What follows belongs to an exercise in optimizing a design on an open flow for small area; a production flow would make more cautious choices. The RTL was checked by simulation tests, not by an equivalence proof against the original design. Some runs may be left out. An edit can pass the tests and still lose a function that they never use.

Fig. 1: run 1, M1 wires
(2 px per µm)
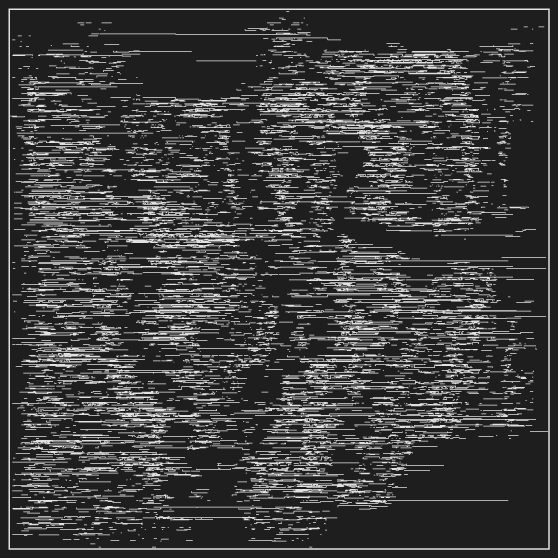
Fig. 2: run 1, M3 wires
(2 px per µm)
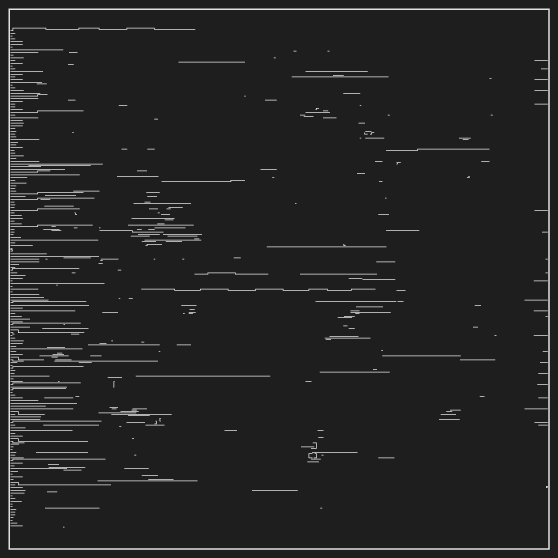
Fig. 3: run 1, M4 wires
(1.5 px per µm)
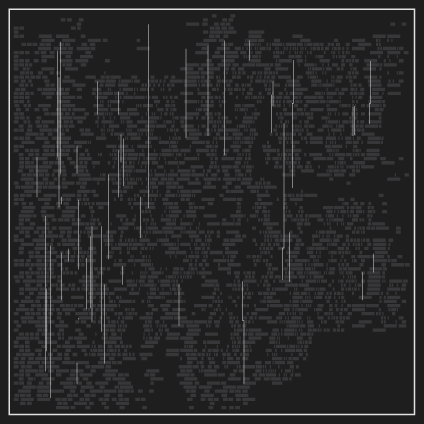
`design.v`:
```
module pe_fc(
		input clk,
		input rst_n,
		input signed [7:0] data_i,
		input signed [7:0] weight_i,
		input signed [15:0] bias_i,
		input en,
		input bias_en,
		input flush,
		output reg signed [31:0] data_o
);
reg signed [15:0] mul;
reg signed [15:0] add;    
always @(posedge clk or negedge rst_n) begin
	if (!rst_n)
		mul <= 0;
	else 
		mul <= data_i * weight_i;
end
always @(*) begin
	if (en)
		add = mul;
	else if (bias_en)
		add = bias_i;
	else
		add = 0;
end
always @(posedge clk or negedge rst_n) begin
	if (!rst_n)
		data_o <= 0;
	else if (flush)
		data_o <= mul;
	else 
		data_o <= data_o + add;
end
endmodule
module fc_top(
	input wire clk,
	input wire rst_n,
	input wire valid_i,
	input wire [9*8-1:0] data_in,
	input wire [9*8-1:0] weight1,
	input wire [9*8-1:0] weight2,
	input wire [31:0] bias,
	output reg valid_o,
	output reg [7:0] data1_o,
	output reg [7:0] data2_o
);
parameter M0 = 4'd11;  
parameter n = 15;  
reg [9*8-1:0] weight1_inst;
reg [9*8-1:0] weight2_inst;
reg [32-1:0]  bias_inst;
wire signed [7:0] input_div [8:0];
wire signed [7:0] weight1_div [8:0];
wire signed [7:0] weight2_div [8:0];
wire signed [15:0] bias1;
wire signed [15:0] bias2;
reg       fc_en;
reg [3:0] cnt;
reg [5:0] num_cnt;
reg pe_en;
reg bias_en;
reg flush;
reg signed [7:0] pe_data;
reg signed [7:0] pe_weight1;
reg signed [7:0] pe_weight2;
wire signed [31:0] data_o_1,data_o_2;
reg signed [35:0] data_big_1, data_big_2;
genvar input_allo;
generate for (input_allo=0; input_allo<9; input_allo=input_allo+1)
	begin: INPUT_ALLOCATION
		assign input_div[input_allo] = data_in[(input_allo+1)*8 -1-:8];	
	end
endgenerate
genvar weight_allo;
generate for (weight_allo=0; weight_allo<9; weight_allo=weight_allo+1)
	begin: WEIGHT_ALLOCATION
		assign weight1_div[weight_allo] = weight1_inst[(weight_allo+1)*8 -1-:8];	
		assign weight2_div[weight_allo] = weight2_inst[(weight_allo+1)*8 -1-:8];	
	end
endgenerate
assign bias1 = bias_inst[15:0];
assign bias2 = bias_inst[31:16];
always @(posedge clk or negedge rst_n) begin
	if (!rst_n)
		weight1_inst <= 0;
	else if (valid_i)
		weight1_inst <= weight1;
end
always @(posedge clk or negedge rst_n) begin
	if (!rst_n)
		weight2_inst <= 0;
	else if (valid_i)
		weight2_inst <= weight2;
end
always @(posedge clk or negedge rst_n) begin
	if (!rst_n)
		bias_inst <= 0;
	else if (valid_i)
		bias_inst <= bias;
end
always @(posedge clk or negedge rst_n) begin
	if (!rst_n)
		fc_en <= 1'b0;
	else if (valid_i)
		fc_en <= 1'b1;
	else if (cnt == 4'd11)
		fc_en <= 1'b0;
end
always @(posedge clk or negedge rst_n) begin
	if (!rst_n)
		cnt <= 0;
	else if (cnt == 4'd12)
		cnt <= 0;
	else if (valid_i | fc_en)
		cnt <= cnt + 1'b1;
end
always @(posedge clk or negedge rst_n) begin
	if (!rst_n)
		num_cnt <= 0;
	else if (num_cnt == 6'd32 && valid_i)
		num_cnt <= 6'd1;
	else if (valid_i)
		num_cnt <= num_cnt + 1'b1;
end
always @(posedge clk or negedge rst_n) begin
	if (!rst_n)
		pe_en <= 1'b0;
	else if ((cnt>= 5'd1) && (cnt<= 5'd9))
		pe_en <= 1'b1;
	else 
		pe_en <= 1'b0;
end
always @(posedge clk or negedge rst_n) begin
	if (!rst_n)
		bias_en <= 1'b0;
	else if ((cnt== 5'd10) && (num_cnt == 6'd1))
		bias_en <= 1'b1;
	else 
		bias_en <= 1'b0;
end
always @(posedge clk or negedge rst_n) begin
	if (!rst_n)
		flush <= 1'b0;
	else if ((cnt== 5'd1) && (num_cnt == 6'd1))
		flush <= 1'b1;
	else 
		flush <= 1'b0;
end
always @(*) begin
	if ((cnt>= 5'd1) && (cnt<= 5'd9))
		pe_data = input_div[cnt-1];
	else
		pe_data = 0;
end
always @(*) begin
	if ((cnt>= 5'd1) && (cnt<= 5'd9))
		pe_weight1 = weight1_div[cnt-1];
	else
		pe_weight1 = 0;
end
always @(*) begin
	if ((cnt>= 5'd1) && (cnt<= 5'd9))
		pe_weight2 = weight2_div[cnt-1];
	else
		pe_weight2 = 0;
end
pe_fc u_pe_fc1(
	.clk(clk),
	.rst_n(rst_n),
	.data_i(pe_data),
	.weight_i(pe_weight1),
	.bias_i(bias1),
	.en(pe_en),
	.bias_en(bias_en),
	.flush(flush),
	.data_o(data_o_1)
);
pe_fc u_pe_fc2(
	.clk(clk),
	.rst_n(rst_n),
	.data_i(pe_data),
	.weight_i(pe_weight2),
	.bias_i(bias2),
	.en(pe_en),
	.bias_en(bias_en),
	.flush(flush),
	.data_o(data_o_2)
);
always @(posedge clk or negedge rst_n) begin
	if (!rst_n)
		data_big_1 <= 0;
	else
		data_big_1 <= data_o_1 * $signed({1'b0, M0});
end
always @(posedge clk or negedge rst_n) begin
	if (!rst_n)
		data_big_2 <= 0;
	else
		data_big_2 <= data_o_2 * $signed({1'b0, M0});
end
always@(posedge clk or negedge rst_n) begin  
	if(!rst_n)
		data1_o <= 0;
	else if((cnt== 5'd12) && (num_cnt == 6'd32)) begin
		if (data_big_1[35])
			data1_o <= (&data_big_1[35:22])?data_big_1[22:15]:8'h80;
		else 
			data1_o <= data_big_1[35:22]?8'h7f:data_big_1[22:15];
	end
end
always@(posedge clk or negedge rst_n) begin  
	if(!rst_n)
		data2_o <= 0;
	else if((cnt== 5'd12) && (num_cnt == 6'd32)) begin
		if (data_big_2[35])
			data2_o <= (&data_big_2[35:22])?data_big_2[22:15]:8'h80;
		else 
			data2_o <= data_big_2[35:22]?8'h7f:data_big_2[22:15];
	end
end
always@(posedge clk or negedge rst_n) begin
	if(!rst_n)
		valid_o <= 1'b0;
	else if (valid_o)
		valid_o <= 1'b0;
	else if ((cnt== 5'd12) && (num_cnt == 6'd32))
		valid_o <= 1'b1;
end
endmodule 
```
`run.sh`:
```
#!/bin/bash
# synth_recipe.tcl (not shown) runs the flow's synth.tcl, then flattens the netlist and writes it again
# the make line also repeats each setting of config.mk as NAME=value (left out here)
make -C /OpenROAD-flow-scripts/flow DESIGN_CONFIG=/design/flow/config.mk WORK_HOME=/design/flow/orfs CLKGATE_MAP_FILE= SYNTH_SCRIPT=/design/flow/synth_recipe.tcl finish
```
`config.mk`:
```
export PLATFORM = sky130hd
export DESIGN_NAME = fc_top
export DESIGN_NICKNAME = fc_top
export VERILOG_FILES = /design/flow/design.v
export SDC_FILE = /design/flow/constraint.sdc
export NUM_CORES = 4
export LEC_CHECK = 0
export CAP_MARGIN = 20
export CORE_MARGIN = 2
export CORE_UTILIZATION = 40
export PLACE_DENSITY = 0.6
export SLEW_MARGIN = 20
```
`constraint.sdc`:
```
create_clock -name core_clock -period 8.0 [get_ports {clk}]
set_input_delay 1.6000 -clock core_clock [delete_from_list [all_inputs] [get_ports {clk}]]
set_output_delay 1.6000 -clock core_clock [all_outputs]
set_load 0.01 [all_outputs]
```
==> impl_metrics.csv, run 1 <==
group,metric,value,unit
yosys,yosys_warnings,2,
global_routing,grt_pass1_vias,22997,
timing,rsz0062_at_grt,"false",
yosys,synthCells,2922,
place,dp_slack,0.385,ns
yosys,synth.top_cells.by_count,"inv_1, dfrtp_1, ha_1, mux2_2, fa_1",
die,io_pins,268,
global_routing,overflow,0,
timing,finalCritPeriodShare,92.4,%
worst_hold_path,hp-class,"reg2reg",
place,gp_congestion,0.918,
setup_path,crit_family,"adder cells",
global_routing,antenna_found_initial,3,
route,ant_nets,0,
place,hpwl,59.0,mm
yosys,synth_most_common_cell,"inv_1",
die,die_y,269,µm
cts,ctsResizeCount,0,
yosys,yosys.area.top_type,"dfrtp_1",
timing,finalClockSkew,0.0438,ns
cells_and_area,fillCellCount,6448,
cells_and_area,final_cell_mix,"inv_1, dfrtp_1, clkdlybuf4s50_1",
timing,drv_slew,0,
timing,finalSetupTns,0,ns
setup_path,critPathCaptureType,"flip-flop",
timing,finalCriticalPeriod,7.39,ns
setup_path,crit_required,8.46,ns
global_routing,grt_pass1_wl,122,mm
yosys,yosys-top-cells-area,"dfrtp_1, fa_1, ha_1, mux2_2, inv_1",
setup_path,critPathBufInv,5,
route,vias_per_cell,5.28,
timing,hold_viol,0,
yosys,synth_edf_count,0,
die,start_util,40.3,%
outcome,status,"no timing/DRC/antenna violations",
cells_and_area,final_common_cell,"inv_1",
setup_path,critPathMaxFanout,14,
timing,fmax,135,MHz
die,core_area,0.0698,mm²
cts,cts_sinks,345,
route,drtIter0Drc,1316,
cts,h-tree-depth,2,
timing,max_slew_margin,29.8,%
timing,layout_setup_ws,0.610,ns
cts,numCtsBuffers,43,
cts,cts_root_buf,"clkbuf_16",
About Fig. 1:
main direction = horizontal
longest straight run = 78.2 µm
nets with wire on the layer = 3584
wire length on this layer = 32.1 mm
share of all routed wire = 43%

About Fig. 2:
nets with wire on the layer = 338
wire length on this layer = 4240 µm
longest straight run = 66.9 µm
share of all routed wire = 5.7%
main direction = horizontal
final WL: 74.9 mm
vias: 21.8k
M3 GR Usage: 4.03%

About Fig. 3:
main direction = vertical
nets with wire on the layer = 30
longest straight run = 122 µm

-- run 1: sequential cells by signal, indices dropped and copies added, names as in the netlist, 16 cells and up --
name / flops
weight2_inst: 72
u_pe_fc1.mul: 16
data_big_1: 21
u_pe_fc2.data_o: 32
data_big_2: 21
u_pe_fc2.mul: 16
u_pe_fc1.data_o: 32
weight1_inst: 72
bias_inst: 32
-- run 1: metrics by stage --
step | utilization (%) | std cells | cell area [µm²]
2_1_floorplan | - | 2922 | 28100
3_3_place_gp | 45.6 | 4058 | 31800
3_5_place_dp | 45.6 | 4058 | 31800
4_1_cts | 47.7 | 4135 | 33300
5_1_grt | 47.7 | 4135 | 33300
6_report | 47.7 | 4135 | 33300
-- run 1: area by class of cell --
type | instances | area, µm² | area share [%]
multi-input combinational | 1976 | 17200 | 51.5
timing repair buffer | 310 | 3020 | 9.06
inverter | 487 | 1830 | 5.49
clock inverter | 20 | 282 | 0.846
clock buffer | 57 | 1190 | 3.57
tap | 940 | 1180 | 3.53
sequential | 345 | 8630 | 25.9
-- run 1: final timing paths --
kind | from | end | slack (ns) | cells past startpoint
min reg2reg | valid_o | valid_o | 0.42 | 1
max | cnt[0] | u_pe_fc1.mul[14] | 0.61 | 25
min in group asynchronous | rst_n | u_pe_fc1.mul[11] | 0.96 | 1
min | valid_o | valid_o | 0.42 | 1
max reg2reg | cnt[0] | u_pe_fc1.mul[14] | 0.61 | 25
max in group asynchronous | rst_n | weight2_inst[3] | 5.74 | 2
-- run 1: kinds of logic after synthesis --
| family | count (synthesis) | synth area share (%) |
|---|---|---|
| buf+inv | 601 | 8.31 |
| compound gates | 637 | 15.3 |
| simple gates | 589 | 10.4 |
| xor+xnor | 133 | 4.19 |
| flops | 345 | 30.7 |
| mux | 190 | 7.60 |
| fa+ha+maj | 427 | 23.5 |
-- run 1: per-layer routing --
metal / global-route usage (%) / up-vias / wire length (µm) / part of all wire [%]
met5: 0 / - / 23 / 0.031
met4: 5.78 / 4 / 1920 / 2.6
met3: 4.03 / 107 / 4240 / 5.7
met2: 36.4 / 560 / 36600 / 49
met1: 26.0 / 10634 / 32100 / 43
li1: - / 10520 / - / -
## Run 2: files that changed since run 1, shown whole
==> design.v <==
module pe_fc(
	input [7:0] x,
	input [7:0] w,
	input act,
	input load,
	input [15:0] bias,
	input [23:0] acc,
	input [2:0] cb,
	output [23:0] acc_n,
	output [2:0] cb_n
);
wire [23:0] kb = {4'b0111, 3'b000, ~bias[15], bias};
wire [23:0] base = load ? kb : acc;
wire [2:0] cbg = cb & {3{~load}};
wire p_0_0 = x[0] & w[0];
wire p_0_1 = x[1] & w[0];
wire p_0_2 = x[2] & w[0];
wire p_0_3 = x[3] & w[0];
wire p_0_4 = x[4] & w[0];
wire p_0_5 = x[5] & w[0];
wire p_0_6 = x[6] & w[0];
wire p_1_0 = x[0] & w[1];
wire p_1_1 = x[1] & w[1];
wire p_1_2 = x[2] & w[1];
wire p_1_3 = x[3] & w[1];
wire p_1_4 = x[4] & w[1];
wire p_1_5 = x[5] & w[1];
wire p_1_6 = x[6] & w[1];
wire p_2_0 = x[0] & w[2];
wire p_2_1 = x[1] & w[2];
wire p_2_2 = x[2] & w[2];
wire p_2_3 = x[3] & w[2];
wire p_2_4 = x[4] & w[2];
wire p_2_5 = x[5] & w[2];
wire p_2_6 = x[6] & w[2];
wire p_3_0 = x[0] & w[3];
wire p_3_1 = x[1] & w[3];
wire p_3_2 = x[2] & w[3];
wire p_3_3 = x[3] & w[3];
wire p_3_4 = x[4] & w[3];
wire p_3_5 = x[5] & w[3];
wire p_3_6 = x[6] & w[3];
wire p_4_0 = x[0] & w[4];
wire p_4_1 = x[1] & w[4];
wire p_4_2 = x[2] & w[4];
wire p_4_3 = x[3] & w[4];
wire p_4_4 = x[4] & w[4];
wire p_4_5 = x[5] & w[4];
wire p_4_6 = x[6] & w[4];
wire p_5_0 = x[0] & w[5];
wire p_5_1 = x[1] & w[5];
wire p_5_2 = x[2] & w[5];
wire p_5_3 = x[3] & w[5];
wire p_5_4 = x[4] & w[5];
wire p_5_5 = x[5] & w[5];
wire p_5_6 = x[6] & w[5];
wire p_6_0 = x[0] & w[6];
wire p_6_1 = x[1] & w[6];
wire p_6_2 = x[2] & w[6];
wire p_6_3 = x[3] & w[6];
wire p_6_4 = x[4] & w[6];
wire p_6_5 = x[5] & w[6];
wire p_6_6 = x[6] & w[6];
wire p_7_7 = x[7] & w[7];
wire g_0 = act & ~(x[0] & w[7]);
wire g_1 = act & ~(x[1] & w[7]);
wire g_2 = act & ~(x[2] & w[7]);
wire g_3 = act & ~(x[3] & w[7]);
wire g_4 = act & ~(x[4] & w[7]);
wire g_5 = act & ~(x[5] & w[7]);
wire g_6 = act & ~(x[6] & w[7]);
wire h_0 = act & ~(x[7] & w[0]);
wire h_1 = act & ~(x[7] & w[1]);
wire h_2 = act & ~(x[7] & w[2]);
wire h_3 = act & ~(x[7] & w[3]);
wire h_4 = act & ~(x[7] & w[4]);
wire h_5 = act & ~(x[7] & w[5]);
wire h_6 = act & ~(x[7] & w[6]);
wire n1, n2;
ha u2 (.a(base[5]), .b(p_0_5), .s(n1), .co(n2));
wire n3, n4;
fa u4 (.a(base[6]), .b(p_0_6), .c(p_1_5), .s(n3), .co(n4));
wire n5, n6;
ha u6 (.a(p_2_4), .b(p_3_3), .s(n5), .co(n6));
wire n7, n8;
fa u8 (.a(base[7]), .b(p_1_6), .c(p_2_5), .s(n7), .co(n8));
wire n9, n10;
fa u10 (.a(p_3_4), .b(p_4_3), .c(p_5_2), .s(n9), .co(n10));
wire n11, n12;
ha u12 (.a(p_6_1), .b(g_0), .s(n11), .co(n12));
wire n13, n14;
fa u14 (.a(base[8]), .b(p_2_6), .c(p_3_5), .s(n13), .co(n14));
wire n15, n16;
fa u16 (.a(p_4_4), .b(p_5_3), .c(p_6_2), .s(n15), .co(n16));
wire n17, n18;
ha u18 (.a(g_1), .b(h_1), .s(n17), .co(n18));
wire n19, n20;
fa u20 (.a(base[9]), .b(p_3_6), .c(p_4_5), .s(n19), .co(n20));
wire n21, n22;
fa u22 (.a(p_5_4), .b(p_6_3), .c(g_2), .s(n21), .co(n22));
wire n23, n24;
fa u24 (.a(base[10]), .b(p_4_6), .c(p_5_5), .s(n23), .co(n24));
wire n25, n26;
ha u26 (.a(base[3]), .b(p_0_3), .s(n25), .co(n26));
wire n27, n28;
fa u28 (.a(base[4]), .b(p_0_4), .c(p_1_3), .s(n27), .co(n28));
wire n29, n30;
ha u30 (.a(p_2_2), .b(p_3_1), .s(n29), .co(n30));
wire n31, n32;
fa u32 (.a(p_1_4), .b(p_2_3), .c(p_3_2), .s(n31), .co(n32));
wire n33, n34;
fa u34 (.a(p_4_1), .b(p_5_0), .c(n1), .s(n33), .co(n34));
wire n35, n36;
fa u36 (.a(p_4_2), .b(p_5_1), .c(p_6_0), .s(n35), .co(n36));
wire n37, n38;
fa u38 (.a(n2), .b(n5), .c(n3), .s(n37), .co(n38));
wire n39, n40;
fa u40 (.a(h_0), .b(n6), .c(n11), .s(n39), .co(n40));
wire n41, n42;
fa u42 (.a(n4), .b(n7), .c(n9), .s(n41), .co(n42));
wire n43, n44;
fa u44 (.a(n12), .b(n17), .c(n8), .s(n43), .co(n44));
wire n45, n46;
fa u46 (.a(n10), .b(n13), .c(n15), .s(n45), .co(n46));
wire n47, n48;
fa u48 (.a(h_2), .b(n18), .c(n14), .s(n47), .co(n48));
wire n49, n50;
fa u50 (.a(n16), .b(n19), .c(n21), .s(n49), .co(n50));
wire n51, n52;
fa u52 (.a(p_6_4), .b(g_3), .c(h_3), .s(n51), .co(n52));
wire n53, n54;
fa u54 (.a(n20), .b(n22), .c(n23), .s(n53), .co(n54));
wire n55, n56;
fa u56 (.a(base[11]), .b(p_5_6), .c(p_6_5), .s(n55), .co(n56));
wire n57, n58;
fa u58 (.a(g_4), .b(h_4), .c(n24), .s(n57), .co(n58));
wire n59, n60;
fa u60 (.a(base[12]), .b(p_6_6), .c(g_5), .s(n59), .co(n60));
wire n61, n62;
ha u62 (.a(load), .b(base[13]), .s(n61), .co(n62));
wire n63, n64;
ha u64 (.a(base[2]), .b(p_0_2), .s(n63), .co(n64));
wire n65, n66;
fa u66 (.a(p_1_2), .b(p_2_1), .c(p_3_0), .s(n65), .co(n66));
wire n67, n68;
fa u68 (.a(p_4_0), .b(n26), .c(n29), .s(n67), .co(n68));
wire n69, n70;
fa u70 (.a(n30), .b(n28), .c(n31), .s(n69), .co(n70));
wire n71, n72;
fa u72 (.a(n32), .b(n35), .c(n34), .s(n71), .co(n72));
wire n73, n74;
fa u74 (.a(n36), .b(n39), .c(n38), .s(n73), .co(n74));
wire n75, n76;
fa u76 (.a(n40), .b(n42), .c(n43), .s(n75), .co(n76));
wire n77, n78;
fa u78 (.a(n44), .b(n46), .c(n47), .s(n77), .co(n78));
wire n79, n80;
fa u80 (.a(n51), .b(n48), .c(n50), .s(n79), .co(n80));
wire n81, n82;
fa u82 (.a(n52), .b(n55), .c(n54), .s(n81), .co(n82));
wire n83, n84;
fa u84 (.a(h_5), .b(n56), .c(n59), .s(n83), .co(n84));
wire n85, n86;
fa u86 (.a(n61), .b(g_6), .c(h_6), .s(n85), .co(n86));
wire n87, n88;
ha u88 (.a(base[14]), .b(n62), .s(n87), .co(n88));
wire n89, n90;
ha u90 (.a(base[1]), .b(p_0_1), .s(n89), .co(n90));
wire n91, n92;
fa u92 (.a(p_1_1), .b(p_2_0), .c(n63), .s(n91), .co(n92));
wire n93, n94;
fa u94 (.a(n64), .b(n25), .c(n65), .s(n93), .co(n94));
wire n95, n96;
fa u96 (.a(n66), .b(n27), .c(n67), .s(n95), .co(n96));
wire n97, n98;
fa u98 (.a(n68), .b(n33), .c(n69), .s(n97), .co(n98));
wire n99, n100;
fa u100 (.a(n70), .b(n37), .c(n71), .s(n99), .co(n100));
wire n101, n102;
fa u102 (.a(n41), .b(n72), .c(n73), .s(n101), .co(n102));
wire n103, n104;
fa u104 (.a(n45), .b(n74), .c(n75), .s(n103), .co(n104));
wire n105, n106;
fa u106 (.a(n49), .b(n76), .c(n77), .s(n105), .co(n106));
wire n107, n108;
fa u108 (.a(n53), .b(n78), .c(n79), .s(n107), .co(n108));
wire n109, n110;
fa u110 (.a(n57), .b(n80), .c(n81), .s(n109), .co(n110));
wire n111, n112;
fa u112 (.a(n58), .b(n83), .c(n82), .s(n111), .co(n112));
wire n113, n114;
fa u114 (.a(n60), .b(n85), .c(n84), .s(n113), .co(n114));
wire n115, n116;
fa u116 (.a(p_7_7), .b(n87), .c(n86), .s(n115), .co(n116));
wire n117, n118;
ha u118 (.a(base[15]), .b(n88), .s(n117), .co(n118));
wire n119, n120;
ha u120 (.a(base[0]), .b(p_0_0), .s(n119), .co(n120));
wire n121, n122;
fa u122 (.a(n89), .b(p_1_0), .c(n120), .s(n121), .co(n122));
wire n123, n124;
fa u124 (.a(n90), .b(n91), .c(n122), .s(n123), .co(n124));
wire n125, n126;
fa u126 (.a(n92), .b(n93), .c(n124), .s(n125), .co(n126));
wire n127, n128;
fa u128 (.a(n94), .b(n95), .c(n126), .s(n127), .co(n128));
wire n129, n130;
fa u130 (.a(n96), .b(n97), .c(n128), .s(n129), .co(n130));
wire n131, n132;
fa u132 (.a(n98), .b(n99), .c(cbg[0]), .s(n131), .co(n132));
wire n133, n134;
fa u134 (.a(n100), .b(n101), .c(n132), .s(n133), .co(n134));
wire n135, n136;
fa u136 (.a(n102), .b(n103), .c(n134), .s(n135), .co(n136));
wire n137, n138;
fa u138 (.a(n104), .b(n105), .c(n136), .s(n137), .co(n138));
wire n139, n140;
fa u140 (.a(n106), .b(n107), .c(n138), .s(n139), .co(n140));
wire n141, n142;
fa u142 (.a(n108), .b(n109), .c(n140), .s(n141), .co(n142));
wire n143, n144;
fa u144 (.a(n110), .b(n111), .c(cbg[1]), .s(n143), .co(n144));
wire n145, n146;
fa u146 (.a(n112), .b(n113), .c(n144), .s(n145), .co(n146));
wire n147, n148;
fa u148 (.a(n114), .b(n115), .c(n146), .s(n147), .co(n148));
wire n149, n150;
fa u150 (.a(n116), .b(n117), .c(n148), .s(n149), .co(n150));
wire n151, n152;
fa u152 (.a(n118), .b(base[16]), .c(n150), .s(n151), .co(n152));
wire n153, n154;
ha u154 (.a(base[17]), .b(n152), .s(n153), .co(n154));
wire n155, n156;
ha u156 (.a(base[18]), .b(cbg[2]), .s(n155), .co(n156));
wire n157, n158;
ha u158 (.a(base[19]), .b(n156), .s(n157), .co(n158));
wire n159, n160;
ha u160 (.a(base[20]), .b(n158), .s(n159), .co(n160));
wire n161, n162;
ha u162 (.a(base[21]), .b(n160), .s(n161), .co(n162));
wire n163, n164;
ha u164 (.a(base[22]), .b(n162), .s(n163), .co(n164));
wire n165 = base[23] ^ n164;
assign acc_n = {n165, n163, n161, n159, n157, n155, n153, n151, n149, n147, n145, n143, n141, n139, n137, n135, n133, n131, n129, n127, n125, n123, n121, n119};
assign cb_n = {n154, n142, n130};
endmodule
module rescale(
	input [23:0] s,
	input [1:0] r,
	output [1:0] r_n,
	output [7:0] q
);
wire n1, n2;
ha u2 (.a(s[3]), .b(s[2]), .s(n1), .co(n2));
wire n3, n4;
fa u4 (.a(s[4]), .b(s[3]), .c(s[1]), .s(n3), .co(n4));
wire n5, n6;
fa u6 (.a(s[5]), .b(s[4]), .c(s[2]), .s(n5), .co(n6));
wire n7, n8;
fa u8 (.a(s[6]), .b(s[5]), .c(s[3]), .s(n7), .co(n8));
wire n9, n10;
fa u10 (.a(s[7]), .b(s[6]), .c(s[4]), .s(n9), .co(n10));
wire n11, n12;
fa u12 (.a(s[8]), .b(s[7]), .c(s[5]), .s(n11), .co(n12));
wire n13, n14;
fa u14 (.a(s[9]), .b(s[8]), .c(s[6]), .s(n13), .co(n14));
wire n15, n16;
fa u16 (.a(s[10]), .b(s[9]), .c(s[7]), .s(n15), .co(n16));
wire n17, n18;
fa u18 (.a(s[11]), .b(s[10]), .c(s[8]), .s(n17), .co(n18));
wire n19, n20;
fa u20 (.a(s[12]), .b(s[11]), .c(s[9]), .s(n19), .co(n20));
wire n21, n22;
fa u22 (.a(s[13]), .b(s[12]), .c(s[10]), .s(n21), .co(n22));
wire n23, n24;
fa u24 (.a(s[14]), .b(s[13]), .c(s[11]), .s(n23), .co(n24));
wire n25, n26;
fa u26 (.a(s[15]), .b(s[14]), .c(s[12]), .s(n25), .co(n26));
wire n27, n28;
fa u28 (.a(s[16]), .b(s[15]), .c(s[13]), .s(n27), .co(n28));
wire n29, n30;
fa u30 (.a(s[17]), .b(s[16]), .c(s[14]), .s(n29), .co(n30));
wire n31, n32;
fa u32 (.a(s[18]), .b(s[17]), .c(s[15]), .s(n31), .co(n32));
wire n33, n34;
fa u34 (.a(s[19]), .b(s[18]), .c(s[16]), .s(n33), .co(n34));
wire n35, n36;
fa u36 (.a(s[20]), .b(s[19]), .c(s[17]), .s(n35), .co(n36));
wire n37, n38;
fa u38 (.a(s[21]), .b(s[20]), .c(s[18]), .s(n37), .co(n38));
wire n39, n40;
fa u40 (.a(s[22]), .b(s[21]), .c(s[19]), .s(n39), .co(n40));
wire n41, n42;
fa u42 (.a(s[23]), .b(s[22]), .c(s[20]), .s(n41), .co(n42));
wire n43 = s[1] & s[0];
wire n44;
mj u44 (.a(s[2]), .b(s[1]), .c(n43), .y(n44));
wire n45;
mj u45 (.a(n1), .b(s[0]), .c(n44), .y(n45));
wire n46;
mj u46 (.a(n2), .b(n3), .c(n45), .y(n46));
wire n47;
mj u47 (.a(n4), .b(n5), .c(n46), .y(n47));
wire n48;
mj u48 (.a(n6), .b(n7), .c(n47), .y(n48));
wire n49;
mj u49 (.a(n8), .b(n9), .c(n48), .y(n49));
wire n50;
mj u50 (.a(n10), .b(n11), .c(n49), .y(n50));
wire n51;
mj u51 (.a(n12), .b(n13), .c(n50), .y(n51));
wire n52;
mj u52 (.a(n14), .b(n15), .c(n51), .y(n52));
wire n53;
mj u53 (.a(n16), .b(n17), .c(n52), .y(n53));
wire n54;
mj u54 (.a(n18), .b(n19), .c(n53), .y(n54));
wire n55;
mj u55 (.a(n20), .b(n21), .c(n54), .y(n55));
wire n56;
mj u56 (.a(n22), .b(n23), .c(n55), .y(n56));
wire n57, n58;
fa u58 (.a(n24), .b(n25), .c(r[0]), .s(n57), .co(n58));
wire n59, n60;
fa u60 (.a(n26), .b(n27), .c(n58), .s(n59), .co(n60));
wire n61, n62;
fa u62 (.a(n28), .b(n29), .c(n60), .s(n61), .co(n62));
wire n63, n64;
fa u64 (.a(n30), .b(n31), .c(n62), .s(n63), .co(n64));
wire n65, n66;
fa u66 (.a(n32), .b(n33), .c(n64), .s(n65), .co(n66));
wire n67, n68;
fa u68 (.a(n34), .b(n35), .c(r[1]), .s(n67), .co(n68));
wire n69, n70;
fa u70 (.a(n36), .b(n37), .c(n68), .s(n69), .co(n70));
wire n71, n72;
fa u72 (.a(n38), .b(n39), .c(n70), .s(n71), .co(n72));
wire n73, n74;
fa u74 (.a(n40), .b(n41), .c(n72), .s(n73), .co(n74));
wire n75, n76;
fa u76 (.a(n42), .b(s[21]), .c(n74), .s(n75), .co(n76));
wire n77, n78;
fa u78 (.a(s[22]), .b(s[23]), .c(n76), .s(n77), .co(n78));
wire [27:15] t = {s[23], n78, n77, n75, n73, n71, n69, n67, n65, n63, n61, n59, n57};
assign r_n = {n66, n56};
wire in_range = (&t[27:22]) | ~(|t[27:22]);
assign q = in_range ? t[22:15] : (t[27] ? 8'h80 : 8'h7f);
endmodule
module fa(input a, input b, input c, output s, output co);
assign s = a ^ b ^ c;
assign co = (a & b) | (a & c) | (b & c);
endmodule
module ha(input a, input b, output s, output co);
assign s = a ^ b;
assign co = a & b;
endmodule
module mj(input a, input b, input c, output y);
assign y = (a & b) | (a & c) | (b & c);
endmodule
module fc_top(
	input wire clk,
	input wire rst_n,
	input wire valid_i,
	input wire [9*8-1:0] data_in,
	input wire [9*8-1:0] weight1,
	input wire [9*8-1:0] weight2,
	input wire [31:0] bias,
	output wire valid_o,
	output wire [7:0] data1_o,
	output wire [7:0] data2_o
);
reg [3:0] cnt;
reg [4:0] num_cnt;
always @(posedge clk or negedge rst_n) begin
	if (!rst_n)
		cnt <= 4'd0;
	else if (valid_i)
		cnt <= 4'd1;
	else if (cnt == 4'd13)
		cnt <= 4'd0;
	else if (cnt != 4'd0)
		cnt <= cnt + 4'd1;
end
always @(posedge clk or negedge rst_n) begin
	if (!rst_n)
		num_cnt <= 5'd0;
	else if (valid_i)
		num_cnt <= num_cnt + 5'd1;
end
assign valid_o = (cnt == 4'd13) && (num_cnt == 5'd0);
reg [63:0] w1_sr, w2_sr;
always @(posedge clk) begin
	if (valid_i) begin
		w1_sr <= weight1[71:8];
		w2_sr <= weight2[71:8];
	end else begin
		w1_sr <= {weight1[71:64], w1_sr[63:8]};
		w2_sr <= {weight2[71:64], w2_sr[63:8]};
	end
end
wire act = valid_i | ((cnt != 4'd0) && (cnt <= 4'd8));
reg [7:0] pe_data;
integer k;
always @(*) begin
	pe_data = valid_i ? data_in[7:0] : 8'd0;
	for (k = 1; k < 9; k = k + 1)
		if (cnt == k)
			pe_data = data_in[8*k +: 8];
end
wire [7:0] pe_w1 = valid_i ? weight1[7:0] : w1_sr[7:0];
wire [7:0] pe_w2 = valid_i ? weight2[7:0] : w2_sr[7:0];
wire load = (num_cnt == 5'd0) && ((cnt == 4'd0) || (cnt == 4'd13));
reg [23:0] acc1, acc2;
reg [2:0] cb1, cb2;
wire [23:0] acc1_n, acc2_n;
wire [2:0] cb1_n, cb2_n;
pe_fc u_pe_fc1(
	.x(pe_data), .w(pe_w1), .act(act), .load(load), .bias(bias[15:0]),
	.acc(acc1), .cb(cb1), .acc_n(acc1_n), .cb_n(cb1_n)
);
pe_fc u_pe_fc2(
	.x(pe_data), .w(pe_w2), .act(act), .load(load), .bias(bias[31:16]),
	.acc(acc2), .cb(cb2), .acc_n(acc2_n), .cb_n(cb2_n)
);
always @(posedge clk) begin
	acc1 <= acc1_n;
	acc2 <= acc2_n;
	cb1 <= cb1_n;
	cb2 <= cb2_n;
end
reg [1:0] rc1, rc2;
wire [1:0] rc1_n, rc2_n;
rescale u_rescale1(.s(acc1), .r(rc1), .r_n(rc1_n), .q(data1_o));
rescale u_rescale2(.s(acc2), .r(rc2), .r_n(rc2_n), .q(data2_o));
always @(posedge clk) begin
	rc1 <= rc1_n;
	rc2 <= rc2_n;
end
endmodule
==> config.mk <==
export PLATFORM = sky130hd
export DESIGN_NAME = fc_top
export DESIGN_NICKNAME = fc_top
export VERILOG_FILES = /design/flow/design.v
export SDC_FILE = /design/flow/constraint.sdc
export NUM_CORES = 4
export LEC_CHECK = 0
export CAP_MARGIN = 20
export CORE_MARGIN = 2
export CORE_UTILIZATION = 40
export PLACE_DENSITY = 0.6
export SLEW_MARGIN = 20
export SYNTH_HIERARCHICAL = 1
export SYNTH_MINIMUM_KEEP_SIZE = 0
==> run 2 against run 1 <==
  * Routed wire length down 60%
  * Critical path depth decreased by 9
  * Setup slack gained 0.46 ns
  * Non-clock buffer count shrank 25
  * Final area fell by 50%
  * Global-route usage fell by 2.7 points
  * Critical endpoint is now acc2[17]
  * Largest cell class unchanged
==> impl_metrics.csv, run 2 <==
group,metric,value,unit
outcome,status,"no timing/DRC/antenna violations",
yosys,yosys.area.top_type,"fa_1",
cts,cts_sinks,195,
yosys,yosys-top-cells-area,"fa_1, dfxtp_1, mux2_2, and2_1, ha_1",
route,ant_nets,0,
global_routing,overflow,0,
die,rows,66,
route,wl_met3,2.40,mm
die,die_y,187,µm
timing,fmax,144,MHz
die,core_area,0.0327,mm²
place,hpwl,23.8,mm
global_routing,grt_pass1_wl,49.7,mm
cts,cts_root_buf,"clkbuf_16",
timing,rsz0062_at_grt,"false",
route,drc,0,
yosys,synth_top_area_share,28.4,%
cells_and_area,largestRegisters,"w1_sr (64), w2_sr (64)",
yosys,yosys_warnings,7,
timing,drv_slew,0,
global_routing,use_met3,6.25,%
cts,cts_hold_buf,0,
die,start_util,40.9,%
yosys,synth_area,0.0134,mm²
setup_path,critPathBufInv,1,
setup_path,crit_required,8.33,ns
worst_hold_path,hp-class,"reg2reg",
cts,insertion_delay,0.45,ns
route,wl_met2,14.9,mm
yosys,synth_most_common_cell,"fa_1",
route,top_layer_used,"met4",
timing,finalCritPeriodShare,86.7,%
cells_and_area,final_common_cell,"clkdlybuf4s50_1",
cts,cts_buffer_depth,2,
setup_path,cpPeakStageDelay,0.52,ns
route,vias_per_cell,4.87,
die,io_pins,268,
route,m1WireLength,12.3,mm
global_routing,grt_use_met2,30.9,%
global_routing,antenna_found_initial,2,
cts,cts_setup_buffers,0,
timing,finalSetupTns,0,ns
timing,worstMarginPinSlew,0.794,ns
setup_path,crit_family,"adder cells",
global_routing,top_usage_layer,"met2",
yosys,synth_edf_count,0,
cells_and_area,final_core_util,51.0,%
place,gp_congestion,0.828,
global_routing,grt_pass1_vias,9268,
setup_path,path_common_cell,"fa_1",
cts,h-tree-depth,4,
cts,numCtsBuffers,17,
yosys,synthCells,1065,
timing,max_slew_margin,47.0,%
setup_path,path_class,"in2reg",
yosys,synth.top_cells.by_count,"fa_1, dfxtp_1, mux2_2, and2_1, buf_4",
timing,finalCriticalPeriod,6.93,ns
setup_path,critPathCaptureType,"flip-flop",
timing,setup_violations,0,
route,drtIter0Drc,253,
cts,ctsResizeCount,0,
timing,finalClockSkew,0.0142,ns
setup_path,critPathMaxFanout,16,
cells_and_area,nets,1748,
timing,hold_viol,0,
cells_and_area,final_cell_mix,"clkdlybuf4s50_1, fa_1, dfxtp_1",
[run 2: cell types whose count changed after synthesis, sizes merged, moves of 108 or more]
cell   delta
inv     -481
ha      -218
o21ai   -143
dfxtp   +186
dfrtp   -336
nand2   -108
nor2    -132
[run 2: worst paths after layout]
kind | from | to | slack, ns | cells after the start
max reg2reg | cnt[2] | acc2[17] | 1.30 | 16
min | w1_sr[44] | w1_sr[36] | 0.45 | 1
min in group asynchronous | rst_n | num_cnt[0] | 1.47 | 1
max | data_in[19] | acc2[17] | 1.07 | 16
min reg2reg | w1_sr[44] | w1_sr[36] | 0.45 | 1
max in group asynchronous | rst_n | cnt[1] | 6.21 | 1
[run 2: through the flow]
| stage | setup WS [ns] | hold slack (ns) | cells | cell area, µm² |
|---|---|---|---|---|
| 2_1_floorplan | 0.983 | 0.434 | 1065 | 13400 |
| 3_3_place_gp | 0.336 | 0.437 | 1690 | 16000 |
| 3_5_place_dp | 0.581 | 0.440 | 1690 | 16100 |
| 4_1_cts | 1.07 | 0.460 | 1722 | 16700 |
| 5_1_grt | 0.763 | 0.466 | 1722 | 16700 |
| 6_report | 1.07 | 0.455 | 1722 | 16700 |
[run 2: logic make-up after synthesis]
logic type	synth area share, %
buffers and inverters	5.55
xor gates and xnor gates	0.459
muxes	14.4
adders and majority gates	34.4
DFF	29.5
AOI/OAI and AO/OA	6.19
and+or+nand+nor	9.48
[run 2: area by class of cell]
type	count	area, µm²
Sequential cell	195	3950
Clock inverter	14	188
Timing Repair Buffer	285	2830
Clock buffer	18	439
Inverter	6	22.5
Tap cell	442	553
Multi-Input combinational cell	762	8690
Fill cell	2985	16000
[run 2: modules after synthesis (local to each module, per instance)]
module   cell area, µm²  times used  cells inside
fa                 20.0         190             1
fc_top             6600           1           525
ha                 12.5          38             1
mj                 11.3          26             1
pe_fc               963           2           124
rescale             136           2            19
Fig. 4: run 2, M3 wires
(3 px per µm)
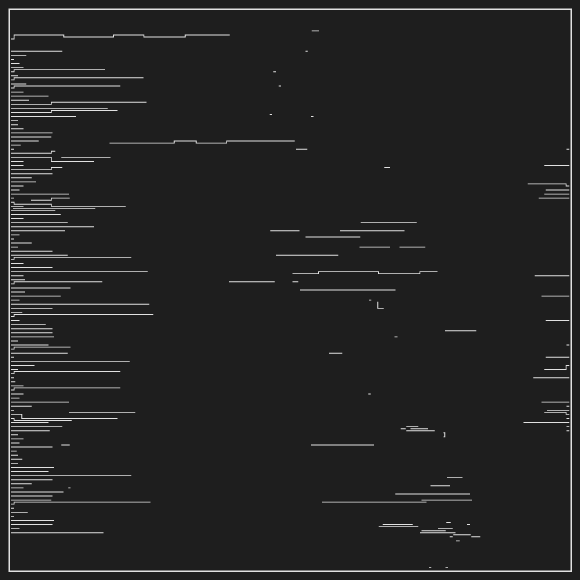
nets with wire on the layer = 172
share of all routed wire = 7.9%

Fig. 5: run 2, the metal 2 layer
(2 px per µm)
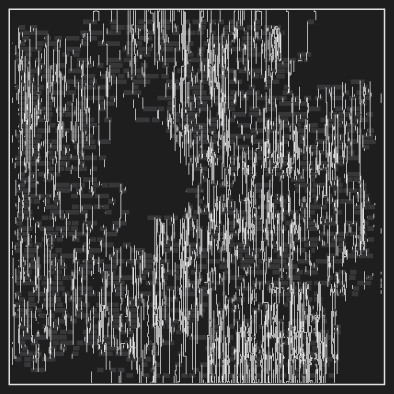
main direction = vertical
wire length on this layer = 14900 µm

Fig. 6: run 2, M1 wires
(4 px per µm)
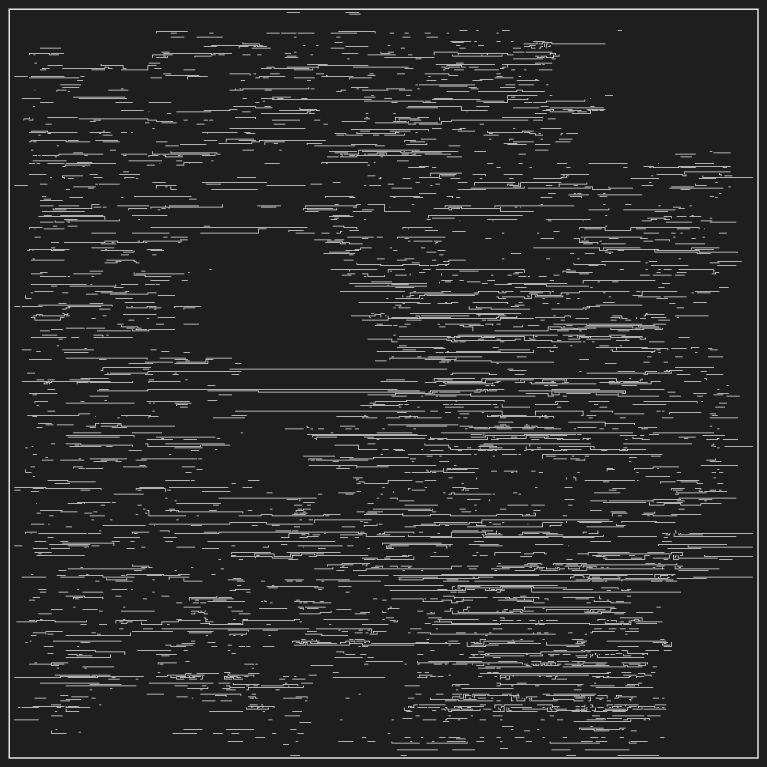
final WL: 30.2 mm
vias: 8384
GR Util met1: 21.5%

==> inputs of run 3 (changes only) <==
==> flow/run.sh (new file) <==
#!/bin/bash
# The standard layout (standard.sh), with the port buffers made of the
# smallest plain buffer cell instead of ORFS's default choice.
set -euo pipefail
export BUFFER_PORTS_ARGS="-buffer_cell sky130_fd_sc_hd__buf_1"
bash standard.sh > standard.log 2>&1
==> standard.sh (new file) <==
#!/bin/bash
# synth_recipe.tcl (not shown) runs the flow's synth.tcl, then flattens the netlist and writes it again
# the make line also repeats each setting of config.mk as NAME=value (left out here)
make -C /OpenROAD-flow-scripts/flow DESIGN_CONFIG=/design/flow/config.mk WORK_HOME=/design/flow/orfs CLKGATE_MAP_FILE= SYNTH_SCRIPT=/design/flow/synth_recipe.tcl "${@:-finish}"
removed: run.sh
==> run 3 against run 2 <==
  * Still clean
  * Die area stayed put
  * Clock skew is 0.0019 ns higher
  * Final area is 9.9% lower
  * Global-route usage decreased by 0.28 points
  * Highest routed layer unchanged
==> impl_metrics.csv, run 3 <==
group,metric,value,unit
route,top_layer_used,"met4",
cells_and_area,largestRegisters,"w1_sr (64), w2_sr (64)",
timing,setup_violations,0,
cts,h-tree-depth,4,
outcome,status,"no timing/DRC/antenna violations",
global_routing,grt_pass1_vias,9209,
cells_and_area,nets,1746,
cells_and_area,layout.cells.non_filler,1720,
setup_path,r2r_start,"cnt[3]",
cells_and_area,final_cell_mix,"buf_1, fa_1, dfxtp_1",
setup_path,critPathMaxFanout,139,
setup_path,reg2reg_depth,16,
global_routing,antenna_found_initial,1,
yosys,synth_edf_count,0,
global_routing,top_usage_layer,"met2",
cts,cts_hold_buf,0,
timing,rsz0062_at_grt,"false",
yosys,yosys_warnings,7,
yosys,yosys.area.top_type,"fa_1",
cells_and_area,fillCellCount,3130,
worst_hold_path,hp-class,"reg2reg",
place,gp_congestion,0.848,
timing,finalCriticalPeriod,6.86,ns
timing,hold_viol,0,
cts,cts_buffer_depth,2,
yosys,synth.top_cells.by_count,"fa_1, dfxtp_1, mux2_2, and2_1, buf_4",
yosys,synth_most_common_cell,"fa_1",
worst_hold_path,hold_depth,1,
cts,ctsResizeCount,0,
global_routing,use_met1,21.8,%
timing,drv_slew,0,
setup_path,path_class,"in2reg",
place,hpwl,23.4,mm
timing,fmax,146,MHz
global_routing,grt_pass1_wl,48.9,mm
yosys,synth_top_area_share,28.4,%
route,wl_met2,14.9,mm
die,io_pins,268,
global_routing,overflow,0,
yosys,synthCells,1065,
-- run 3: cell types whose count changed in the layout (fill, tap and decap cells not counted), sizes merged --
cell / change
clkinvlp: -1
clkinv: -3
buf: +263
clkdlybuf4s50: -266
inv: +5
-- run 3: worst max-delay path by stage --
| stage | slack [ns] | to | cells past startpoint |
|---|---|---|---|
| 2_1_floorplan | 0.98 | acc1[17] | 17 |
| 3_3_place_gp | 0.64 | acc2[17] | 16 |
| 3_5_place_dp | 0.43 | acc1[17] | 16 |
| 4_1_cts | 0.84 | acc1[17] | 16 |
| 5_1_grt | 0.89 | acc2[17] | 16 |
| 6_report | 1.14 | acc2[17] | 14 |
-- run 3: cell families (layout without fill, tap and decap cells) --
family	Yosys count	after routing	share of synthesized area, %
adder cells (fa/ha/maj)	256	256	34.4
AND/OR/NAND/NOR	219	219	9.48
flip-flops	195	195	29.5
multiplexers	165	165	14.4
AO/OA/AOI/OAI	115	115	6.19
buffers and inverters	108	321	5.55
XOR/XNOR	7	7	0.459
-- run 3: layout make-up --
class | instances | area (µm²) | share of cell area (%)
clock buffer | 17 | 425 | 2.83
timing repair buffer | 283 | 1140 | 7.58
clock inverter | 15 | 236 | 1.57
sequential | 195 | 3950 | 26.3
multi-input combinational | 762 | 8700 | 57.9
tap | 442 | 553 | 3.68
inverter | 6 | 22.5 | 0.150
-- run 3: stage by stage --
| step | util [%] | hold slack [ns] | area, µm² | setup WS, ns |
|---|---|---|---|---|
| finish | 45.9 | 0.456 | 15000 | 1.14 |
| global route | 45.9 | 0.468 | 15000 | 0.887 |
| CTS | 45.9 | 0.461 | 15000 | 0.844 |
| detailed placement | 43.9 | 0.441 | 14400 | 0.425 |
| global placement | 43.9 | 0.437 | 14400 | 0.639 |
| floorplan | - | 0.434 | 13400 | 0.983 |
-- run 3: worst max-delay path: cells and delay by family --
| kind | cells | cell delay [ns] |
|---|---|---|
| fa+ha+maj | 10 | 4.01 |
| mux | 1 | 0.51 |
| buf+inv | 2 | 0.64 |
| simple gates | 1 | 0.21 |
Fig. 7: run 3, the metal 2 layer
(2 px per µm)
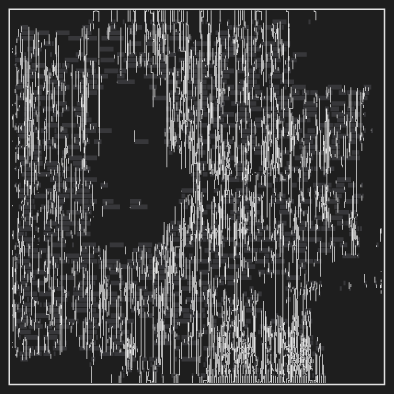
final WL: 29.7 mm
met2 usage: 30.8%
vias: 8411

Fig. 8: run 3, M4 wires
(2 px per µm)
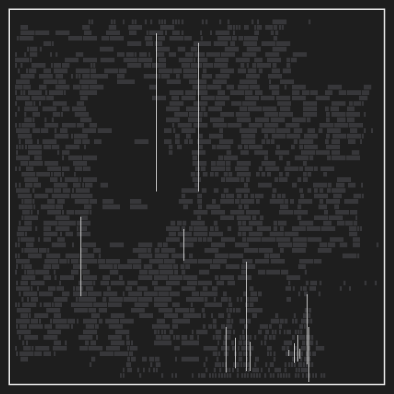

Fig. 9: run 3, M3 wires
(3 px per µm)
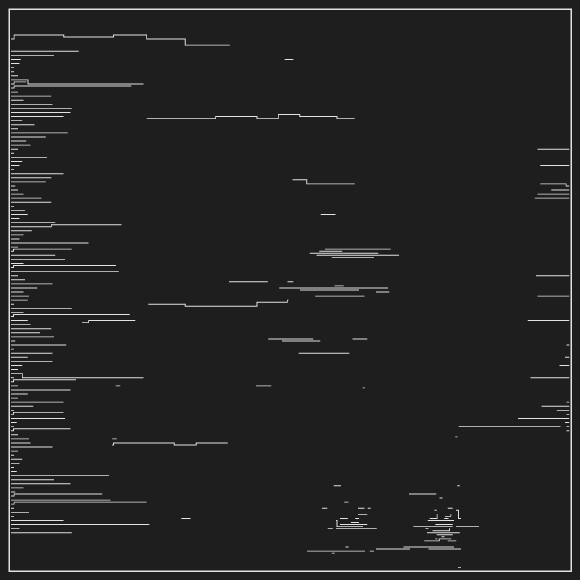
M3 GR Usage: 5.40%

==> inputs of run 4 (changes only) <==
--- a/design.v
+++ b/design.v
@@ -1,6 +1,6 @@
 module pe_fc(
-	input [7:0] x,
-	input [7:0] w,
+	input [7:0] xn,
+	input [7:0] wn,
 	input act,
 	input load,
 	input [15:0] bias,
@@ -12,70 +12,70 @@
 wire [23:0] kb = {4'b0111, 3'b000, ~bias[15], bias};
 wire [23:0] base = load ? kb : acc;
 wire [2:0] cbg = cb & {3{~load}};
-wire p_0_0 = x[0] & w[0];
-wire p_0_1 = x[1] & w[0];
-wire p_0_2 = x[2] & w[0];
-wire p_0_3 = x[3] & w[0];
-wire p_0_4 = x[4] & w[0];
-wire p_0_5 = x[5] & w[0];
-wire p_0_6 = x[6] & w[0];
-wire p_1_0 = x[0] & w[1];
-wire p_1_1 = x[1] & w[1];
-wire p_1_2 = x[2] & w[1];
-wire p_1_3 = x[3] & w[1];
-wire p_1_4 = x[4] & w[1];
-wire p_1_5 = x[5] & w[1];
-wire p_1_6 = x[6] & w[1];
-wire p_2_0 = x[0] & w[2];
-wire p_2_1 = x[1] & w[2];
-wire p_2_2 = x[2] & w[2];
-wire p_2_3 = x[3] & w[2];
-wire p_2_4 = x[4] & w[2];
-wire p_2_5 = x[5] & w[2];
-wire p_2_6 = x[6] & w[2];
-wire p_3_0 = x[0] & w[3];
-wire p_3_1 = x[1] & w[3];
-wire p_3_2 = x[2] & w[3];
-wire p_3_3 = x[3] & w[3];
-wire p_3_4 = x[4] & w[3];
-wire p_3_5 = x[5] & w[3];
-wire p_3_6 = x[6] & w[3];
-wire p_4_0 = x[0] & w[4];
-wire p_4_1 = x[1] & w[4];
-wire p_4_2 = x[2] & w[4];
-wire p_4_3 = x[3] & w[4];
-wire p_4_4 = x[4] & w[4];
-wire p_4_5 = x[5] & w[4];
-wire p_4_6 = x[6] & w[4];
-wire p_5_0 = x[0] & w[5];
-wire p_5_1 = x[1] & w[5];
-wire p_5_2 = x[2] & w[5];
-wire p_5_3 = x[3] & w[5];
-wire p_5_4 = x[4] & w[5];
-wire p_5_5 = x[5] & w[5];
-wire p_5_6 = x[6] & w[5];
-wire p_6_0 = x[0] & w[6];
-wire p_6_1 = x[1] & w[6];
-wire p_6_2 = x[2] & w[6];
-wire p_6_3 = x[3] & w[6];
-wire p_6_4 = x[4] & w[6];
-wire p_6_5 = x[5] & w[6];
-wire p_6_6 = x[6] & w[6];
-wire p_7_7 = x[7] & w[7];
-wire g_0 = act & ~(x[0] & w[7]);
-wire g_1 = act & ~(x[1] & w[7]);
-wire g_2 = act & ~(x[2] & w[7]);
-wire g_3 = act & ~(x[3] & w[7]);
-wire g_4 = act & ~(x[4] & w[7]);
-wire g_5 = act & ~(x[5] & w[7]);
-wire g_6 = act & ~(x[6] & w[7]);
-wire h_0 = act & ~(x[7] & w[0]);
-wire h_1 = act & ~(x[7] & w[1]);
-wire h_2 = act & ~(x[7] & w[2]);
-wire h_3 = act & ~(x[7] & w[3]);
-wire h_4 = act & ~(x[7] & w[4]);
-wire h_5 = act & ~(x[7] & w[5]);
-wire h_6 = act & ~(x[7] & w[6]);
+wire p_0_0 = ~(xn[0] | wn[0]);
+wire p_0_1 = ~(xn[1] | wn[0]);
+wire p_0_2 = ~(xn[2] | wn[0]);
+wire p_0_3 = ~(xn[3] | wn[0]);
+wire p_0_4 = ~(xn[4] | wn[0]);
+wire p_0_5 = ~(xn[5] | wn[0]);
+wire p_0_6 = ~(xn[6] | wn[0]);
+wire p_1_0 = ~(xn[0] | wn[1]);
+wire p_1_1 = ~(xn[1] | wn[1]);
+wire p_1_2 = ~(xn[2] | wn[1]);
+wire p_1_3 = ~(xn[3] | wn[1]);
+wire p_1_4 = ~(xn[4] | wn[1]);
+wire p_1_5 = ~(xn[5] | wn[1]);
+wire p_1_6 = ~(xn[6] | wn[1]);
+wire p_2_0 = ~(xn[0] | wn[2]);
+wire p_2_1 = ~(xn[1] | wn[2]);
+wire p_2_2 = ~(xn[2] | wn[2]);
+wire p_2_3 = ~(xn[3] | wn[2]);
+wire p_2_4 = ~(xn[4] | wn[2]);
+wire p_2_5 = ~(xn[5] | wn[2]);
+wire p_2_6 = ~(xn[6] | wn[2]);
+wire p_3_0 = ~(xn[0] | wn[3]);
+wire p_3_1 = ~(xn[1] | wn[3]);
+wire p_3_2 = ~(xn[2] | wn[3]);
+wire p_3_3 = ~(xn[3] | wn[3]);
+wire p_3_4 = ~(xn[4] | wn[3]);
+wire p_3_5 = ~(xn[5] | wn[3]);
+wire p_3_6 = ~(xn[6] | wn[3]);
+wire p_4_0 = ~(xn[0] | wn[4]);
+wire p_4_1 = ~(xn[1] | wn[4]);
+wire p_4_2 = ~(xn[2] | wn[4]);
+wire p_4_3 = ~(xn[3] | wn[4]);
+wire p_4_4 = ~(xn[4] | wn[4]);
+wire p_4_5 = ~(xn[5] | wn[4]);
+wire p_4_6 = ~(xn[6] | wn[4]);
+wire p_5_0 = ~(xn[0] | wn[5]);
+wire p_5_1 = ~(xn[1] | wn[5]);
+wire p_5_2 = ~(xn[2] | wn[5]);
+wire p_5_3 = ~(xn[3] | wn[5]);
+wire p_5_4 = ~(xn[4] | wn[5]);
+wire p_5_5 = ~(xn[5] | wn[5]);
+wire p_5_6 = ~(xn[6] | wn[5]);
+wire p_6_0 = ~(xn[0] | wn[6]);
+wire p_6_1 = ~(xn[1] | wn[6]);
+wire p_6_2 = ~(xn[2] | wn[6]);
+wire p_6_3 = ~(xn[3] | wn[6]);
+wire p_6_4 = ~(xn[4] | wn[6]);
+wire p_6_5 = ~(xn[5] | wn[6]);
+wire p_6_6 = ~(xn[6] | wn[6]);
+wire p_7_7 = ~(xn[7] | wn[7]);
+wire g_0 = act & (xn[0] | wn[7]);
+wire g_1 = act & (xn[1] | wn[7]);
+wire g_2 = act & (xn[2] | wn[7]);
+wire g_3 = act & (xn[3] | wn[7]);
+wire g_4 = act & (xn[4] | wn[7]);
+wire g_5 = act & (xn[5] | wn[7]);
+wire g_6 = act & (xn[6] | wn[7]);
+wire h_0 = act & (xn[7] | wn[0]);
+wire h_1 = act & (xn[7] | wn[1]);
+wire h_2 = act & (xn[7] | wn[2]);
+wire h_3 = act & (xn[7] | wn[3]);
+wire h_4 = act & (xn[7] | wn[4]);
+wire h_5 = act & (xn[7] | wn[5]);
+wire h_6 = act & (xn[7] | wn[6]);
 wire n1, n2;
 ha u2 (.a(base[5]), .b(p_0_5), .s(n1), .co(n2));
 wire n3, n4;
@@ -346,6 +346,15 @@
 wire in_range = (&t[27:22]) | ~(|t[27:22]);
 assign q = in_range ? t[22:15] : (t[27] ? 8'h80 : 8'h7f);
 endmodule
+module xmux(input [8:0] sel, input [71:0] d, output [7:0] xn);
+genvar j;
+generate for (j = 0; j < 8; j = j + 1) begin: BIT
+	wire a = ~((sel[0] & d[j]) | (sel[1] & d[8 + j]) | (sel[2] & d[16 + j]));
+	wire b = ~((sel[3] & d[24 + j]) | (sel[4] & d[32 + j]) | (sel[5] & d[40 + j]));
+	wire c = ~((sel[6] & d[48 + j]) | (sel[7] & d[56 + j]) | (sel[8] & d[64 + j]));
+	assign xn[j] = a & b & c;
+end endgenerate
+endmodule
 module fa(input a, input b, input c, output s, output co);
 assign s = a ^ b ^ c;
 assign co = (a & b) | (a & c) | (b & c);
@@ -399,27 +408,27 @@
 	end
 end
 wire act = valid_i | ((cnt != 4'd0) && (cnt <= 4'd8));
-reg [7:0] pe_data;
-integer k;
-always @(*) begin
-	pe_data = valid_i ? data_in[7:0] : 8'd0;
-	for (k = 1; k < 9; k = k + 1)
-		if (cnt == k)
-			pe_data = data_in[8*k +: 8];
-end
-wire [7:0] pe_w1 = valid_i ? weight1[7:0] : w1_sr[7:0];
-wire [7:0] pe_w2 = valid_i ? weight2[7:0] : w2_sr[7:0];
+wire [8:0] dsel;
+assign dsel[0] = valid_i;
+genvar gk;
+generate for (gk = 1; gk < 9; gk = gk + 1) begin: DSEL
+	assign dsel[gk] = (cnt == gk);
+end endgenerate
+wire [7:0] pe_xn;
+xmux u_xmux(.sel(dsel), .d(data_in), .xn(pe_xn));
+wire [7:0] pe_wn1 = ~(valid_i ? weight1[7:0] : w1_sr[7:0]);
+wire [7:0] pe_wn2 = ~(valid_i ? weight2[7:0] : w2_sr[7:0]);
 wire load = (num_cnt == 5'd0) && ((cnt == 4'd0) || (cnt == 4'd13));
 reg [23:0] acc1, acc2;
 reg [2:0] cb1, cb2;
 wire [23:0] acc1_n, acc2_n;
 wire [2:0] cb1_n, cb2_n;
 pe_fc u_pe_fc1(
-	.x(pe_data), .w(pe_w1), .act(act), .load(load), .bias(bias[15:0]),
+	.xn(pe_xn), .wn(pe_wn1), .act(act), .load(load), .bias(bias[15:0]),
 	.acc(acc1), .cb(cb1), .acc_n(acc1_n), .cb_n(cb1_n)
 );
 pe_fc u_pe_fc2(
-	.x(pe_data), .w(pe_w2), .act(act), .load(load), .bias(bias[31:16]),
+	.xn(pe_xn), .wn(pe_wn2), .act(act), .load(load), .bias(bias[31:16]),
 	.acc(acc2), .cb(cb2), .acc_n(acc2_n), .cb_n(cb2_n)
 );
 always @(posedge clk) begin
==> flow/run.sh (replaced) <==
#!/bin/bash
# The standard layout (standard.sh) with two changes: the port buffers are the
# smallest plain buffer cell instead of ORFS's default choice, and clock tree
# synthesis uses clkbuf_8 buffers and no dummy loads.
set -euo pipefail
export BUFFER_PORTS_ARGS="-buffer_cell sky130_fd_sc_hd__buf_1"
export CTS_ARGS="-sink_clustering_enable -repair_clock_nets -dont_use_dummy_load -buf_list sky130_fd_sc_hd__clkbuf_8"
bash standard.sh > standard.log 2>&1
==> run 4 against run 3 <==
  * Non-clock buffer count up 12
  * Core utilization down 1.8 points
  * Via count down 5.8%
  * Die area down 3.9%
  * Count of clock-buffer cells in the layout unchanged
  * Setup slack better by 0.034 ns
  * Global-route usage up 0.21 points
  * Critical path type unchanged
==> impl_metrics.csv, run 4 <==
group,metric,value,unit
place,portBuffers,267,
setup_path,cpPeakStageDelay,0.64,ns
route,vias_per_cell,4.97,
global_routing,use_met3,5.06,%
yosys,ys_seq_area_share,30.7,%
setup_path,worst_ep_arrival_time,7.15,ns
route,top_layer_used,"met5",
yosys,yosys-top-cells-area,"fa_1, dfxtp_1, mux2_2, ha_1, buf_4",
cts,cts_buffer_depth,2,
timing,finalClockSkew,0.0472,ns
yosys,yosys.area_share.simple,5.88,%
cells_and_area,largestRegisters,"w1_sr (64), w2_sr (64)",
cells_and_area,areaGrowthSynthToFinish,8.50,%
yosys,synth_edf_count,0,
place,hpwl,23.7,mm
yosys,synth_nets,1488,
cells_and_area,fillCellCount,3016,
die,die_w,183,µm
outcome,status,"no timing/DRC/antenna violations",
yosys,synth_xor_area_share,0.477,%
cts,numCtsBuffers,17,
yosys,synth.top_cells.by_count,"fa_1, dfxtp_1, mux2_2, nor2_1, buf_4",
yosys,async_reset_ff_share,4.62,%
yosys,ys_ff_latch,195,
cells_and_area,fin_area,0.0139,mm²
yosys,yosys_warnings,7,
global_routing,top_usage_layer,"met2",
cts,cts_root_buf,"clkbuf_8",
timing,setup_violations,0,
worst_hold_path,hp-class,"reg2reg",
cts,insertion_delay,0.48,ns
route,dr.pass1.iters,5,
cells_and_area,seq_area,0.00395,mm²
setup_path,slowest_stage,"a222oi_1",
yosys,syn_avg_cell_area,12.8,µm²
yosys,synth_mux_area_share,14.6,%
global_routing,grt_use_total,18.0,%
route,drtIter0Drc,428,
cells_and_area,final_common_cell,"buf_1",
setup_path,critPathCaptureType,"flip-flop",
timing,fmax,146,MHz
yosys,yosys.area.top_type,"fa_1",
timing,worstMarginPinSlew,0.969,ns
global_routing,grt_pass1_vias,8819,
yosys,synth_cell_types,41,
cts,cts_tree,"built",
timing,drv_slew,0,
global_routing,grt_pass1_wl,46.1,mm
route,wl_per_cell,18.1,µm
yosys,synth-compound-area-share,5.52,%
cells_and_area,multi_input_area,0.00802,mm²
global_routing,grt_max_degree,74,
cts,cts_setup_buffers,0,
setup_path,path_class,"in2reg",
route,ant_nets,0,
timing,finalCritPeriodShare,85.3,%
die,io_pins,268,
route,drc,0,
setup_path,startpoint_type,"input pin",
timing,max_slew_margin,33.5,%
cells_and_area,nets,1673,
timing,finalSetupTns,0,ns
timing,hold_viol,0,
cts,ctsResizeCount,0,
yosys,synth_top_area_share,29.6,%
worst_hold_path,hold_depth,1,
timing,rsz0062_at_grt,"false",
setup_path,critPathMaxFanout,16,
setup_path,crit_chain,"buf_1 -> a222oi_1 -> nand3_1 -> a221oi_2 -> buf_4 -> nor2_1 -> ha_1 -> fa_1 -> fa_1 -> fa_1 -> fa_1 -> fa_1 -> fa_1 -> fa_1 -> fa_1 -> fa_1",
route,wl_met3,2.23,mm
die,start_util,40.7,%
place,gp_congestion,0.858,
cts,cts_hold_buf,0,
setup_path,crit_required,8.33,ns
cts,h-tree-depth,4,
global_routing,use_met1,20.9,%
yosys,synth_area,0.0128,mm²
global_routing,antenna_found_initial,3,
cells_and_area,drive_gt1_share,19.2,%
die,rows,65,
die,die_y,183,µm
yosys,synth_top_family_by_area,"adder cells",
cells_and_area,final_core_util,44.2,%
cts,clkTransAtPathRegs,0.11,ns
yosys,synthCells,1007,
place,postPlaceCellArea,0.0137,mm²
setup_path,reg2reg_depth,17,
global_routing,overflow,0,
setup_path,path_common_cell,"fa_1",
yosys,synthFlopType,"dfxtp_1",
die,die_area,0.0336,mm²
cts,cts_sinks,195,
yosys,synth_most_common_cell,"fa_1",
timing,finalCriticalPeriod,6.83,ns
die,core_area,0.0316,mm²
yosys,yosys.area_share.adder,35.8,%
route,wl_met2,14.6,mm
cells_and_area,final_cell_mix,"buf_1, fa_1, dfxtp_1",
route,m1WireLength,11.3,mm
job,drv_cap,0,
[run 4: changes by cell type after synthesis, sizes merged, moves of 16 or more]
cell and change:
a21boi -28, a22oi +16, and2 -100, clkbuf +31, mux2 -16, nand2 -35, nor2 +99, o21a +28
o21ai -17
[run 4: critical path: cells and delay by family]
kind | cells | cell delay, ns
AO/OA/AOI/OAI | 2 | 0.85
adder cells (fa/ha/maj) | 10 | 4.11
buffers and inverters | 2 | 0.34
AND/OR/NAND/NOR | 2 | 0.25
[run 4: cells by family after synthesis]
| family | after synthesis |
|---|---|
| compound gates | 85 |
| buf+inv | 133 |
| mux | 162 |
| xor+xnor | 7 |
| flops | 195 |
| fa+ha+maj | 256 |
| simple gates | 169 |
[run 4: layout make-up]
type | count | area share, %
tap | 402 | 3.61
sequential | 195 | 28.3
clock buffer | 17 | 1.68
antenna | 1 | 0.0180
timing repair buffer | 295 | 8.73
inverter | 4 | 0.108
multi-input combinational | 679 | 57.5
[run 4: modules after synthesis (local to each module, per instance), a selection]
module | cells | area [µm²] | flip-flops and latches
fc_top | 386 | 5790 | 195
pe_fc | 140 | 900 | 0
xmux | 49 | 408 | 0
rescale | 19 | 136 | 0
ha | 1 | 12.5 | 0
mj | 1 | 11.3 | 0
[run 4: final timing paths]
kind                              from         end  slack (ns)
max reg2reg                     cnt[1]    acc1[11]        1.38
min in group asynchronous        rst_n  num_cnt[1]        1.06
max                        data_in[45]    acc1[11]        1.17
max in group asynchronous        rst_n      cnt[2]        6.58
min reg2reg                  w2_sr[43]   w2_sr[35]        0.43
min                          w2_sr[43]   w2_sr[35]        0.43
[run 4: per-stage QoR]
step	std cells	hold WS, ns	setup slack, ns
after CTS	1592	0.427	1.26
after global routing	1593	0.442	0.978
after floorplan	1007	0.434	1.29
after global placement	1575	0.437	0.848
final	1593	0.431	1.17
after detailed placement	1575	0.440	0.743
Fig. 10: run 4, M3 wires
(3 px per µm)
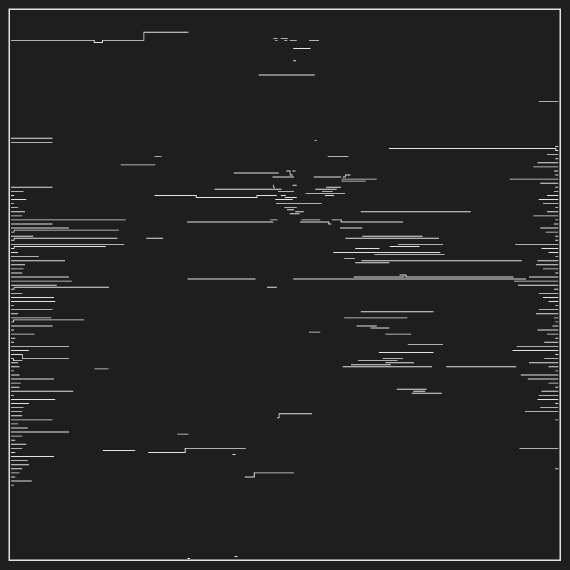
main direction = horizontal
wire length on this layer = 2230 µm
nets with wire on the layer = 201
share of all routed wire = 7.7%
longest straight run = 77.3 µm

Fig. 11: run 4, the metal 2 layer
(2 px per µm)
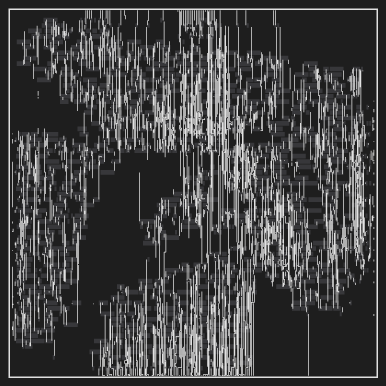
vias: 7925
met2 usage: 31.9%
final WL: 28.9 mm

Fig. 12: run 4, M4 wires
(2 px per µm)
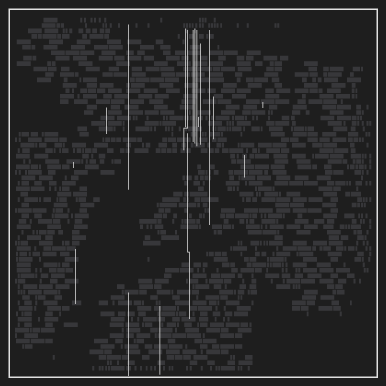
main direction = vertical
wire length on this layer = 762 µm
longest straight run = 97.2 µm
share of all routed wire = 2.6%

==> inputs of run 5 (changes only) <==
--- a/design.v
+++ b/design.v
@@ -245,104 +245,115 @@
 assign cb_n = {n154, n142, n130};
 endmodule
 module rescale(
-	input [23:0] s,
-	input [1:0] r,
-	output [1:0] r_n,
+	input [11:0] sa,
+	input [17:8] sb,
+	input [23:14] sc,
+	input r_a,
+	input r_b,
+	input [17:15] tb,
+	output r_a_n,
+	output r_b_n,
+	output [17:15] tb_n,
 	output [7:0] q
 );
 wire n1, n2;
-ha u2 (.a(s[3]), .b(s[2]), .s(n1), .co(n2));
+fa u2 (.a(sa[3]), .b(sa[2]), .c(sa[0]), .s(n1), .co(n2));
 wire n3, n4;
-fa u4 (.a(s[4]), .b(s[3]), .c(s[1]), .s(n3), .co(n4));
+fa u4 (.a(sa[4]), .b(sa[3]), .c(sa[1]), .s(n3), .co(n4));
 wire n5, n6;
-fa u6 (.a(s[5]), .b(s[4]), .c(s[2]), .s(n5), .co(n6));
+fa u6 (.a(sa[5]), .b(sa[4]), .c(sa[2]), .s(n5), .co(n6));
 wire n7, n8;
-fa u8 (.a(s[6]), .b(s[5]), .c(s[3]), .s(n7), .co(n8));
+fa u8 (.a(sa[6]), .b(sa[5]), .c(sa[3]), .s(n7), .co(n8));
 wire n9, n10;
-fa u10 (.a(s[7]), .b(s[6]), .c(s[4]), .s(n9), .co(n10));
+fa u10 (.a(sa[7]), .b(sa[6]), .c(sa[4]), .s(n9), .co(n10));
 wire n11, n12;
-fa u12 (.a(s[8]), .b(s[7]), .c(s[5]), .s(n11), .co(n12));
+fa u12 (.a(sa[8]), .b(sa[7]), .c(sa[5]), .s(n11), .co(n12));
 wire n13, n14;
-fa u14 (.a(s[9]), .b(s[8]), .c(s[6]), .s(n13), .co(n14));
+fa u14 (.a(sa[9]), .b(sa[8]), .c(sa[6]), .s(n13), .co(n14));
 wire n15, n16;
-fa u16 (.a(s[10]), .b(s[9]), .c(s[7]), .s(n15), .co(n16));
+fa u16 (.a(sa[10]), .b(sa[9]), .c(sa[7]), .s(n15), .co(n16));
 wire n17, n18;
-fa u18 (.a(s[11]), .b(s[10]), .c(s[8]), .s(n17), .co(n18));
-wire n19, n20;
-fa u20 (.a(s[12]), .b(s[11]), .c(s[9]), .s(n19), .co(n20));
-wire n21, n22;
-fa u22 (.a(s[13]), .b(s[12]), .c(s[10]), .s(n21), .co(n22));
-wire n23, n24;
-fa u24 (.a(s[14]), .b(s[13]), .c(s[11]), .s(n23), .co(n24));
-wire n25, n26;
-fa u26 (.a(s[15]), .b(s[14]), .c(s[12]), .s(n25), .co(n26));
-wire n27, n28;
-fa u28 (.a(s[16]), .b(s[15]), .c(s[13]), .s(n27), .co(n28));
-wire n29, n30;
-fa u30 (.a(s[17]), .b(s[16]), .c(s[14]), .s(n29), .co(n30));
-wire n31, n32;
-fa u32 (.a(s[18]), .b(s[17]), .c(s[15]), .s(n31), .co(n32));
-wire n33, n34;
-fa u34 (.a(s[19]), .b(s[18]), .c(s[16]), .s(n33), .co(n34));
-wire n35, n36;
-fa u36 (.a(s[20]), .b(s[19]), .c(s[17]), .s(n35), .co(n36));
-wire n37, n38;
-fa u38 (.a(s[21]), .b(s[20]), .c(s[18]), .s(n37), .co(n38));
-wire n39, n40;
-fa u40 (.a(s[22]), .b(s[21]), .c(s[19]), .s(n39), .co(n40));
-wire n41, n42;
-fa u42 (.a(s[23]), .b(s[22]), .c(s[20]), .s(n41), .co(n42));
-wire n43 = s[1] & s[0];
+fa u18 (.a(sa[11]), .b(sa[10]), .c(sa[8]), .s(n17), .co(n18));
+wire n19 = sa[1] & sa[0];
+wire n20;
+mj u20 (.a(sa[2]), .b(sa[1]), .c(n19), .y(n20));
+wire n21 = n1 & n20;
+wire n22;
+mj u22 (.a(n2), .b(n3), .c(n21), .y(n22));
+wire n23;
+mj u23 (.a(n4), .b(n5), .c(n22), .y(n23));
+wire n24;
+mj u24 (.a(n6), .b(n7), .c(n23), .y(n24));
+wire n25;
+mj u25 (.a(n8), .b(n9), .c(n24), .y(n25));
+wire n26;
+mj u26 (.a(n10), .b(n11), .c(n25), .y(n26));
+wire n27;
+mj u27 (.a(n12), .b(n13), .c(n26), .y(n27));
+wire n28;
+mj u28 (.a(n14), .b(n15), .c(n27), .y(n28));
+wire n29;
+mj u29 (.a(n16), .b(n17), .c(n28), .y(n29));
+wire n30, n31;
+fa u31 (.a(sb[12]), .b(sb[11]), .c(sb[9]), .s(n30), .co(n31));
+wire n32, n33;
+fa u33 (.a(sb[13]), .b(sb[12]), .c(sb[10]), .s(n32), .co(n33));
+wire n34, n35;
+fa u35 (.a(sb[14]), .b(sb[13]), .c(sb[11]), .s(n34), .co(n35));
+wire n36, n37;
+fa u37 (.a(sb[15]), .b(sb[14]), .c(sb[12]), .s(n36), .co(n37));
+wire n38, n39;
+fa u39 (.a(sb[16]), .b(sb[15]), .c(sb[13]), .s(n38), .co(n39));
+wire n40, n41;
+fa u41 (.a(sb[17]), .b(sb[16]), .c(sb[14]), .s(n40), .co(n41));
+wire n42;
+mj u42 (.a(sb[11]), .b(sb[10]), .c(sb[8]), .y(n42));
+wire n43;
+mj u43 (.a(n30), .b(n42), .c(r_a), .y(n43));
 wire n44;
-mj u44 (.a(s[2]), .b(s[1]), .c(n43), .y(n44));
+mj u44 (.a(n31), .b(n32), .c(n43), .y(n44));
 wire n45;
-mj u45 (.a(n1), .b(s[0]), .c(n44), .y(n45));
-wire n46;
-mj u46 (.a(n2), .b(n3), .c(n45), .y(n46));
-wire n47;
-mj u47 (.a(n4), .b(n5), .c(n46), .y(n47));
-wire n48;
-mj u48 (.a(n6), .b(n7), .c(n47), .y(n48));
-wire n49;
-mj u49 (.a(n8), .b(n9), .c(n48), .y(n49));
-wire n50;
-mj u50 (.a(n10), .b(n11), .c(n49), .y(n50));
-wire n51;
-mj u51 (.a(n12), .b(n13), .c(n50), .y(n51));
-wire n52;
-mj u52 (.a(n14), .b(n15), .c(n51), .y(n52));
-wire n53;
-mj u53 (.a(n16), .b(n17), .c(n52), .y(n53));
-wire n54;
-mj u54 (.a(n18), .b(n19), .c(n53), .y(n54));
-wire n55;
-mj u55 (.a(n20), .b(n21), .c(n54), .y(n55));
-wire n56;
-mj u56 (.a(n22), .b(n23), .c(n55), .y(n56));
-wire n57, n58;
-fa u58 (.a(n24), .b(n25), .c(r[0]), .s(n57), .co(n58));
-wire n59, n60;
-fa u60 (.a(n26), .b(n27), .c(n58), .s(n59), .co(n60));
-wire n61, n62;
-fa u62 (.a(n28), .b(n29), .c(n60), .s(n61), .co(n62));
-wire n63, n64;
-fa u64 (.a(n30), .b(n31), .c(n62), .s(n63), .co(n64));
+mj u45 (.a(n33), .b(n34), .c(n44), .y(n45));
+wire n46, n47;
+fa u47 (.a(n35), .b(n36), .c(n45), .s(n46), .co(n47));
+wire n48, n49;
+fa u49 (.a(n37), .b(n38), .c(n47), .s(n48), .co(n49));
+wire n50, n51;
+fa u51 (.a(n39), .b(n40), .c(n49), .s(n50), .co(n51));
+wire n52, n53;
+fa u53 (.a(sc[18]), .b(sc[17]), .c(sc[15]), .s(n52), .co(n53));
+wire n54, n55;
+fa u55 (.a(sc[19]), .b(sc[18]), .c(sc[16]), .s(n54), .co(n55));
+wire n56, n57;
+fa u57 (.a(sc[20]), .b(sc[19]), .c(sc[17]), .s(n56), .co(n57));
+wire n58, n59;
+fa u59 (.a(sc[21]), .b(sc[20]), .c(sc[18]), .s(n58), .co(n59));
+wire n60, n61;
+fa u61 (.a(sc[22]), .b(sc[21]), .c(sc[19]), .s(n60), .co(n61));
+wire n62, n63;
+fa u63 (.a(sc[23]), .b(sc[22]), .c(sc[20]), .s(n62), .co(n63));
+wire n64;
+mj u64 (.a(sc[17]), .b(sc[16]), .c(sc[14]), .y(n64));
 wire n65, n66;
-fa u66 (.a(n32), .b(n33), .c(n64), .s(n65), .co(n66));
+fa u66 (.a(n52), .b(n64), .c(r_b), .s(n65), .co(n66));
 wire n67, n68;
-fa u68 (.a(n34), .b(n35), .c(r[1]), .s(n67), .co(n68));
+fa u68 (.a(n53), .b(n54), .c(n66), .s(n67), .co(n68));
 wire n69, n70;
-fa u70 (.a(n36), .b(n37), .c(n68), .s(n69), .co(n70));
+fa u70 (.a(n55), .b(n56), .c(n68), .s(n69), .co(n70));
 wire n71, n72;
-fa u72 (.a(n38), .b(n39), .c(n70), .s(n71), .co(n72));
+fa u72 (.a(n57), .b(n58), .c(n70), .s(n71), .co(n72));
 wire n73, n74;
-fa u74 (.a(n40), .b(n41), .c(n72), .s(n73), .co(n74));
+fa u74 (.a(n59), .b(n60), .c(n72), .s(n73), .co(n74));
 wire n75, n76;
-fa u76 (.a(n42), .b(s[21]), .c(n74), .s(n75), .co(n76));
+fa u76 (.a(n61), .b(n62), .c(n74), .s(n75), .co(n76));
 wire n77, n78;
-fa u78 (.a(s[22]), .b(s[23]), .c(n76), .s(n77), .co(n78));
-wire [27:15] t = {s[23], n78, n77, n75, n73, n71, n69, n67, n65, n63, n61, n59, n57};
-assign r_n = {n66, n56};
+fa u78 (.a(sc[21]), .b(n63), .c(n76), .s(n77), .co(n78));
+wire n79, n80;
+fa u80 (.a(sc[22]), .b(sc[23]), .c(n78), .s(n79), .co(n80));
+assign r_a_n = n29;
+assign r_b_n = n51;
+assign tb_n = {n50, n48, n46};
+wire [27:15] t = {sc[23], n80, n79, n77, n75, n73, n71, n69, n67, n65, tb};
 wire in_range = (&t[27:22]) | ~(|t[27:22]);
 assign q = in_range ? t[22:15] : (t[27] ? 8'h80 : 8'h7f);
 endmodule
@@ -437,12 +448,25 @@
 	cb1 <= cb1_n;
 	cb2 <= cb2_n;
 end
-reg [1:0] rc1, rc2;
-wire [1:0] rc1_n, rc2_n;
-rescale u_rescale1(.s(acc1), .r(rc1), .r_n(rc1_n), .q(data1_o));
-rescale u_rescale2(.s(acc2), .r(rc2), .r_n(rc2_n), .q(data2_o));
+wire [11:0] rs_a = (cnt == 4'd10) ? acc1[11:0] : acc2[11:0];
+wire [17:8] rs_b = (cnt == 4'd11) ? acc1[17:8] : acc2[17:8];
+wire [23:14] rs_c = (cnt == 4'd12) ? acc1[23:14] : acc2[23:14];
+reg rs_ra, rs_rb;
+reg [17:15] rs_tb;
+reg [7:0] q1;
+wire rs_ra_n, rs_rb_n;
+wire [17:15] rs_tb_n;
+wire [7:0] rs_q;
+rescale u_rescale(
+	.sa(rs_a), .sb(rs_b), .sc(rs_c), .r_a(rs_ra), .r_b(rs_rb), .tb(rs_tb),
+	.r_a_n(rs_ra_n), .r_b_n(rs_rb_n), .tb_n(rs_tb_n), .q(rs_q)
+);
 always @(posedge clk) begin
-	rc1 <= rc1_n;
-	rc2 <= rc2_n;
+	rs_ra <= rs_ra_n;
+	rs_rb <= rs_rb_n;
+	rs_tb <= rs_tb_n;
+	q1 <= rs_q;
 end
+assign data1_o = q1;
+assign data2_o = rs_q;
 endmodule
==> run 5 against run 4 <==
  * Die area fell by 2.3%
  * Final area rose by 1.2%
  * Highest routed layer is now met4
  * Final cell count rose by 0.69%
  * Non-clock buffer count rose by 10
  * Sequential share of layout area rose by 0.93 points
  * Still clean on timing, DRC and antenna
  * Setup slack got worse by 1.0 ns
  * Fmax fell by 13%
  * Critical path depth rose by 1
==> impl_metrics.csv, run 5 <==
group,metric,value,unit
setup_path,critPathCaptureType,"primary output",
cells_and_area,layout.cells.non_filler,1604,
route,dr.pass1.iters,7,
yosys,syn_avg_cell_area,12.6,µm²
cells_and_area,nets,1659,
place,portBuffers,267,
global_routing,top_usage_layer,"met2",
cts,insertion_delay,0.54,ns
route,drtIter0Drc,316,
cells_and_area,biggestCellCategory,"multi-input gates",
yosys,ys_seq_area_share,32.9,%
yosys,yosys_warnings,7,
cts,cts_root_buf,"clkbuf_8",
cells_and_area,seq_cell_count,204,
global_routing,overflow,0,
worst_hold_path,hold_path_end,"w2_sr[11]",
die,core_area,0.0307,mm²
timing,fmax,128,MHz
yosys,synthFlopType,"dfxtp_1",
cts,cts_sinks,204,
place,postPlaceCellArea,0.0135,mm²
setup_path,path_class,"reg2out",
timing,finalCritPeriodShare,97.8,%
die,rows,64,
yosys,yosys.area_share.adder,30.6,%
cells_and_area,inverters,4,
setup_path,r2r_start,"cnt[2]",
die,io_pins,268,
route,ant_nets,0,
cells_and_area,buffers_excl_clock,305,
global_routing,grt_use_total,18.4,%
worst_hold_path,hold_depth,1,
outcome,status,"no timing/DRC/antenna violations",
timing,hold_viol,0,
cells_and_area,areaGrowthSynthToFinish,12.6,%
yosys,yosys.area.top_type,"dfxtp_1",
place,hpwl,22.9,mm
setup_path,worstReg2RegEnd,"acc2[17]",
worst_hold_path,hp-class,"reg2reg",
die,nWellTaps,396,
job,drv_cap,0,
cells_and_area,clkbuf_count,37,
yosys,synth_most_common_cell,"dfxtp_1",
setup_path,reg2reg_slack,1.49,ns
timing,finalClockSkew,0.0647,ns
setup_path,critPathMaxFanout,7,
timing,worstMarginPinSlew,1.06,ns
timing,layout_setup_ws,0.178,ns
timing,max_slew_margin,29.2,%
yosys,synth_mux_area_share,18.1,%
yosys,synth_area,0.0125,mm²
die,die_w,181,µm
global_routing,grt_pass1_wl,47.0,mm
yosys,ys_ff_latch,204,
yosys,synth_xor_area_share,0.489,%
timing,setup_violations,0,
setup_path,startpoint_type,"flip-flop",
place,dp_slack,0.337,ns
yosys,synth_top_family_by_area,"adder cells",
yosys,async_reset_ff_share,4.41,%
timing,drv_slew,0,
yosys,yosys-top-cells-area,"dfxtp_1, fa_1, mux2_2, ha_1, mux2_4",
cells_and_area,seq_area_share,29.3,%
global_routing,grt_max_degree,68,
cells_and_area,final_cell_mix,"buf_1, dfxtp_1, fa_1",
-- run 5: how the worst max path moves through the flow --
stage | start | end | slack (ns) | cells past startpoint
detailed placement | cnt[0] | data2_o[6] | 0.34 | 16
finish | cnt[0] | data2_o[6] | 0.18 | 17
floorplan | cnt[0] | data2_o[0] | 0.78 | 16
global placement | cnt[0] | data2_o[1] | 0.49 | 16
global route | cnt[0] | data2_o[5] | -0.01 | 17
CTS | cnt[1] | data2_o[6] | 0.01 | 16
-- run 5: kinds of logic after synthesis --
| group | Yosys count |
|---|---|
| flip-flops | 204 |
| buffers and inverters | 133 |
| multiplexers | 194 |
| adder cells (fa/ha/maj) | 212 |
| AND/OR/NAND/NOR | 170 |
| XOR/XNOR | 7 |
| AO/OA/AOI/OAI | 75 |
-- run 5: repair_timing --
action	CTS	global route
setup buffers	3	1
setup endpoints to repair	7	7
pin swaps	1	5
hold endpoints to repair	0	0
resized for setup	1	20
-- run 5: critical path: stages, from the launching register on --
cell	delay (ns)
dfrtp_1	0.36
nand2b_2	0.22
nor2_4	0.22
buf_4	0.15
mux2_2	0.35
fa_1	0.53
fa_2	0.41
fa_1	0.39
fa_2	0.35
fa_1	0.38
fa_1	0.40
fa_2	0.36
fa_2	0.35
fa_1	0.62
nor2_4	0.07
a2bb2o_4	0.24
a21o_1	0.20
clkbuf_2	0.13
-- run 5: Yosys stat by module (local to each module, per instance) --
| module | flops+latches | copies in the design | cells |
|---|---|---|---|
| fc_top | 204 | 1 | 435 |
| pe_fc | 0 | 2 | 140 |
| xmux | 0 | 1 | 49 |
| rescale | 0 | 1 | 21 |
| fa | 0 | 160 | 1 |
| ha | 0 | 36 | 1 |
| mj | 0 | 14 | 1 |
-- run 5: metal layers --
| layer | vias to the layer above | part of all wire, % |
|---|---|---|
| li1 | 3708 | - |
| met1 | 3881 | 41 |
| met4 | 0 | 2.3 |
| met5 | - | 0 |
| met2 | 276 | 49 |
| met3 | 57 | 8.1 |
Fig. 13: run 5, M3 wires
(3 px per µm)
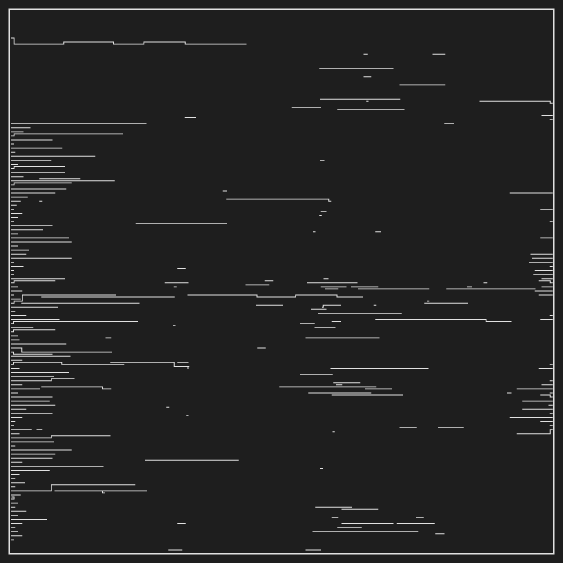
vias: 7922
final WL: 29.4 mm
M3 GR Usage: 5.36%

Fig. 14: run 5, the metal 2 layer
(2 px per µm)
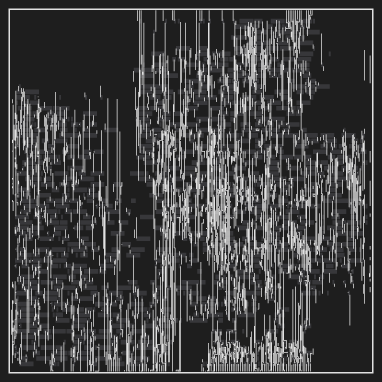
wire length on this layer = 14300 µm
nets with wire on the layer = 1424
main direction = vertical
met2 usage: 31.2%

Fig. 15: run 5, M4 wires
(2 px per µm)
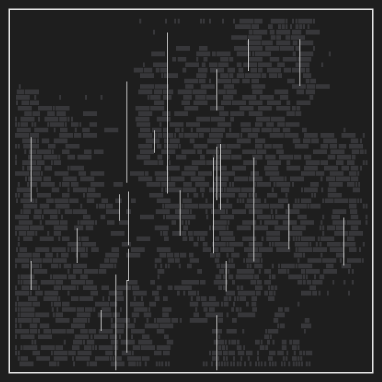
nets with wire on the layer = 13
longest straight run = 80.2 µm
wire length on this layer = 683 µm
share of all routed wire = 2.3%

==> inputs of run 6 (changes only) <==
--- a/design.v
+++ b/design.v
@@ -3,15 +3,23 @@
 	input [7:0] wn,
 	input act,
 	input load,
+	input loadn,
 	input [15:0] bias,
 	input [23:0] acc,
 	input [2:0] cb,
 	output [23:0] acc_n,
 	output [2:0] cb_n
 );
-wire [23:0] kb = {4'b0111, 3'b000, ~bias[15], bias};
-wire [23:0] base = load ? kb : acc;
-wire [2:0] cbg = cb & {3{~load}};
+wire [23:0] base;
+genvar gb;
+generate for (gb = 0; gb < 16; gb = gb + 1) begin: BASE
+	ao u_ao(.a(bias[gb]), .sa(load), .b(acc[gb]), .sb(loadn), .y(base[gb]));
+end endgenerate
+assign base[16] = (load & ~bias[15]) | (loadn & acc[16]);
+assign base[19:17] = acc[19:17] & {3{loadn}};
+assign base[22:20] = acc[22:20] | {3{load}};
+assign base[23] = acc[23] & loadn;
+wire [2:0] cbg = cb & {3{loadn}};
 wire p_0_0 = ~(xn[0] | wn[0]);
 wire p_0_1 = ~(xn[1] | wn[0]);
 wire p_0_2 = ~(xn[2] | wn[0]);
@@ -357,15 +365,28 @@
 wire in_range = (&t[27:22]) | ~(|t[27:22]);
 assign q = in_range ? t[22:15] : (t[27] ? 8'h80 : 8'h7f);
 endmodule
+module ao(input a, input sa, input b, input sb, output y);
+assign y = (a & sa) | (b & sb);
+endmodule
+module aoi(input a, input sa, input b, input sb, output y);
+assign y = ~((a | sb) & (b | sa));
+endmodule
 module xmux(input [8:0] sel, input [71:0] d, output [7:0] xn);
 genvar j;
 generate for (j = 0; j < 8; j = j + 1) begin: BIT
-	wire a = ~((sel[0] & d[j]) | (sel[1] & d[8 + j]) | (sel[2] & d[16 + j]));
-	wire b = ~((sel[3] & d[24 + j]) | (sel[4] & d[32 + j]) | (sel[5] & d[40 + j]));
-	wire c = ~((sel[6] & d[48 + j]) | (sel[7] & d[56 + j]) | (sel[8] & d[64 + j]));
-	assign xn[j] = a & b & c;
+	wire a, b, c;
+	aoi222 u_a(.a1(sel[0]), .b1(d[j]), .a2(sel[1]), .b2(d[8 + j]), .a3(sel[2]), .b3(d[16 + j]), .y(a));
+	aoi222 u_b(.a1(sel[3]), .b1(d[24 + j]), .a2(sel[4]), .b2(d[32 + j]), .a3(sel[5]), .b3(d[40 + j]), .y(b));
+	aoi222 u_c(.a1(sel[6]), .b1(d[48 + j]), .a2(sel[7]), .b2(d[56 + j]), .a3(sel[8]), .b3(d[64 + j]), .y(c));
+	and3m u_and(.a(a), .b(b), .c(c), .y(xn[j]));
 end endgenerate
 endmodule
+module aoi222(input a1, input b1, input a2, input b2, input a3, input b3, output y);
+assign y = ~((a1 & b1) | (a2 & b2) | (a3 & b3));
+endmodule
+module and3m(input a, input b, input c, output y);
+assign y = a & b & c;
+endmodule
 module fa(input a, input b, input c, output s, output co);
 assign s = a ^ b ^ c;
 assign co = (a & b) | (a & c) | (b & c);
@@ -408,15 +429,19 @@
 		num_cnt <= num_cnt + 5'd1;
 end
 assign valid_o = (cnt == 4'd13) && (num_cnt == 5'd0);
+wire valid_n = ~valid_i;
 reg [63:0] w1_sr, w2_sr;
+wire [63:0] w1_sr_n, w2_sr_n;
+genvar gw;
+generate for (gw = 0; gw < 56; gw = gw + 1) begin: WSR
+	ao u_ao1(.a(weight1[gw + 8]), .sa(valid_i), .b(w1_sr[gw + 8]), .sb(valid_n), .y(w1_sr_n[gw]));
+	ao u_ao2(.a(weight2[gw + 8]), .sa(valid_i), .b(w2_sr[gw + 8]), .sb(valid_n), .y(w2_sr_n[gw]));
+end endgenerate
+assign w1_sr_n[63:56] = weight1[71:64];
+assign w2_sr_n[63:56] = weight2[71:64];
 always @(posedge clk) begin
-	if (valid_i) begin
-		w1_sr <= weight1[71:8];
-		w2_sr <= weight2[71:8];
-	end else begin
-		w1_sr <= {weight1[71:64], w1_sr[63:8]};
-		w2_sr <= {weight2[71:64], w2_sr[63:8]};
-	end
+	w1_sr <= w1_sr_n;
+	w2_sr <= w2_sr_n;
 end
 wire act = valid_i | ((cnt != 4'd0) && (cnt <= 4'd8));
 wire [8:0] dsel;
@@ -427,19 +452,23 @@
 end endgenerate
 wire [7:0] pe_xn;
 xmux u_xmux(.sel(dsel), .d(data_in), .xn(pe_xn));
-wire [7:0] pe_wn1 = ~(valid_i ? weight1[7:0] : w1_sr[7:0]);
-wire [7:0] pe_wn2 = ~(valid_i ? weight2[7:0] : w2_sr[7:0]);
+wire [7:0] pe_wn1, pe_wn2;
+generate for (gw = 0; gw < 8; gw = gw + 1) begin: WOP
+	aoi u_aoi1(.a(weight1[gw]), .sa(valid_i), .b(w1_sr[gw]), .sb(valid_n), .y(pe_wn1[gw]));
+	aoi u_aoi2(.a(weight2[gw]), .sa(valid_i), .b(w2_sr[gw]), .sb(valid_n), .y(pe_wn2[gw]));
+end endgenerate
 wire load = (num_cnt == 5'd0) && ((cnt == 4'd0) || (cnt == 4'd13));
+wire load_n = ~load;
 reg [23:0] acc1, acc2;
 reg [2:0] cb1, cb2;
 wire [23:0] acc1_n, acc2_n;
 wire [2:0] cb1_n, cb2_n;
 pe_fc u_pe_fc1(
-	.xn(pe_xn), .wn(pe_wn1), .act(act), .load(load), .bias(bias[15:0]),
+	.xn(pe_xn), .wn(pe_wn1), .act(act), .load(load), .loadn(load_n), .bias(bias[15:0]),
 	.acc(acc1), .cb(cb1), .acc_n(acc1_n), .cb_n(cb1_n)
 );
 pe_fc u_pe_fc2(
-	.xn(pe_xn), .wn(pe_wn2), .act(act), .load(load), .bias(bias[31:16]),
+	.xn(pe_xn), .wn(pe_wn2), .act(act), .load(load), .loadn(load_n), .bias(bias[31:16]),
 	.acc(acc2), .cb(cb2), .acc_n(acc2_n), .cb_n(cb2_n)
 );
 always @(posedge clk) begin
@@ -448,9 +477,21 @@
 	cb1 <= cb1_n;
 	cb2 <= cb2_n;
 end
-wire [11:0] rs_a = (cnt == 4'd10) ? acc1[11:0] : acc2[11:0];
-wire [17:8] rs_b = (cnt == 4'd11) ? acc1[17:8] : acc2[17:8];
-wire [23:14] rs_c = (cnt == 4'd12) ? acc1[23:14] : acc2[23:14];
+wire s10 = (cnt == 4'd10), s11 = (cnt == 4'd11), s12 = (cnt == 4'd12);
+wire s10_n = ~s10, s11_n = ~s11, s12_n = ~s12;
+wire [11:0] rs_a;
+wire [17:8] rs_b;
+wire [23:14] rs_c;
+genvar gr;
+generate for (gr = 0; gr < 12; gr = gr + 1) begin: RSA
+	ao u_ao(.a(acc1[gr]), .sa(s10), .b(acc2[gr]), .sb(s10_n), .y(rs_a[gr]));
+end endgenerate
+generate for (gr = 8; gr < 18; gr = gr + 1) begin: RSB
+	ao u_ao(.a(acc1[gr]), .sa(s11), .b(acc2[gr]), .sb(s11_n), .y(rs_b[gr]));
+end endgenerate
+generate for (gr = 14; gr < 24; gr = gr + 1) begin: RSC
+	ao u_ao(.a(acc1[gr]), .sa(s12), .b(acc2[gr]), .sb(s12_n), .y(rs_c[gr]));
+end endgenerate
 reg rs_ra, rs_rb;
 reg [17:15] rs_tb;
 reg [7:0] q1;
==> run 6 against run 5 <==
  * Synthesized area fell by 6.5%
  * Setup slack improved by 0.063 ns
  * Fmax rose by 0.82%
  * Final area fell by 3.9%
  * Critical endpoint is now data2_o[5]
==> impl_metrics.csv, run 6 <==
group,metric,value,unit
setup_path,critPathCaptureType,"primary output",
yosys,yosys_warnings,7,
place,dp_slack,0.256,ns
cts,cts_hold_buf,0,
global_routing,grt_pass1_wl,49.3,mm
route,wl_met2,15.2,mm
timing,worstMarginPinSlew,1.01,ns
place,portBuffers,267,
global_routing,use_met1,25.2,%
global_routing,top_usage_layer,"met2",
route,m1WireLength,13.1,mm
cells_and_area,fillCellCount,2697,
place,dp_cells,1565,
cts,insertion_delay,0.54,ns
global_routing,grt_pass1_vias,9274,
timing,rsz0062_at_grt,"false",
route,drtIter0Drc,463,
timing,worst_hold_slack,0.400,ns
route,ant_nets,0,
route,top_layer_used,"met5",
yosys,synth_nets,1412,
cells_and_area,seq_area,0.00413,mm²
yosys,yosys.area.top_type,"dfxtp_1",
die,io_pins,268,
cts,cts_tree,"built",
timing,finalSetupTns,0,ns
setup_path,crit_chain,"nand2b_4 -> or2_4 -> a22o_4 -> fa_1 -> fa_1 -> fa_2 -> fa_1 -> fa_1 -> fa_1 -> fa_1 -> fa_1 -> fa_2 -> nor2_4 -> a2bb2o_4 -> a21o_1 -> clkbuf_2",
setup_path,slowest_stage,"fa_2",
route,drc,0,
cts,h-tree-depth,2,
cells_and_area,drive_gt1_share,11.2,%
cts,cts_root_buf,"clkbuf_8",
route,vias_per_cell,5.28,
yosys,synth.top_cells.by_count,"dfxtp_1, a22o_1, fa_1, nor2_1, buf_4",
route,wl_met3,2.79,mm
route,dr.pass1.iters,5,
worst_hold_path,hp-class,"reg2reg",
yosys,synth_top_area_share,33.3,%
timing,finalCriticalPeriod,7.76,ns
global_routing,grt_use_total,20.7,%
setup_path,path_class,"reg2out",
job,drv_cap,0,
setup_path,cpPeakStageDelay,0.58,ns
yosys,ys_seq_area_share,35.2,%
timing,fmax,129,MHz
cells_and_area,layout.cells.non_filler,1608,
cells_and_area,final_common_cell,"buf_1",
timing,finalClockSkew,0.0670,ns
setup_path,startpoint_type,"flip-flop",
die,start_util,40.7,%
yosys,synth_cell_types,40,
setup_path,worst_ep_arrival_time,6.16,ns
yosys,async_reset_ff_share,4.41,%
cells_and_area,multi_input_area,0.00699,mm²
cts,cts_sinks,204,
yosys,synthFlopType,"dfxtp_1",
global_routing,grt_max_degree,53,
die,die_area,0.0307,mm²
cells_and_area,final_core_util,47.1,%
place,hpwl,24.7,mm
yosys,synthCells,963,
cells_and_area,final_cell_mix,"buf_1, dfxtp_1, a22o_1",
route,wl_per_cell,19.9,µm
setup_path,crit_required,6.40,ns
cts,clkTransAtPathRegs,0.05,ns
timing,layout_setup_ws,0.242,ns
yosys,syn_avg_cell_area,12.2,µm²
cells_and_area,fin_area,0.0136,mm²
cells_and_area,areaGrowthSynthToFinish,15.6,%
yosys,yosys-top-cells-area,"dfxtp_1, fa_1, a22o_1, ha_1, buf_4",
die,core_area,0.0288,mm²
timing,hold_viol,0,
timing,max_slew_margin,32.3,%
die,rows,62,
outcome,status,"no timing/DRC/antenna violations",
cells_and_area,nets,1673,
die,die_y,175,µm
die,die_w,175,µm
yosys,synth_edf_count,0,
place,postPlaceCellArea,0.0129,mm²
place,gp_congestion,0.883,
==> run 6: cell count changes after synthesis, moves of 15 or more <==
cell,delta
a22o_1,+176
mux2_2,-128
clkbuf_1,-40
mux2_4,-30
mux2_1,-18
mux2i_1,-18
a222oi_1,+16
a22oi_1,-16
o22ai_1,+16
buf_2,+15
==> run 6: cell families (layout without fill, tap and decap cells) <==
kind of cell | Yosys count | count (layout) | synth area share (%)
buffers and inverters | 106 | 364 | 5.91
AND/OR/NAND/NOR | 171 | 172 | 6.66
flip-flops | 204 | 204 | 35.2
XOR/XNOR | 7 | 7 | 0.523
adder cells (fa/ha/maj) | 212 | 212 | 32.7
other | 0 | 2 | 0
AO/OA/AOI/OAI | 263 | 263 | 19.0
==> run 6: final timing paths <==
| check | to | depth (start not counted) | startpoint | slack (ns) |
|---|---|---|---|---|
| worst max register to register | acc2[17] | 16 | cnt[2] | 1.33 |
| worst min-delay path | w1_sr[0] | 1 | w1_sr[8] | 0.40 |
| worst max-delay path | data2_o[5] | 16 | cnt[1] | 0.24 |
| max in group asynchronous | cnt[3] | 1 | rst_n | 6.60 |
| worst min register to register | w1_sr[0] | 1 | w1_sr[8] | 0.40 |
| min in group asynchronous | num_cnt[1] | 1 | rst_n | 1.03 |
==> run 6: critical path, delay by kind of cell (launching register included) <==
| family | cells | cell delay, ns |
|---|---|---|
| DFF | 1 | 0.44 |
| and+or+nand+nor | 3 | 0.53 |
| AOI/OAI and AO/OA | 3 | 0.69 |
| buffers and inverters | 1 | 0.13 |
| adders and majority gates | 9 | 3.85 |
==> run 6: what timing repair did <==
item / CTS / global route
pin swaps: 0 / 4
gates resized for setup: 4 / 16
cloned: 0 / 1
buffers inserted: 0 / 3
setup endpoints to repair: 7 / 7
==> run 6: final cells by class <==
class	instances	share of cell area (%)
diodes	2	0.0369
multi-input cells	654	51.6
well taps	384	3.55
inverters	8	0.268
clock buffers	37	3.76
flip-flops and latches	204	30.5
repair buffers	319	10.3
Fig. 16: run 6, M4 wires
(2 px per µm)
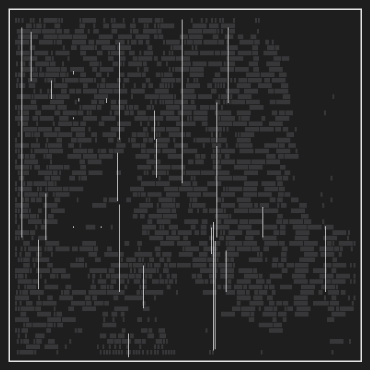
longest straight run = 105 µm
wire length on this layer = 757 µm
main direction = vertical
nets with wire on the layer = 17
vias: 8496
final WL: 31.9 mm

Fig. 17: run 6, M3 wires
(3 px per µm)
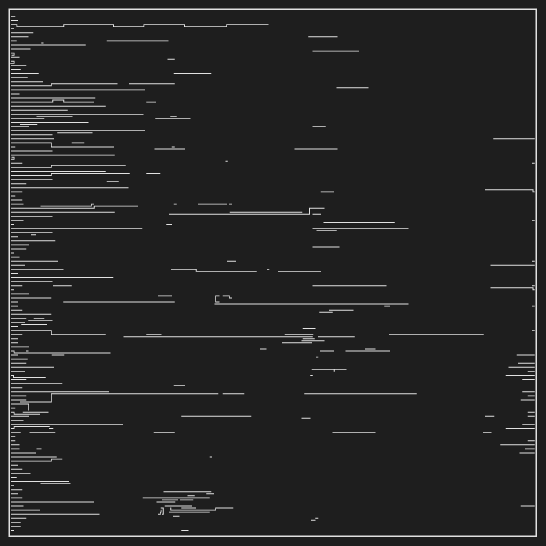
wire length on this layer = 2790 µm
longest straight run = 64.4 µm
M3 GR Usage: 7.11%

Fig. 18: run 6, the metal 2 layer
(2 px per µm)
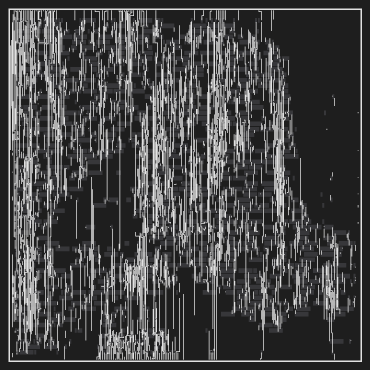
longest straight run = 76.8 µm
share of all routed wire = 48%
nets with wire on the layer = 1453
main direction = vertical
met2 usage: 34.7%

==> inputs of run 7 (changes only) <==
--- a/design.v
+++ b/design.v
@@ -368,6 +368,9 @@
 module ao(input a, input sa, input b, input sb, output y);
 assign y = (a & sa) | (b & sb);
 endmodule
+module xo(input a, input b, output y);
+assign y = a ^ b;
+endmodule
 module aoi(input a, input sa, input b, input sb, output y);
 assign y = ~((a | sb) & (b | sa));
 endmodule
@@ -434,8 +437,8 @@
 wire [63:0] w1_sr_n, w2_sr_n;
 genvar gw;
 generate for (gw = 0; gw < 56; gw = gw + 1) begin: WSR
-	ao u_ao1(.a(weight1[gw + 8]), .sa(valid_i), .b(w1_sr[gw + 8]), .sb(valid_n), .y(w1_sr_n[gw]));
-	ao u_ao2(.a(weight2[gw + 8]), .sa(valid_i), .b(w2_sr[gw + 8]), .sb(valid_n), .y(w2_sr_n[gw]));
+	aoi u_aoi1(.a(weight1[gw + 8]), .sa(valid_i), .b(w1_sr[gw + 8]), .sb(valid_n), .y(w1_sr_n[gw]));
+	aoi u_aoi2(.a(weight2[gw + 8]), .sa(valid_i), .b(w2_sr[gw + 8]), .sb(valid_n), .y(w2_sr_n[gw]));
 end endgenerate
 assign w1_sr_n[63:56] = weight1[71:64];
 assign w2_sr_n[63:56] = weight2[71:64];
@@ -452,10 +455,14 @@
 end endgenerate
 wire [7:0] pe_xn;
 xmux u_xmux(.sel(dsel), .d(data_in), .xn(pe_xn));
+wire winv = (cnt == 4'd1) || (cnt == 4'd3) || (cnt == 4'd5) || (cnt == 4'd7) || (cnt == 4'd8);
 wire [7:0] pe_wn1, pe_wn2;
 generate for (gw = 0; gw < 8; gw = gw + 1) begin: WOP
-	aoi u_aoi1(.a(weight1[gw]), .sa(valid_i), .b(w1_sr[gw]), .sb(valid_n), .y(pe_wn1[gw]));
-	aoi u_aoi2(.a(weight2[gw]), .sa(valid_i), .b(w2_sr[gw]), .sb(valid_n), .y(pe_wn2[gw]));
+	wire m1, m2;
+	aoi u_aoi1(.a(weight1[gw]), .sa(valid_i), .b(w1_sr[gw]), .sb(valid_n), .y(m1));
+	aoi u_aoi2(.a(weight2[gw]), .sa(valid_i), .b(w2_sr[gw]), .sb(valid_n), .y(m2));
+	xo u_xo1(.a(m1), .b(winv), .y(pe_wn1[gw]));
+	xo u_xo2(.a(m2), .b(winv), .y(pe_wn2[gw]));
 end endgenerate
 wire load = (num_cnt == 5'd0) && ((cnt == 4'd0) || (cnt == 4'd13));
 wire load_n = ~load;
@@ -477,7 +484,12 @@
 	cb1 <= cb1_n;
 	cb2 <= cb2_n;
 end
-wire s10 = (cnt == 4'd10), s11 = (cnt == 4'd11), s12 = (cnt == 4'd12);
+reg s10, s11, s12;
+always @(posedge clk) begin
+	s10 <= (cnt == 4'd9);
+	s11 <= (cnt == 4'd10);
+	s12 <= (cnt == 4'd11);
+end
 wire s10_n = ~s10, s11_n = ~s11, s12_n = ~s12;
 wire [11:0] rs_a;
 wire [17:8] rs_b;
==> flow/run.sh (replaced) <==
#!/bin/bash
# The standard layout (standard.sh) with two changes: the port buffers are the
# smallest plain buffer cell instead of ORFS's default choice, and clock tree
# synthesis uses clkbuf_8 buffers, clusters of up to 12 sinks and no dummy loads.
set -euo pipefail
export BUFFER_PORTS_ARGS="-buffer_cell sky130_fd_sc_hd__buf_1"
export CTS_ARGS="-sink_clustering_enable -sink_clustering_size 12 -sink_clustering_max_diameter 150 -repair_clock_nets -dont_use_dummy_load -buf_list sky130_fd_sc_hd__clkbuf_8"
bash standard.sh > standard.log 2>&1
==> run 7 against run 6 <==
  * Critical path type unchanged
  * Final cell count shrank 0.31%
  * Via count shrank 0.35%
  * Setup slack gained 0.12 ns
  * Still clean
  * First-iteration DRC count grew 24%
==> impl_metrics.csv, run 7 <==
group,metric,value,unit
die,die_w,174,µm
yosys,ys_seq_area_share,36.1,%
cells_and_area,final_common_cell,"buf_1",
cells_and_area,nets,1664,
timing,finalClockSkew,0.0374,ns
yosys,yosys.area_share.simple,6.61,%
route,vias_per_cell,5.28,
route,wl_per_cell,19.9,µm
cts,cts_buffer_depth,3,
setup_path,reg2reg_slack,1.36,ns
place,gp_congestion,0.869,
setup_path,path_class,"reg2out",
yosys,synth_mux_area_share,0,%
yosys,yosys.area_share.adder,33.0,%
yosys,yosys-top-cells-area,"dfxtp_1, fa_1, o22ai_1, a22o_1, ha_1",
cts,cts_tree,"built",
yosys,synth_nets,1431,
worst_hold_path,hp-class,"reg2reg",
yosys,synth_top_family_by_area,"adder cells",
cells_and_area,final_cell_mix,"buf_1, dfxtp_1, fa_1",
setup_path,worst_ep_arrival_time,6.04,ns
route,drtIter0Drc,574,
cts,numCtsBuffers,21,
setup_path,crit_required,6.40,ns
timing,hold_viol,0,
cts,cts_setup_buffers,0,
cts,ctsResizeCount,0,
yosys,synth.top_cells.by_count,"dfxtp_1, fa_1, o22ai_1, nor2_1, a22o_1",
outcome,status,"no timing/DRC/antenna violations",
yosys,yosys.area.top_type,"dfxtp_1",
die,rows,62,
global_routing,grt_pass1_wl,49.0,mm
place,postPlaceCellArea,0.0128,mm²
global_routing,grt_pass1_vias,8989,
route,drc,0,
setup_path,startpoint_type,"flip-flop",
yosys,synth_area,0.0116,mm²
yosys,synth-compound-area-share,16.7,%
timing,rsz0062_at_grt,"false",
setup_path,critPathCaptureType,"primary output",
cts,cts_sinks,207,
route,ant_nets,0,
setup_path,cpPeakStageDelay,0.52,ns
cts,clkTransAtPathRegs,0.08,ns
global_routing,antenna_found_initial,6,
timing,setup_violations,0,
yosys,synth_edf_count,0,
timing,finalCritPeriodShare,95.4,%
die,start_util,40.6,%
setup_path,path_common_cell,"fa_1",
setup_path,critPathMaxFanout,11,
route,dr.pass1.iters,5,
place,portBuffers,267,
cts,cts_root_buf,"clkbuf_8",
yosys,synthCells,982,
yosys,yosys_warnings,7,
setup_path,crit_chain,"inv_1 -> a22o_1 -> fa_1 -> fa_1 -> fa_1 -> fa_1 -> fa_1 -> fa_1 -> fa_1 -> fa_1 -> fa_1 -> nor2_1 -> a2bb2o_2 -> a21o_1 -> buf_1",
yosys,synth_top_area_share,34.1,%
cells_and_area,largestRegisters,"w1_sr (64), w2_sr (64)",
yosys,ys_ff_latch,207,
run 7: cell types whose count changed after synthesis, sizes merged, moves of 2 or more:
cell	delta
nor3	+2
buf	-5
xor2	+15
dfxtp	+3
clkbuf	+4
or2	-2
a22o	-112
o22ai	+112
run 7: layout make-up:
cell class	count	area [µm²]	area share (%)
Antenna cell	6	15.0	0.115
Sequential cell	207	4190	32.0
Timing Repair Buffer	307	1310	9.98
Inverter	9	37.5	0.287
Clock buffer	21	289	2.21
Multi-Input combinational cell	669	6770	51.7
Tap cell	384	480	3.67
run 7: worst paths after layout:
kind,start,endpoint,depth (start not counted)
max,s12,data2_o[5],15
min,w1_sr[46],w1_sr[38],1
max reg2reg,cnt[1],acc2[17],15
min reg2reg,w1_sr[46],w1_sr[38],1
max in group asynchronous,rst_n,cnt[0],1
min in group asynchronous,rst_n,cnt[1],1
run 7: cell families after synthesis:
family / Yosys count
adder cells (fa/ha/maj): 212
AND/OR/NAND/NOR: 171
AO/OA/AOI/OAI: 263
flip-flops: 207
XOR/XNOR: 23
buffers and inverters: 106
run 7: per-module statistics from Yosys (local to each module, per instance), excerpt:
module | flops+latches | cells
fc_top | 207 | 267
pe_fc | 0 | 122
rescale | 0 | 21
fa | 0 | 1
ha | 0 | 1
mj | 0 | 1
aoi222 | 0 | 1
ao | 0 | 1
xo | 0 | 1
and3m | 0 | 1
aoi | 0 | 1
run 7: stage by stage:
| stage | setup slack, ns | hold slack, ns | cells | utilization, % |
|---|---|---|---|---|
| after global routing | 0.0359 | 0.387 | 1601 | 45.7 |
| final | 0.364 | 0.378 | 1603 | 45.7 |
| after detailed placement | 0.501 | 0.394 | 1576 | 44.6 |
| after floorplan | 0.0104 | 0.388 | 982 | - |
| after CTS | 0.0511 | 0.378 | 1597 | 45.6 |
| after global placement | 0.556 | 0.390 | 1576 | 44.6 |
run 7: per-layer routing:
layer | vias to the layer above | wire (µm) | track usage, %
li1 | 3952 | - | -
met2 | 324 | 15600 | 35.1
met4 | 4 | 965 | 7.32
met1 | 4125 | 13000 | 26.1
met5 | - | 26 | 0
met3 | 61 | 2330 | 4.68
Fig. 19: run 7, the metal 2 layer
(2 px per µm)
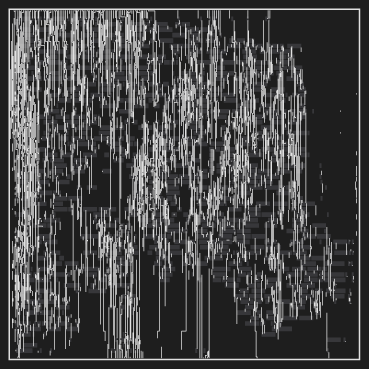
longest straight run = 78.5 µm
main direction = vertical
wire length on this layer = 15600 µm
final WL: 31.9 mm
met2 usage: 35.1%

Fig. 20: run 7, M3 wires
(3 px per µm)
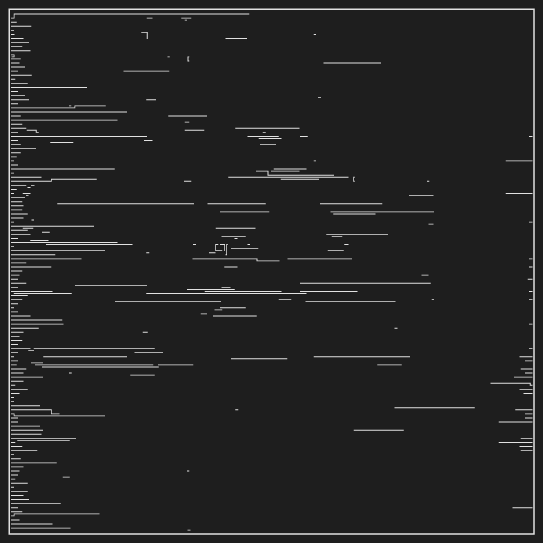
main direction = horizontal
share of all routed wire = 7.3%
longest straight run = 78.2 µm
vias: 8466
M3 GR Usage: 4.68%

Fig. 21: run 7, M1 wires
(4 px per µm)
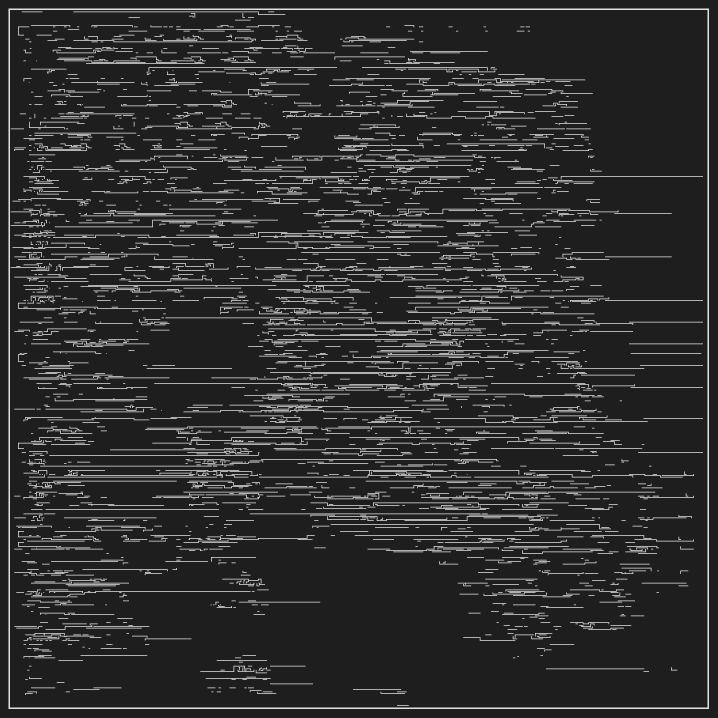
main direction = horizontal
longest straight run = 57.5 µm
wire length on this layer = 13000 µm
nets with wire on the layer = 1481

==> inputs of run 8 (changes only) <==
--- a/design.v
+++ b/design.v
@@ -282,10 +282,10 @@
 fa u16 (.a(sa[10]), .b(sa[9]), .c(sa[7]), .s(n15), .co(n16));
 wire n17, n18;
 fa u18 (.a(sa[11]), .b(sa[10]), .c(sa[8]), .s(n17), .co(n18));
-wire n19 = sa[1] & sa[0];
+wire n19 = sa[1] | sa[0];
 wire n20;
 mj u20 (.a(sa[2]), .b(sa[1]), .c(n19), .y(n20));
-wire n21 = n1 & n20;
+wire n21 = n1 | n20;
 wire n22;
 mj u22 (.a(n2), .b(n3), .c(n21), .y(n22));
 wire n23;
@@ -361,9 +361,9 @@
 assign r_a_n = n29;
 assign r_b_n = n51;
 assign tb_n = {n50, n48, n46};
-wire [27:15] t = {sc[23], n80, n79, n77, n75, n73, n71, n69, n67, n65, tb};
-wire in_range = (&t[27:22]) | ~(|t[27:22]);
-assign q = in_range ? t[22:15] : (t[27] ? 8'h80 : 8'h7f);
+wire [27:15] tn = {sc[23], n80, n79, n77, n75, n73, n71, n69, n67, n65, tb};
+wire in_range = (&tn[27:22]) | ~(|tn[27:22]);
+assign q = in_range ? ~tn[22:15] : (tn[27] ? 8'h7f : 8'h80);
 endmodule
 module ao(input a, input sa, input b, input sb, output y);
 assign y = (a & sa) | (b & sb);
@@ -496,13 +496,13 @@
 wire [23:14] rs_c;
 genvar gr;
 generate for (gr = 0; gr < 12; gr = gr + 1) begin: RSA
-	ao u_ao(.a(acc1[gr]), .sa(s10), .b(acc2[gr]), .sb(s10_n), .y(rs_a[gr]));
+	aoi u_aoi(.a(acc1[gr]), .sa(s10), .b(acc2[gr]), .sb(s10_n), .y(rs_a[gr]));
 end endgenerate
 generate for (gr = 8; gr < 18; gr = gr + 1) begin: RSB
-	ao u_ao(.a(acc1[gr]), .sa(s11), .b(acc2[gr]), .sb(s11_n), .y(rs_b[gr]));
+	aoi u_aoi(.a(acc1[gr]), .sa(s11), .b(acc2[gr]), .sb(s11_n), .y(rs_b[gr]));
 end endgenerate
 generate for (gr = 14; gr < 24; gr = gr + 1) begin: RSC
-	ao u_ao(.a(acc1[gr]), .sa(s12), .b(acc2[gr]), .sb(s12_n), .y(rs_c[gr]));
+	aoi u_aoi(.a(acc1[gr]), .sa(s12), .b(acc2[gr]), .sb(s12_n), .y(rs_c[gr]));
 end endgenerate
 reg rs_ra, rs_rb;
 reg [17:15] rs_tb;
==> flow/run.sh (replaced) <==
#!/bin/bash
# The standard layout (standard.sh) with two changes: the port buffers are the
# smallest plain buffer cell instead of ORFS's default choice, and clock tree
# synthesis uses clkbuf_8 buffers, clusters of up to 14 sinks and no dummy loads.
set -euo pipefail
export BUFFER_PORTS_ARGS="-buffer_cell sky130_fd_sc_hd__buf_1"
export CTS_ARGS="-sink_clustering_enable -sink_clustering_size 14 -sink_clustering_max_diameter 150 -repair_clock_nets -dont_use_dummy_load -buf_list sky130_fd_sc_hd__clkbuf_8"
bash standard.sh > standard.log 2>&1
--- a/config.mk
+++ b/config.mk
@@ -7,8 +7,8 @@
 export LEC_CHECK = 0
 export CAP_MARGIN = 20
 export CORE_MARGIN = 2
-export CORE_UTILIZATION = 40
-export PLACE_DENSITY = 0.6
+export CORE_UTILIZATION = 60
+export PLACE_DENSITY = 0.75
 export SLEW_MARGIN = 20
 export SYNTH_HIERARCHICAL = 1
 export SYNTH_MINIMUM_KEEP_SIZE = 0
==> run 8 against run 7 <==
  * First-iteration DRC count decreased by 1.0%
  * Global-route usage increased by 8.1 points
  * Critical endpoint is now data2_o[2]
==> impl_metrics.csv, run 8 <==
group,metric,value,unit
setup_path,critPathMaxFanout,11,
cells_and_area,final_core_util,67.8,%
route,wl_per_cell,20.1,µm
cts,cts_sinks,207,
timing,drv_slew,0,
cts,clkTransAtPathRegs,0.10,ns
setup_path,critPathCaptureType,"primary output",
cts,cts_hold_buf,0,
yosys,synth_top_area_share,34.4,%
yosys,synthFlopType,"dfxtp_1",
place,postPlaceCellArea,0.0125,mm²
timing,max_slew_margin,45.6,%
global_routing,grt_use_total,28.8,%
setup_path,crit_start,"s12",
die,die_w,143,µm
setup_path,critical_path_depth,15,
route,drc,0,
setup_path,crit_family,"adder cells",
place,portBuffers,267,
yosys,ys_seq_area_share,36.4,%
cells_and_area,areaGrowthSynthToFinish,10.6,%
cells_and_area,fin_area,0.0127,mm²
setup_path,worstReg2RegEnd,"acc1[17]",
setup_path,startpoint_type,"flip-flop",
place,dp_cells,1419,
timing,finalSetupTns,0,ns
cells_and_area,nets,1654,
cts,cts_root_buf,"clkbuf_8",
die,io_pins,268,
yosys,synth_nets,1429,
outcome,status,"no timing/DRC/antenna violations",
global_routing,antenna_found_initial,1,
timing,setup_violations,0,
cts,h-tree-depth,1,
global_routing,grt_max_degree,55,
-- run 8: cell count changes after synthesis, sizes merged, moves of 2 or more --
cell,change
a21o,-7
o21ai,+8
and2,-2
or2,+2
o22ai,+32
a22o,-32
-- run 8: per-layer routing --
layer	up-vias	routed length (µm)	GRT usage [%]
met3	56	2180	5.72
met2	366	14300	48.0
met5	-	0	0
li1	3916	-	-
met1	4188	11600	38.5
met4	0	762	8.86
-- run 8: worst min path at each step --
stage / from / endpoint / depth (start not counted)
final: w2_sr[42] / w2_sr[34] / 1
after floorplan: w1_sr[8] / w1_sr[0] / 1
after detailed placement: w1_sr[62] / w1_sr[54] / 1
after global routing: w2_sr[47] / w2_sr[39] / 1
after CTS: w2_sr[62] / w2_sr[54] / 1
after global placement: w1_sr[44] / w1_sr[36] / 1
-- run 8: final cells by class --
type                       count  area [µm²]
antenna                        3        7.51
clock buffer                  18         248
fill                        1454        6030
inverter                      10        41.3
multi-input combinational    668        6700
sequential                   207        4190
tap                          234         293
timing repair buffer         300        1250
-- run 8: repair_timing --
action / 4_1_cts / 5_1_grt
buffers inserted: 0 / 0
setup endpoints to repair: 0 / 7
gates resized for setup: 0 / 3
-- run 8: logic make-up after synthesis --
family / Yosys count / synth area share (%)
AOI/OAI and AO/OA: 263 / 16.1
adders and majority gates: 212 / 33.3
DFF: 207 / 36.4
and+or+nand+nor: 170 / 6.70
buffers and inverters: 105 / 5.76
xor gates and xnor gates: 23 / 1.75
Fig. 22: run 8, M4 wires
(3 px per µm)
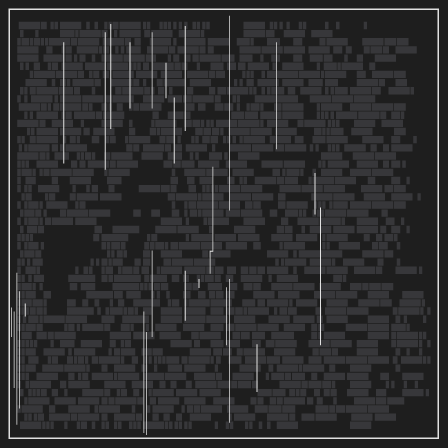
final WL: 28.9 mm
vias: 8526

Fig. 23: run 8, M3 wires
(4 px per µm)
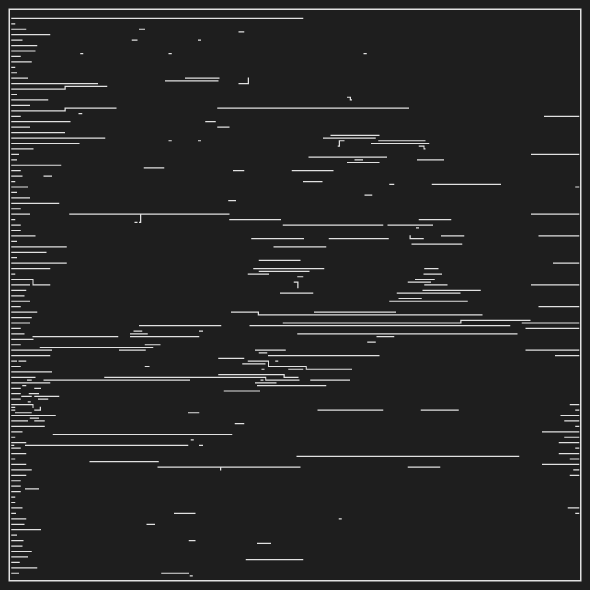
wire length on this layer = 2180 µm
longest straight run = 72.7 µm
share of all routed wire = 7.6%
main direction = horizontal
nets with wire on the layer = 219
M3 GR Usage: 5.72%

Fig. 24: run 8, the metal 2 layer
(3 px per µm)
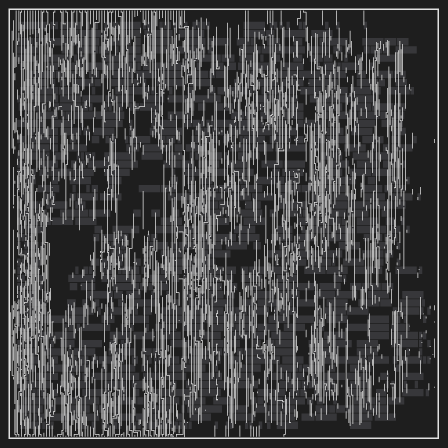
longest straight run = 60.7 µm
nets with wire on the layer = 1410
share of all routed wire = 50%
wire length on this layer = 14300 µm


==> layout pictures side by side <==
M1 wires.
(4 px per µm)
picture 1
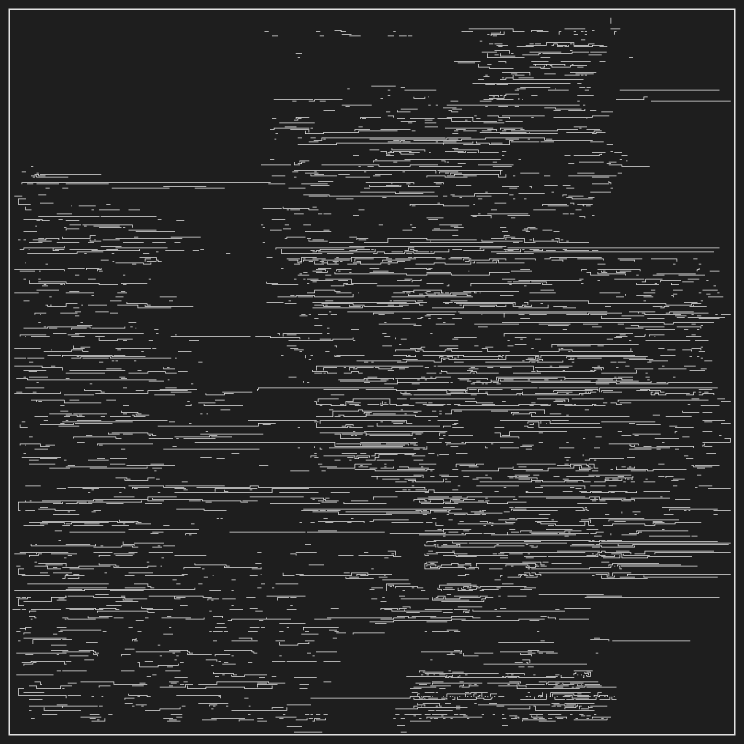
picture 2
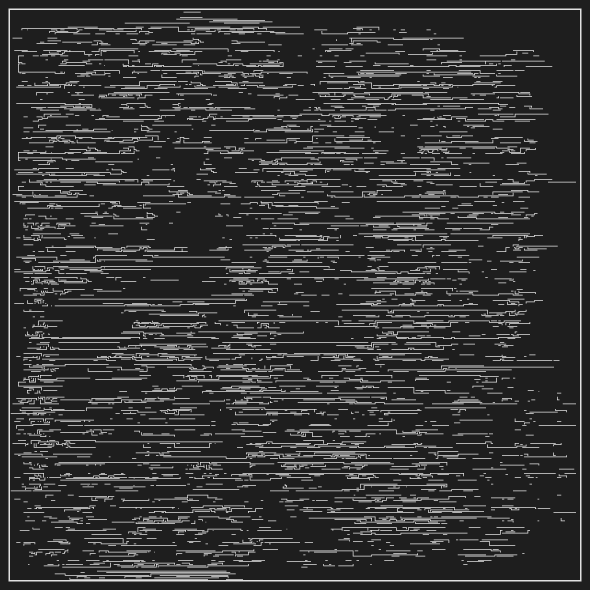
picture 3
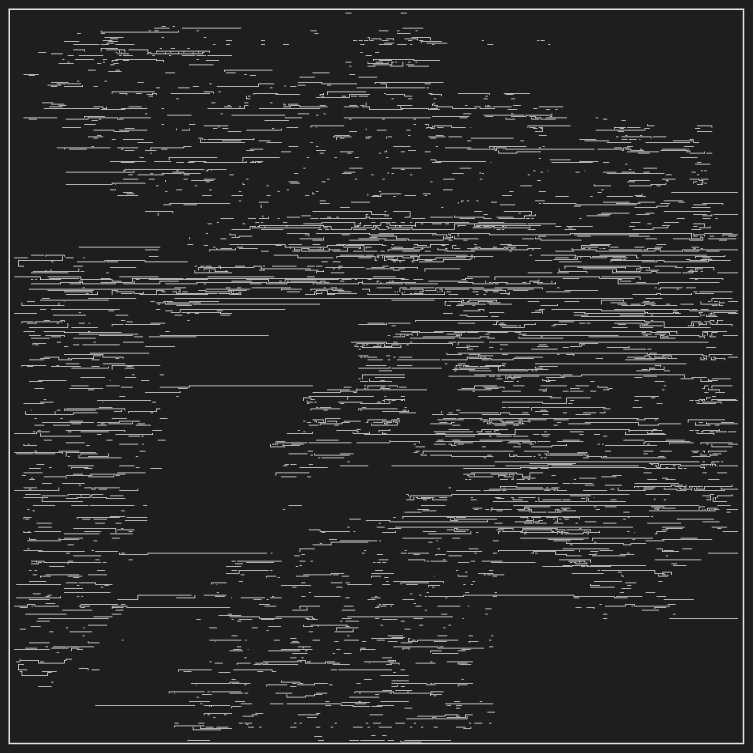
picture 4
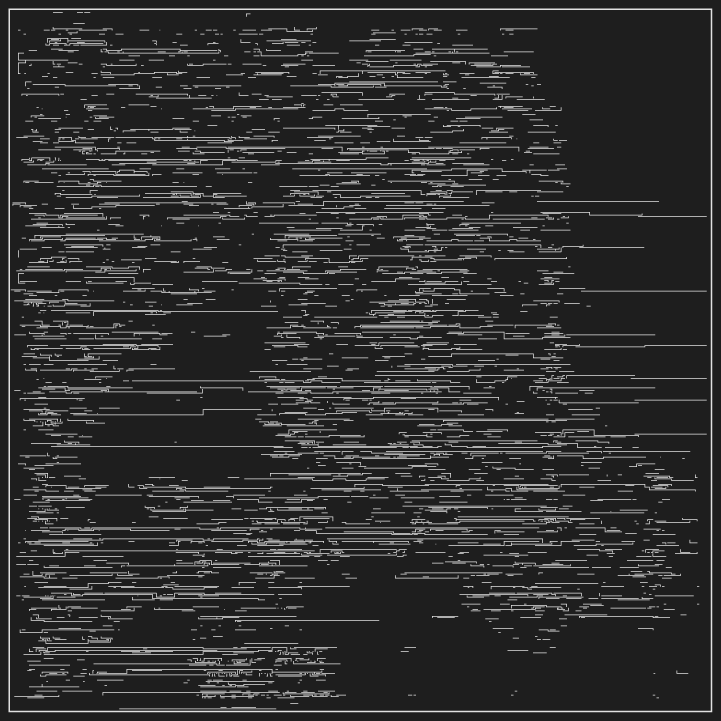
Picture 1 is run 5.
Picture 4 is run 6.
Picture 3 is run 4.
Picture 2 is run 8.
The one with the smallest die is picture 2.

static timing again, ports no longer ideal:
How much do the figures lean on ideal ports? The routed layouts below were timed once more, with nothing changed but the port constraints.
Step 1, drivers: a clkbuf_16 drives clk and a buf_2 each remaining input, both assumed.
Step 2 adds t to the input delays and takes it off the output delays; t is the mean of the earliest and latest rising clock arrival at the registers after step 1. Input paths then give back, and output paths get back, about the clock's delay inside the block.
Slacks: ideal ports / drivers / drivers and shift; pairs: ideal ports / drivers.
run | shift t [ns] | setup slack, ns | worst hold slack (ns) | worst setup path after step 2 | cell pins on the clock port's net
run 1 | 0.648 | 0.610 / 0.610 / 0.455 | 0.422 / 0.422 / 0.422 | input to register | 1
run 2 | 0.487 | 1.067 / 1.094 / 0.607 | 0.455 / 0.455 / 0.455 | input to register | 1
run 3 | 0.485 | 1.140 / 1.166 / 0.681 | 0.456 / 0.456 / 0.456 | input to register | 1
run 4 | 0.498 | 1.174 / 1.198 / 0.700 | 0.431 / 0.431 / 0.431 | input to register | 1
run 5 | 0.553 | 0.178 / 0.132 / 0.659 | 0.405 / 0.405 / 0.405 | input to register | 1
run 6 | 0.553 | 0.242 / 0.194 / 0.524 | 0.400 / 0.400 / 0.400 | input to register | 1
run 7 | 0.564 | 0.364 / 0.318 / 0.481 | 0.378 / 0.378 / 0.378 | input to register | 1
run 8 | 0.554 | 0.399 / 0.356 / 0.277 | 0.390 / 0.390 / 0.390 | input to register | 1
After both steps setup and hold are still met in every run listed. The setup slack of run 4, which loses most, moves by +0.024 ns with the drivers and by -0.474 ns with both steps.
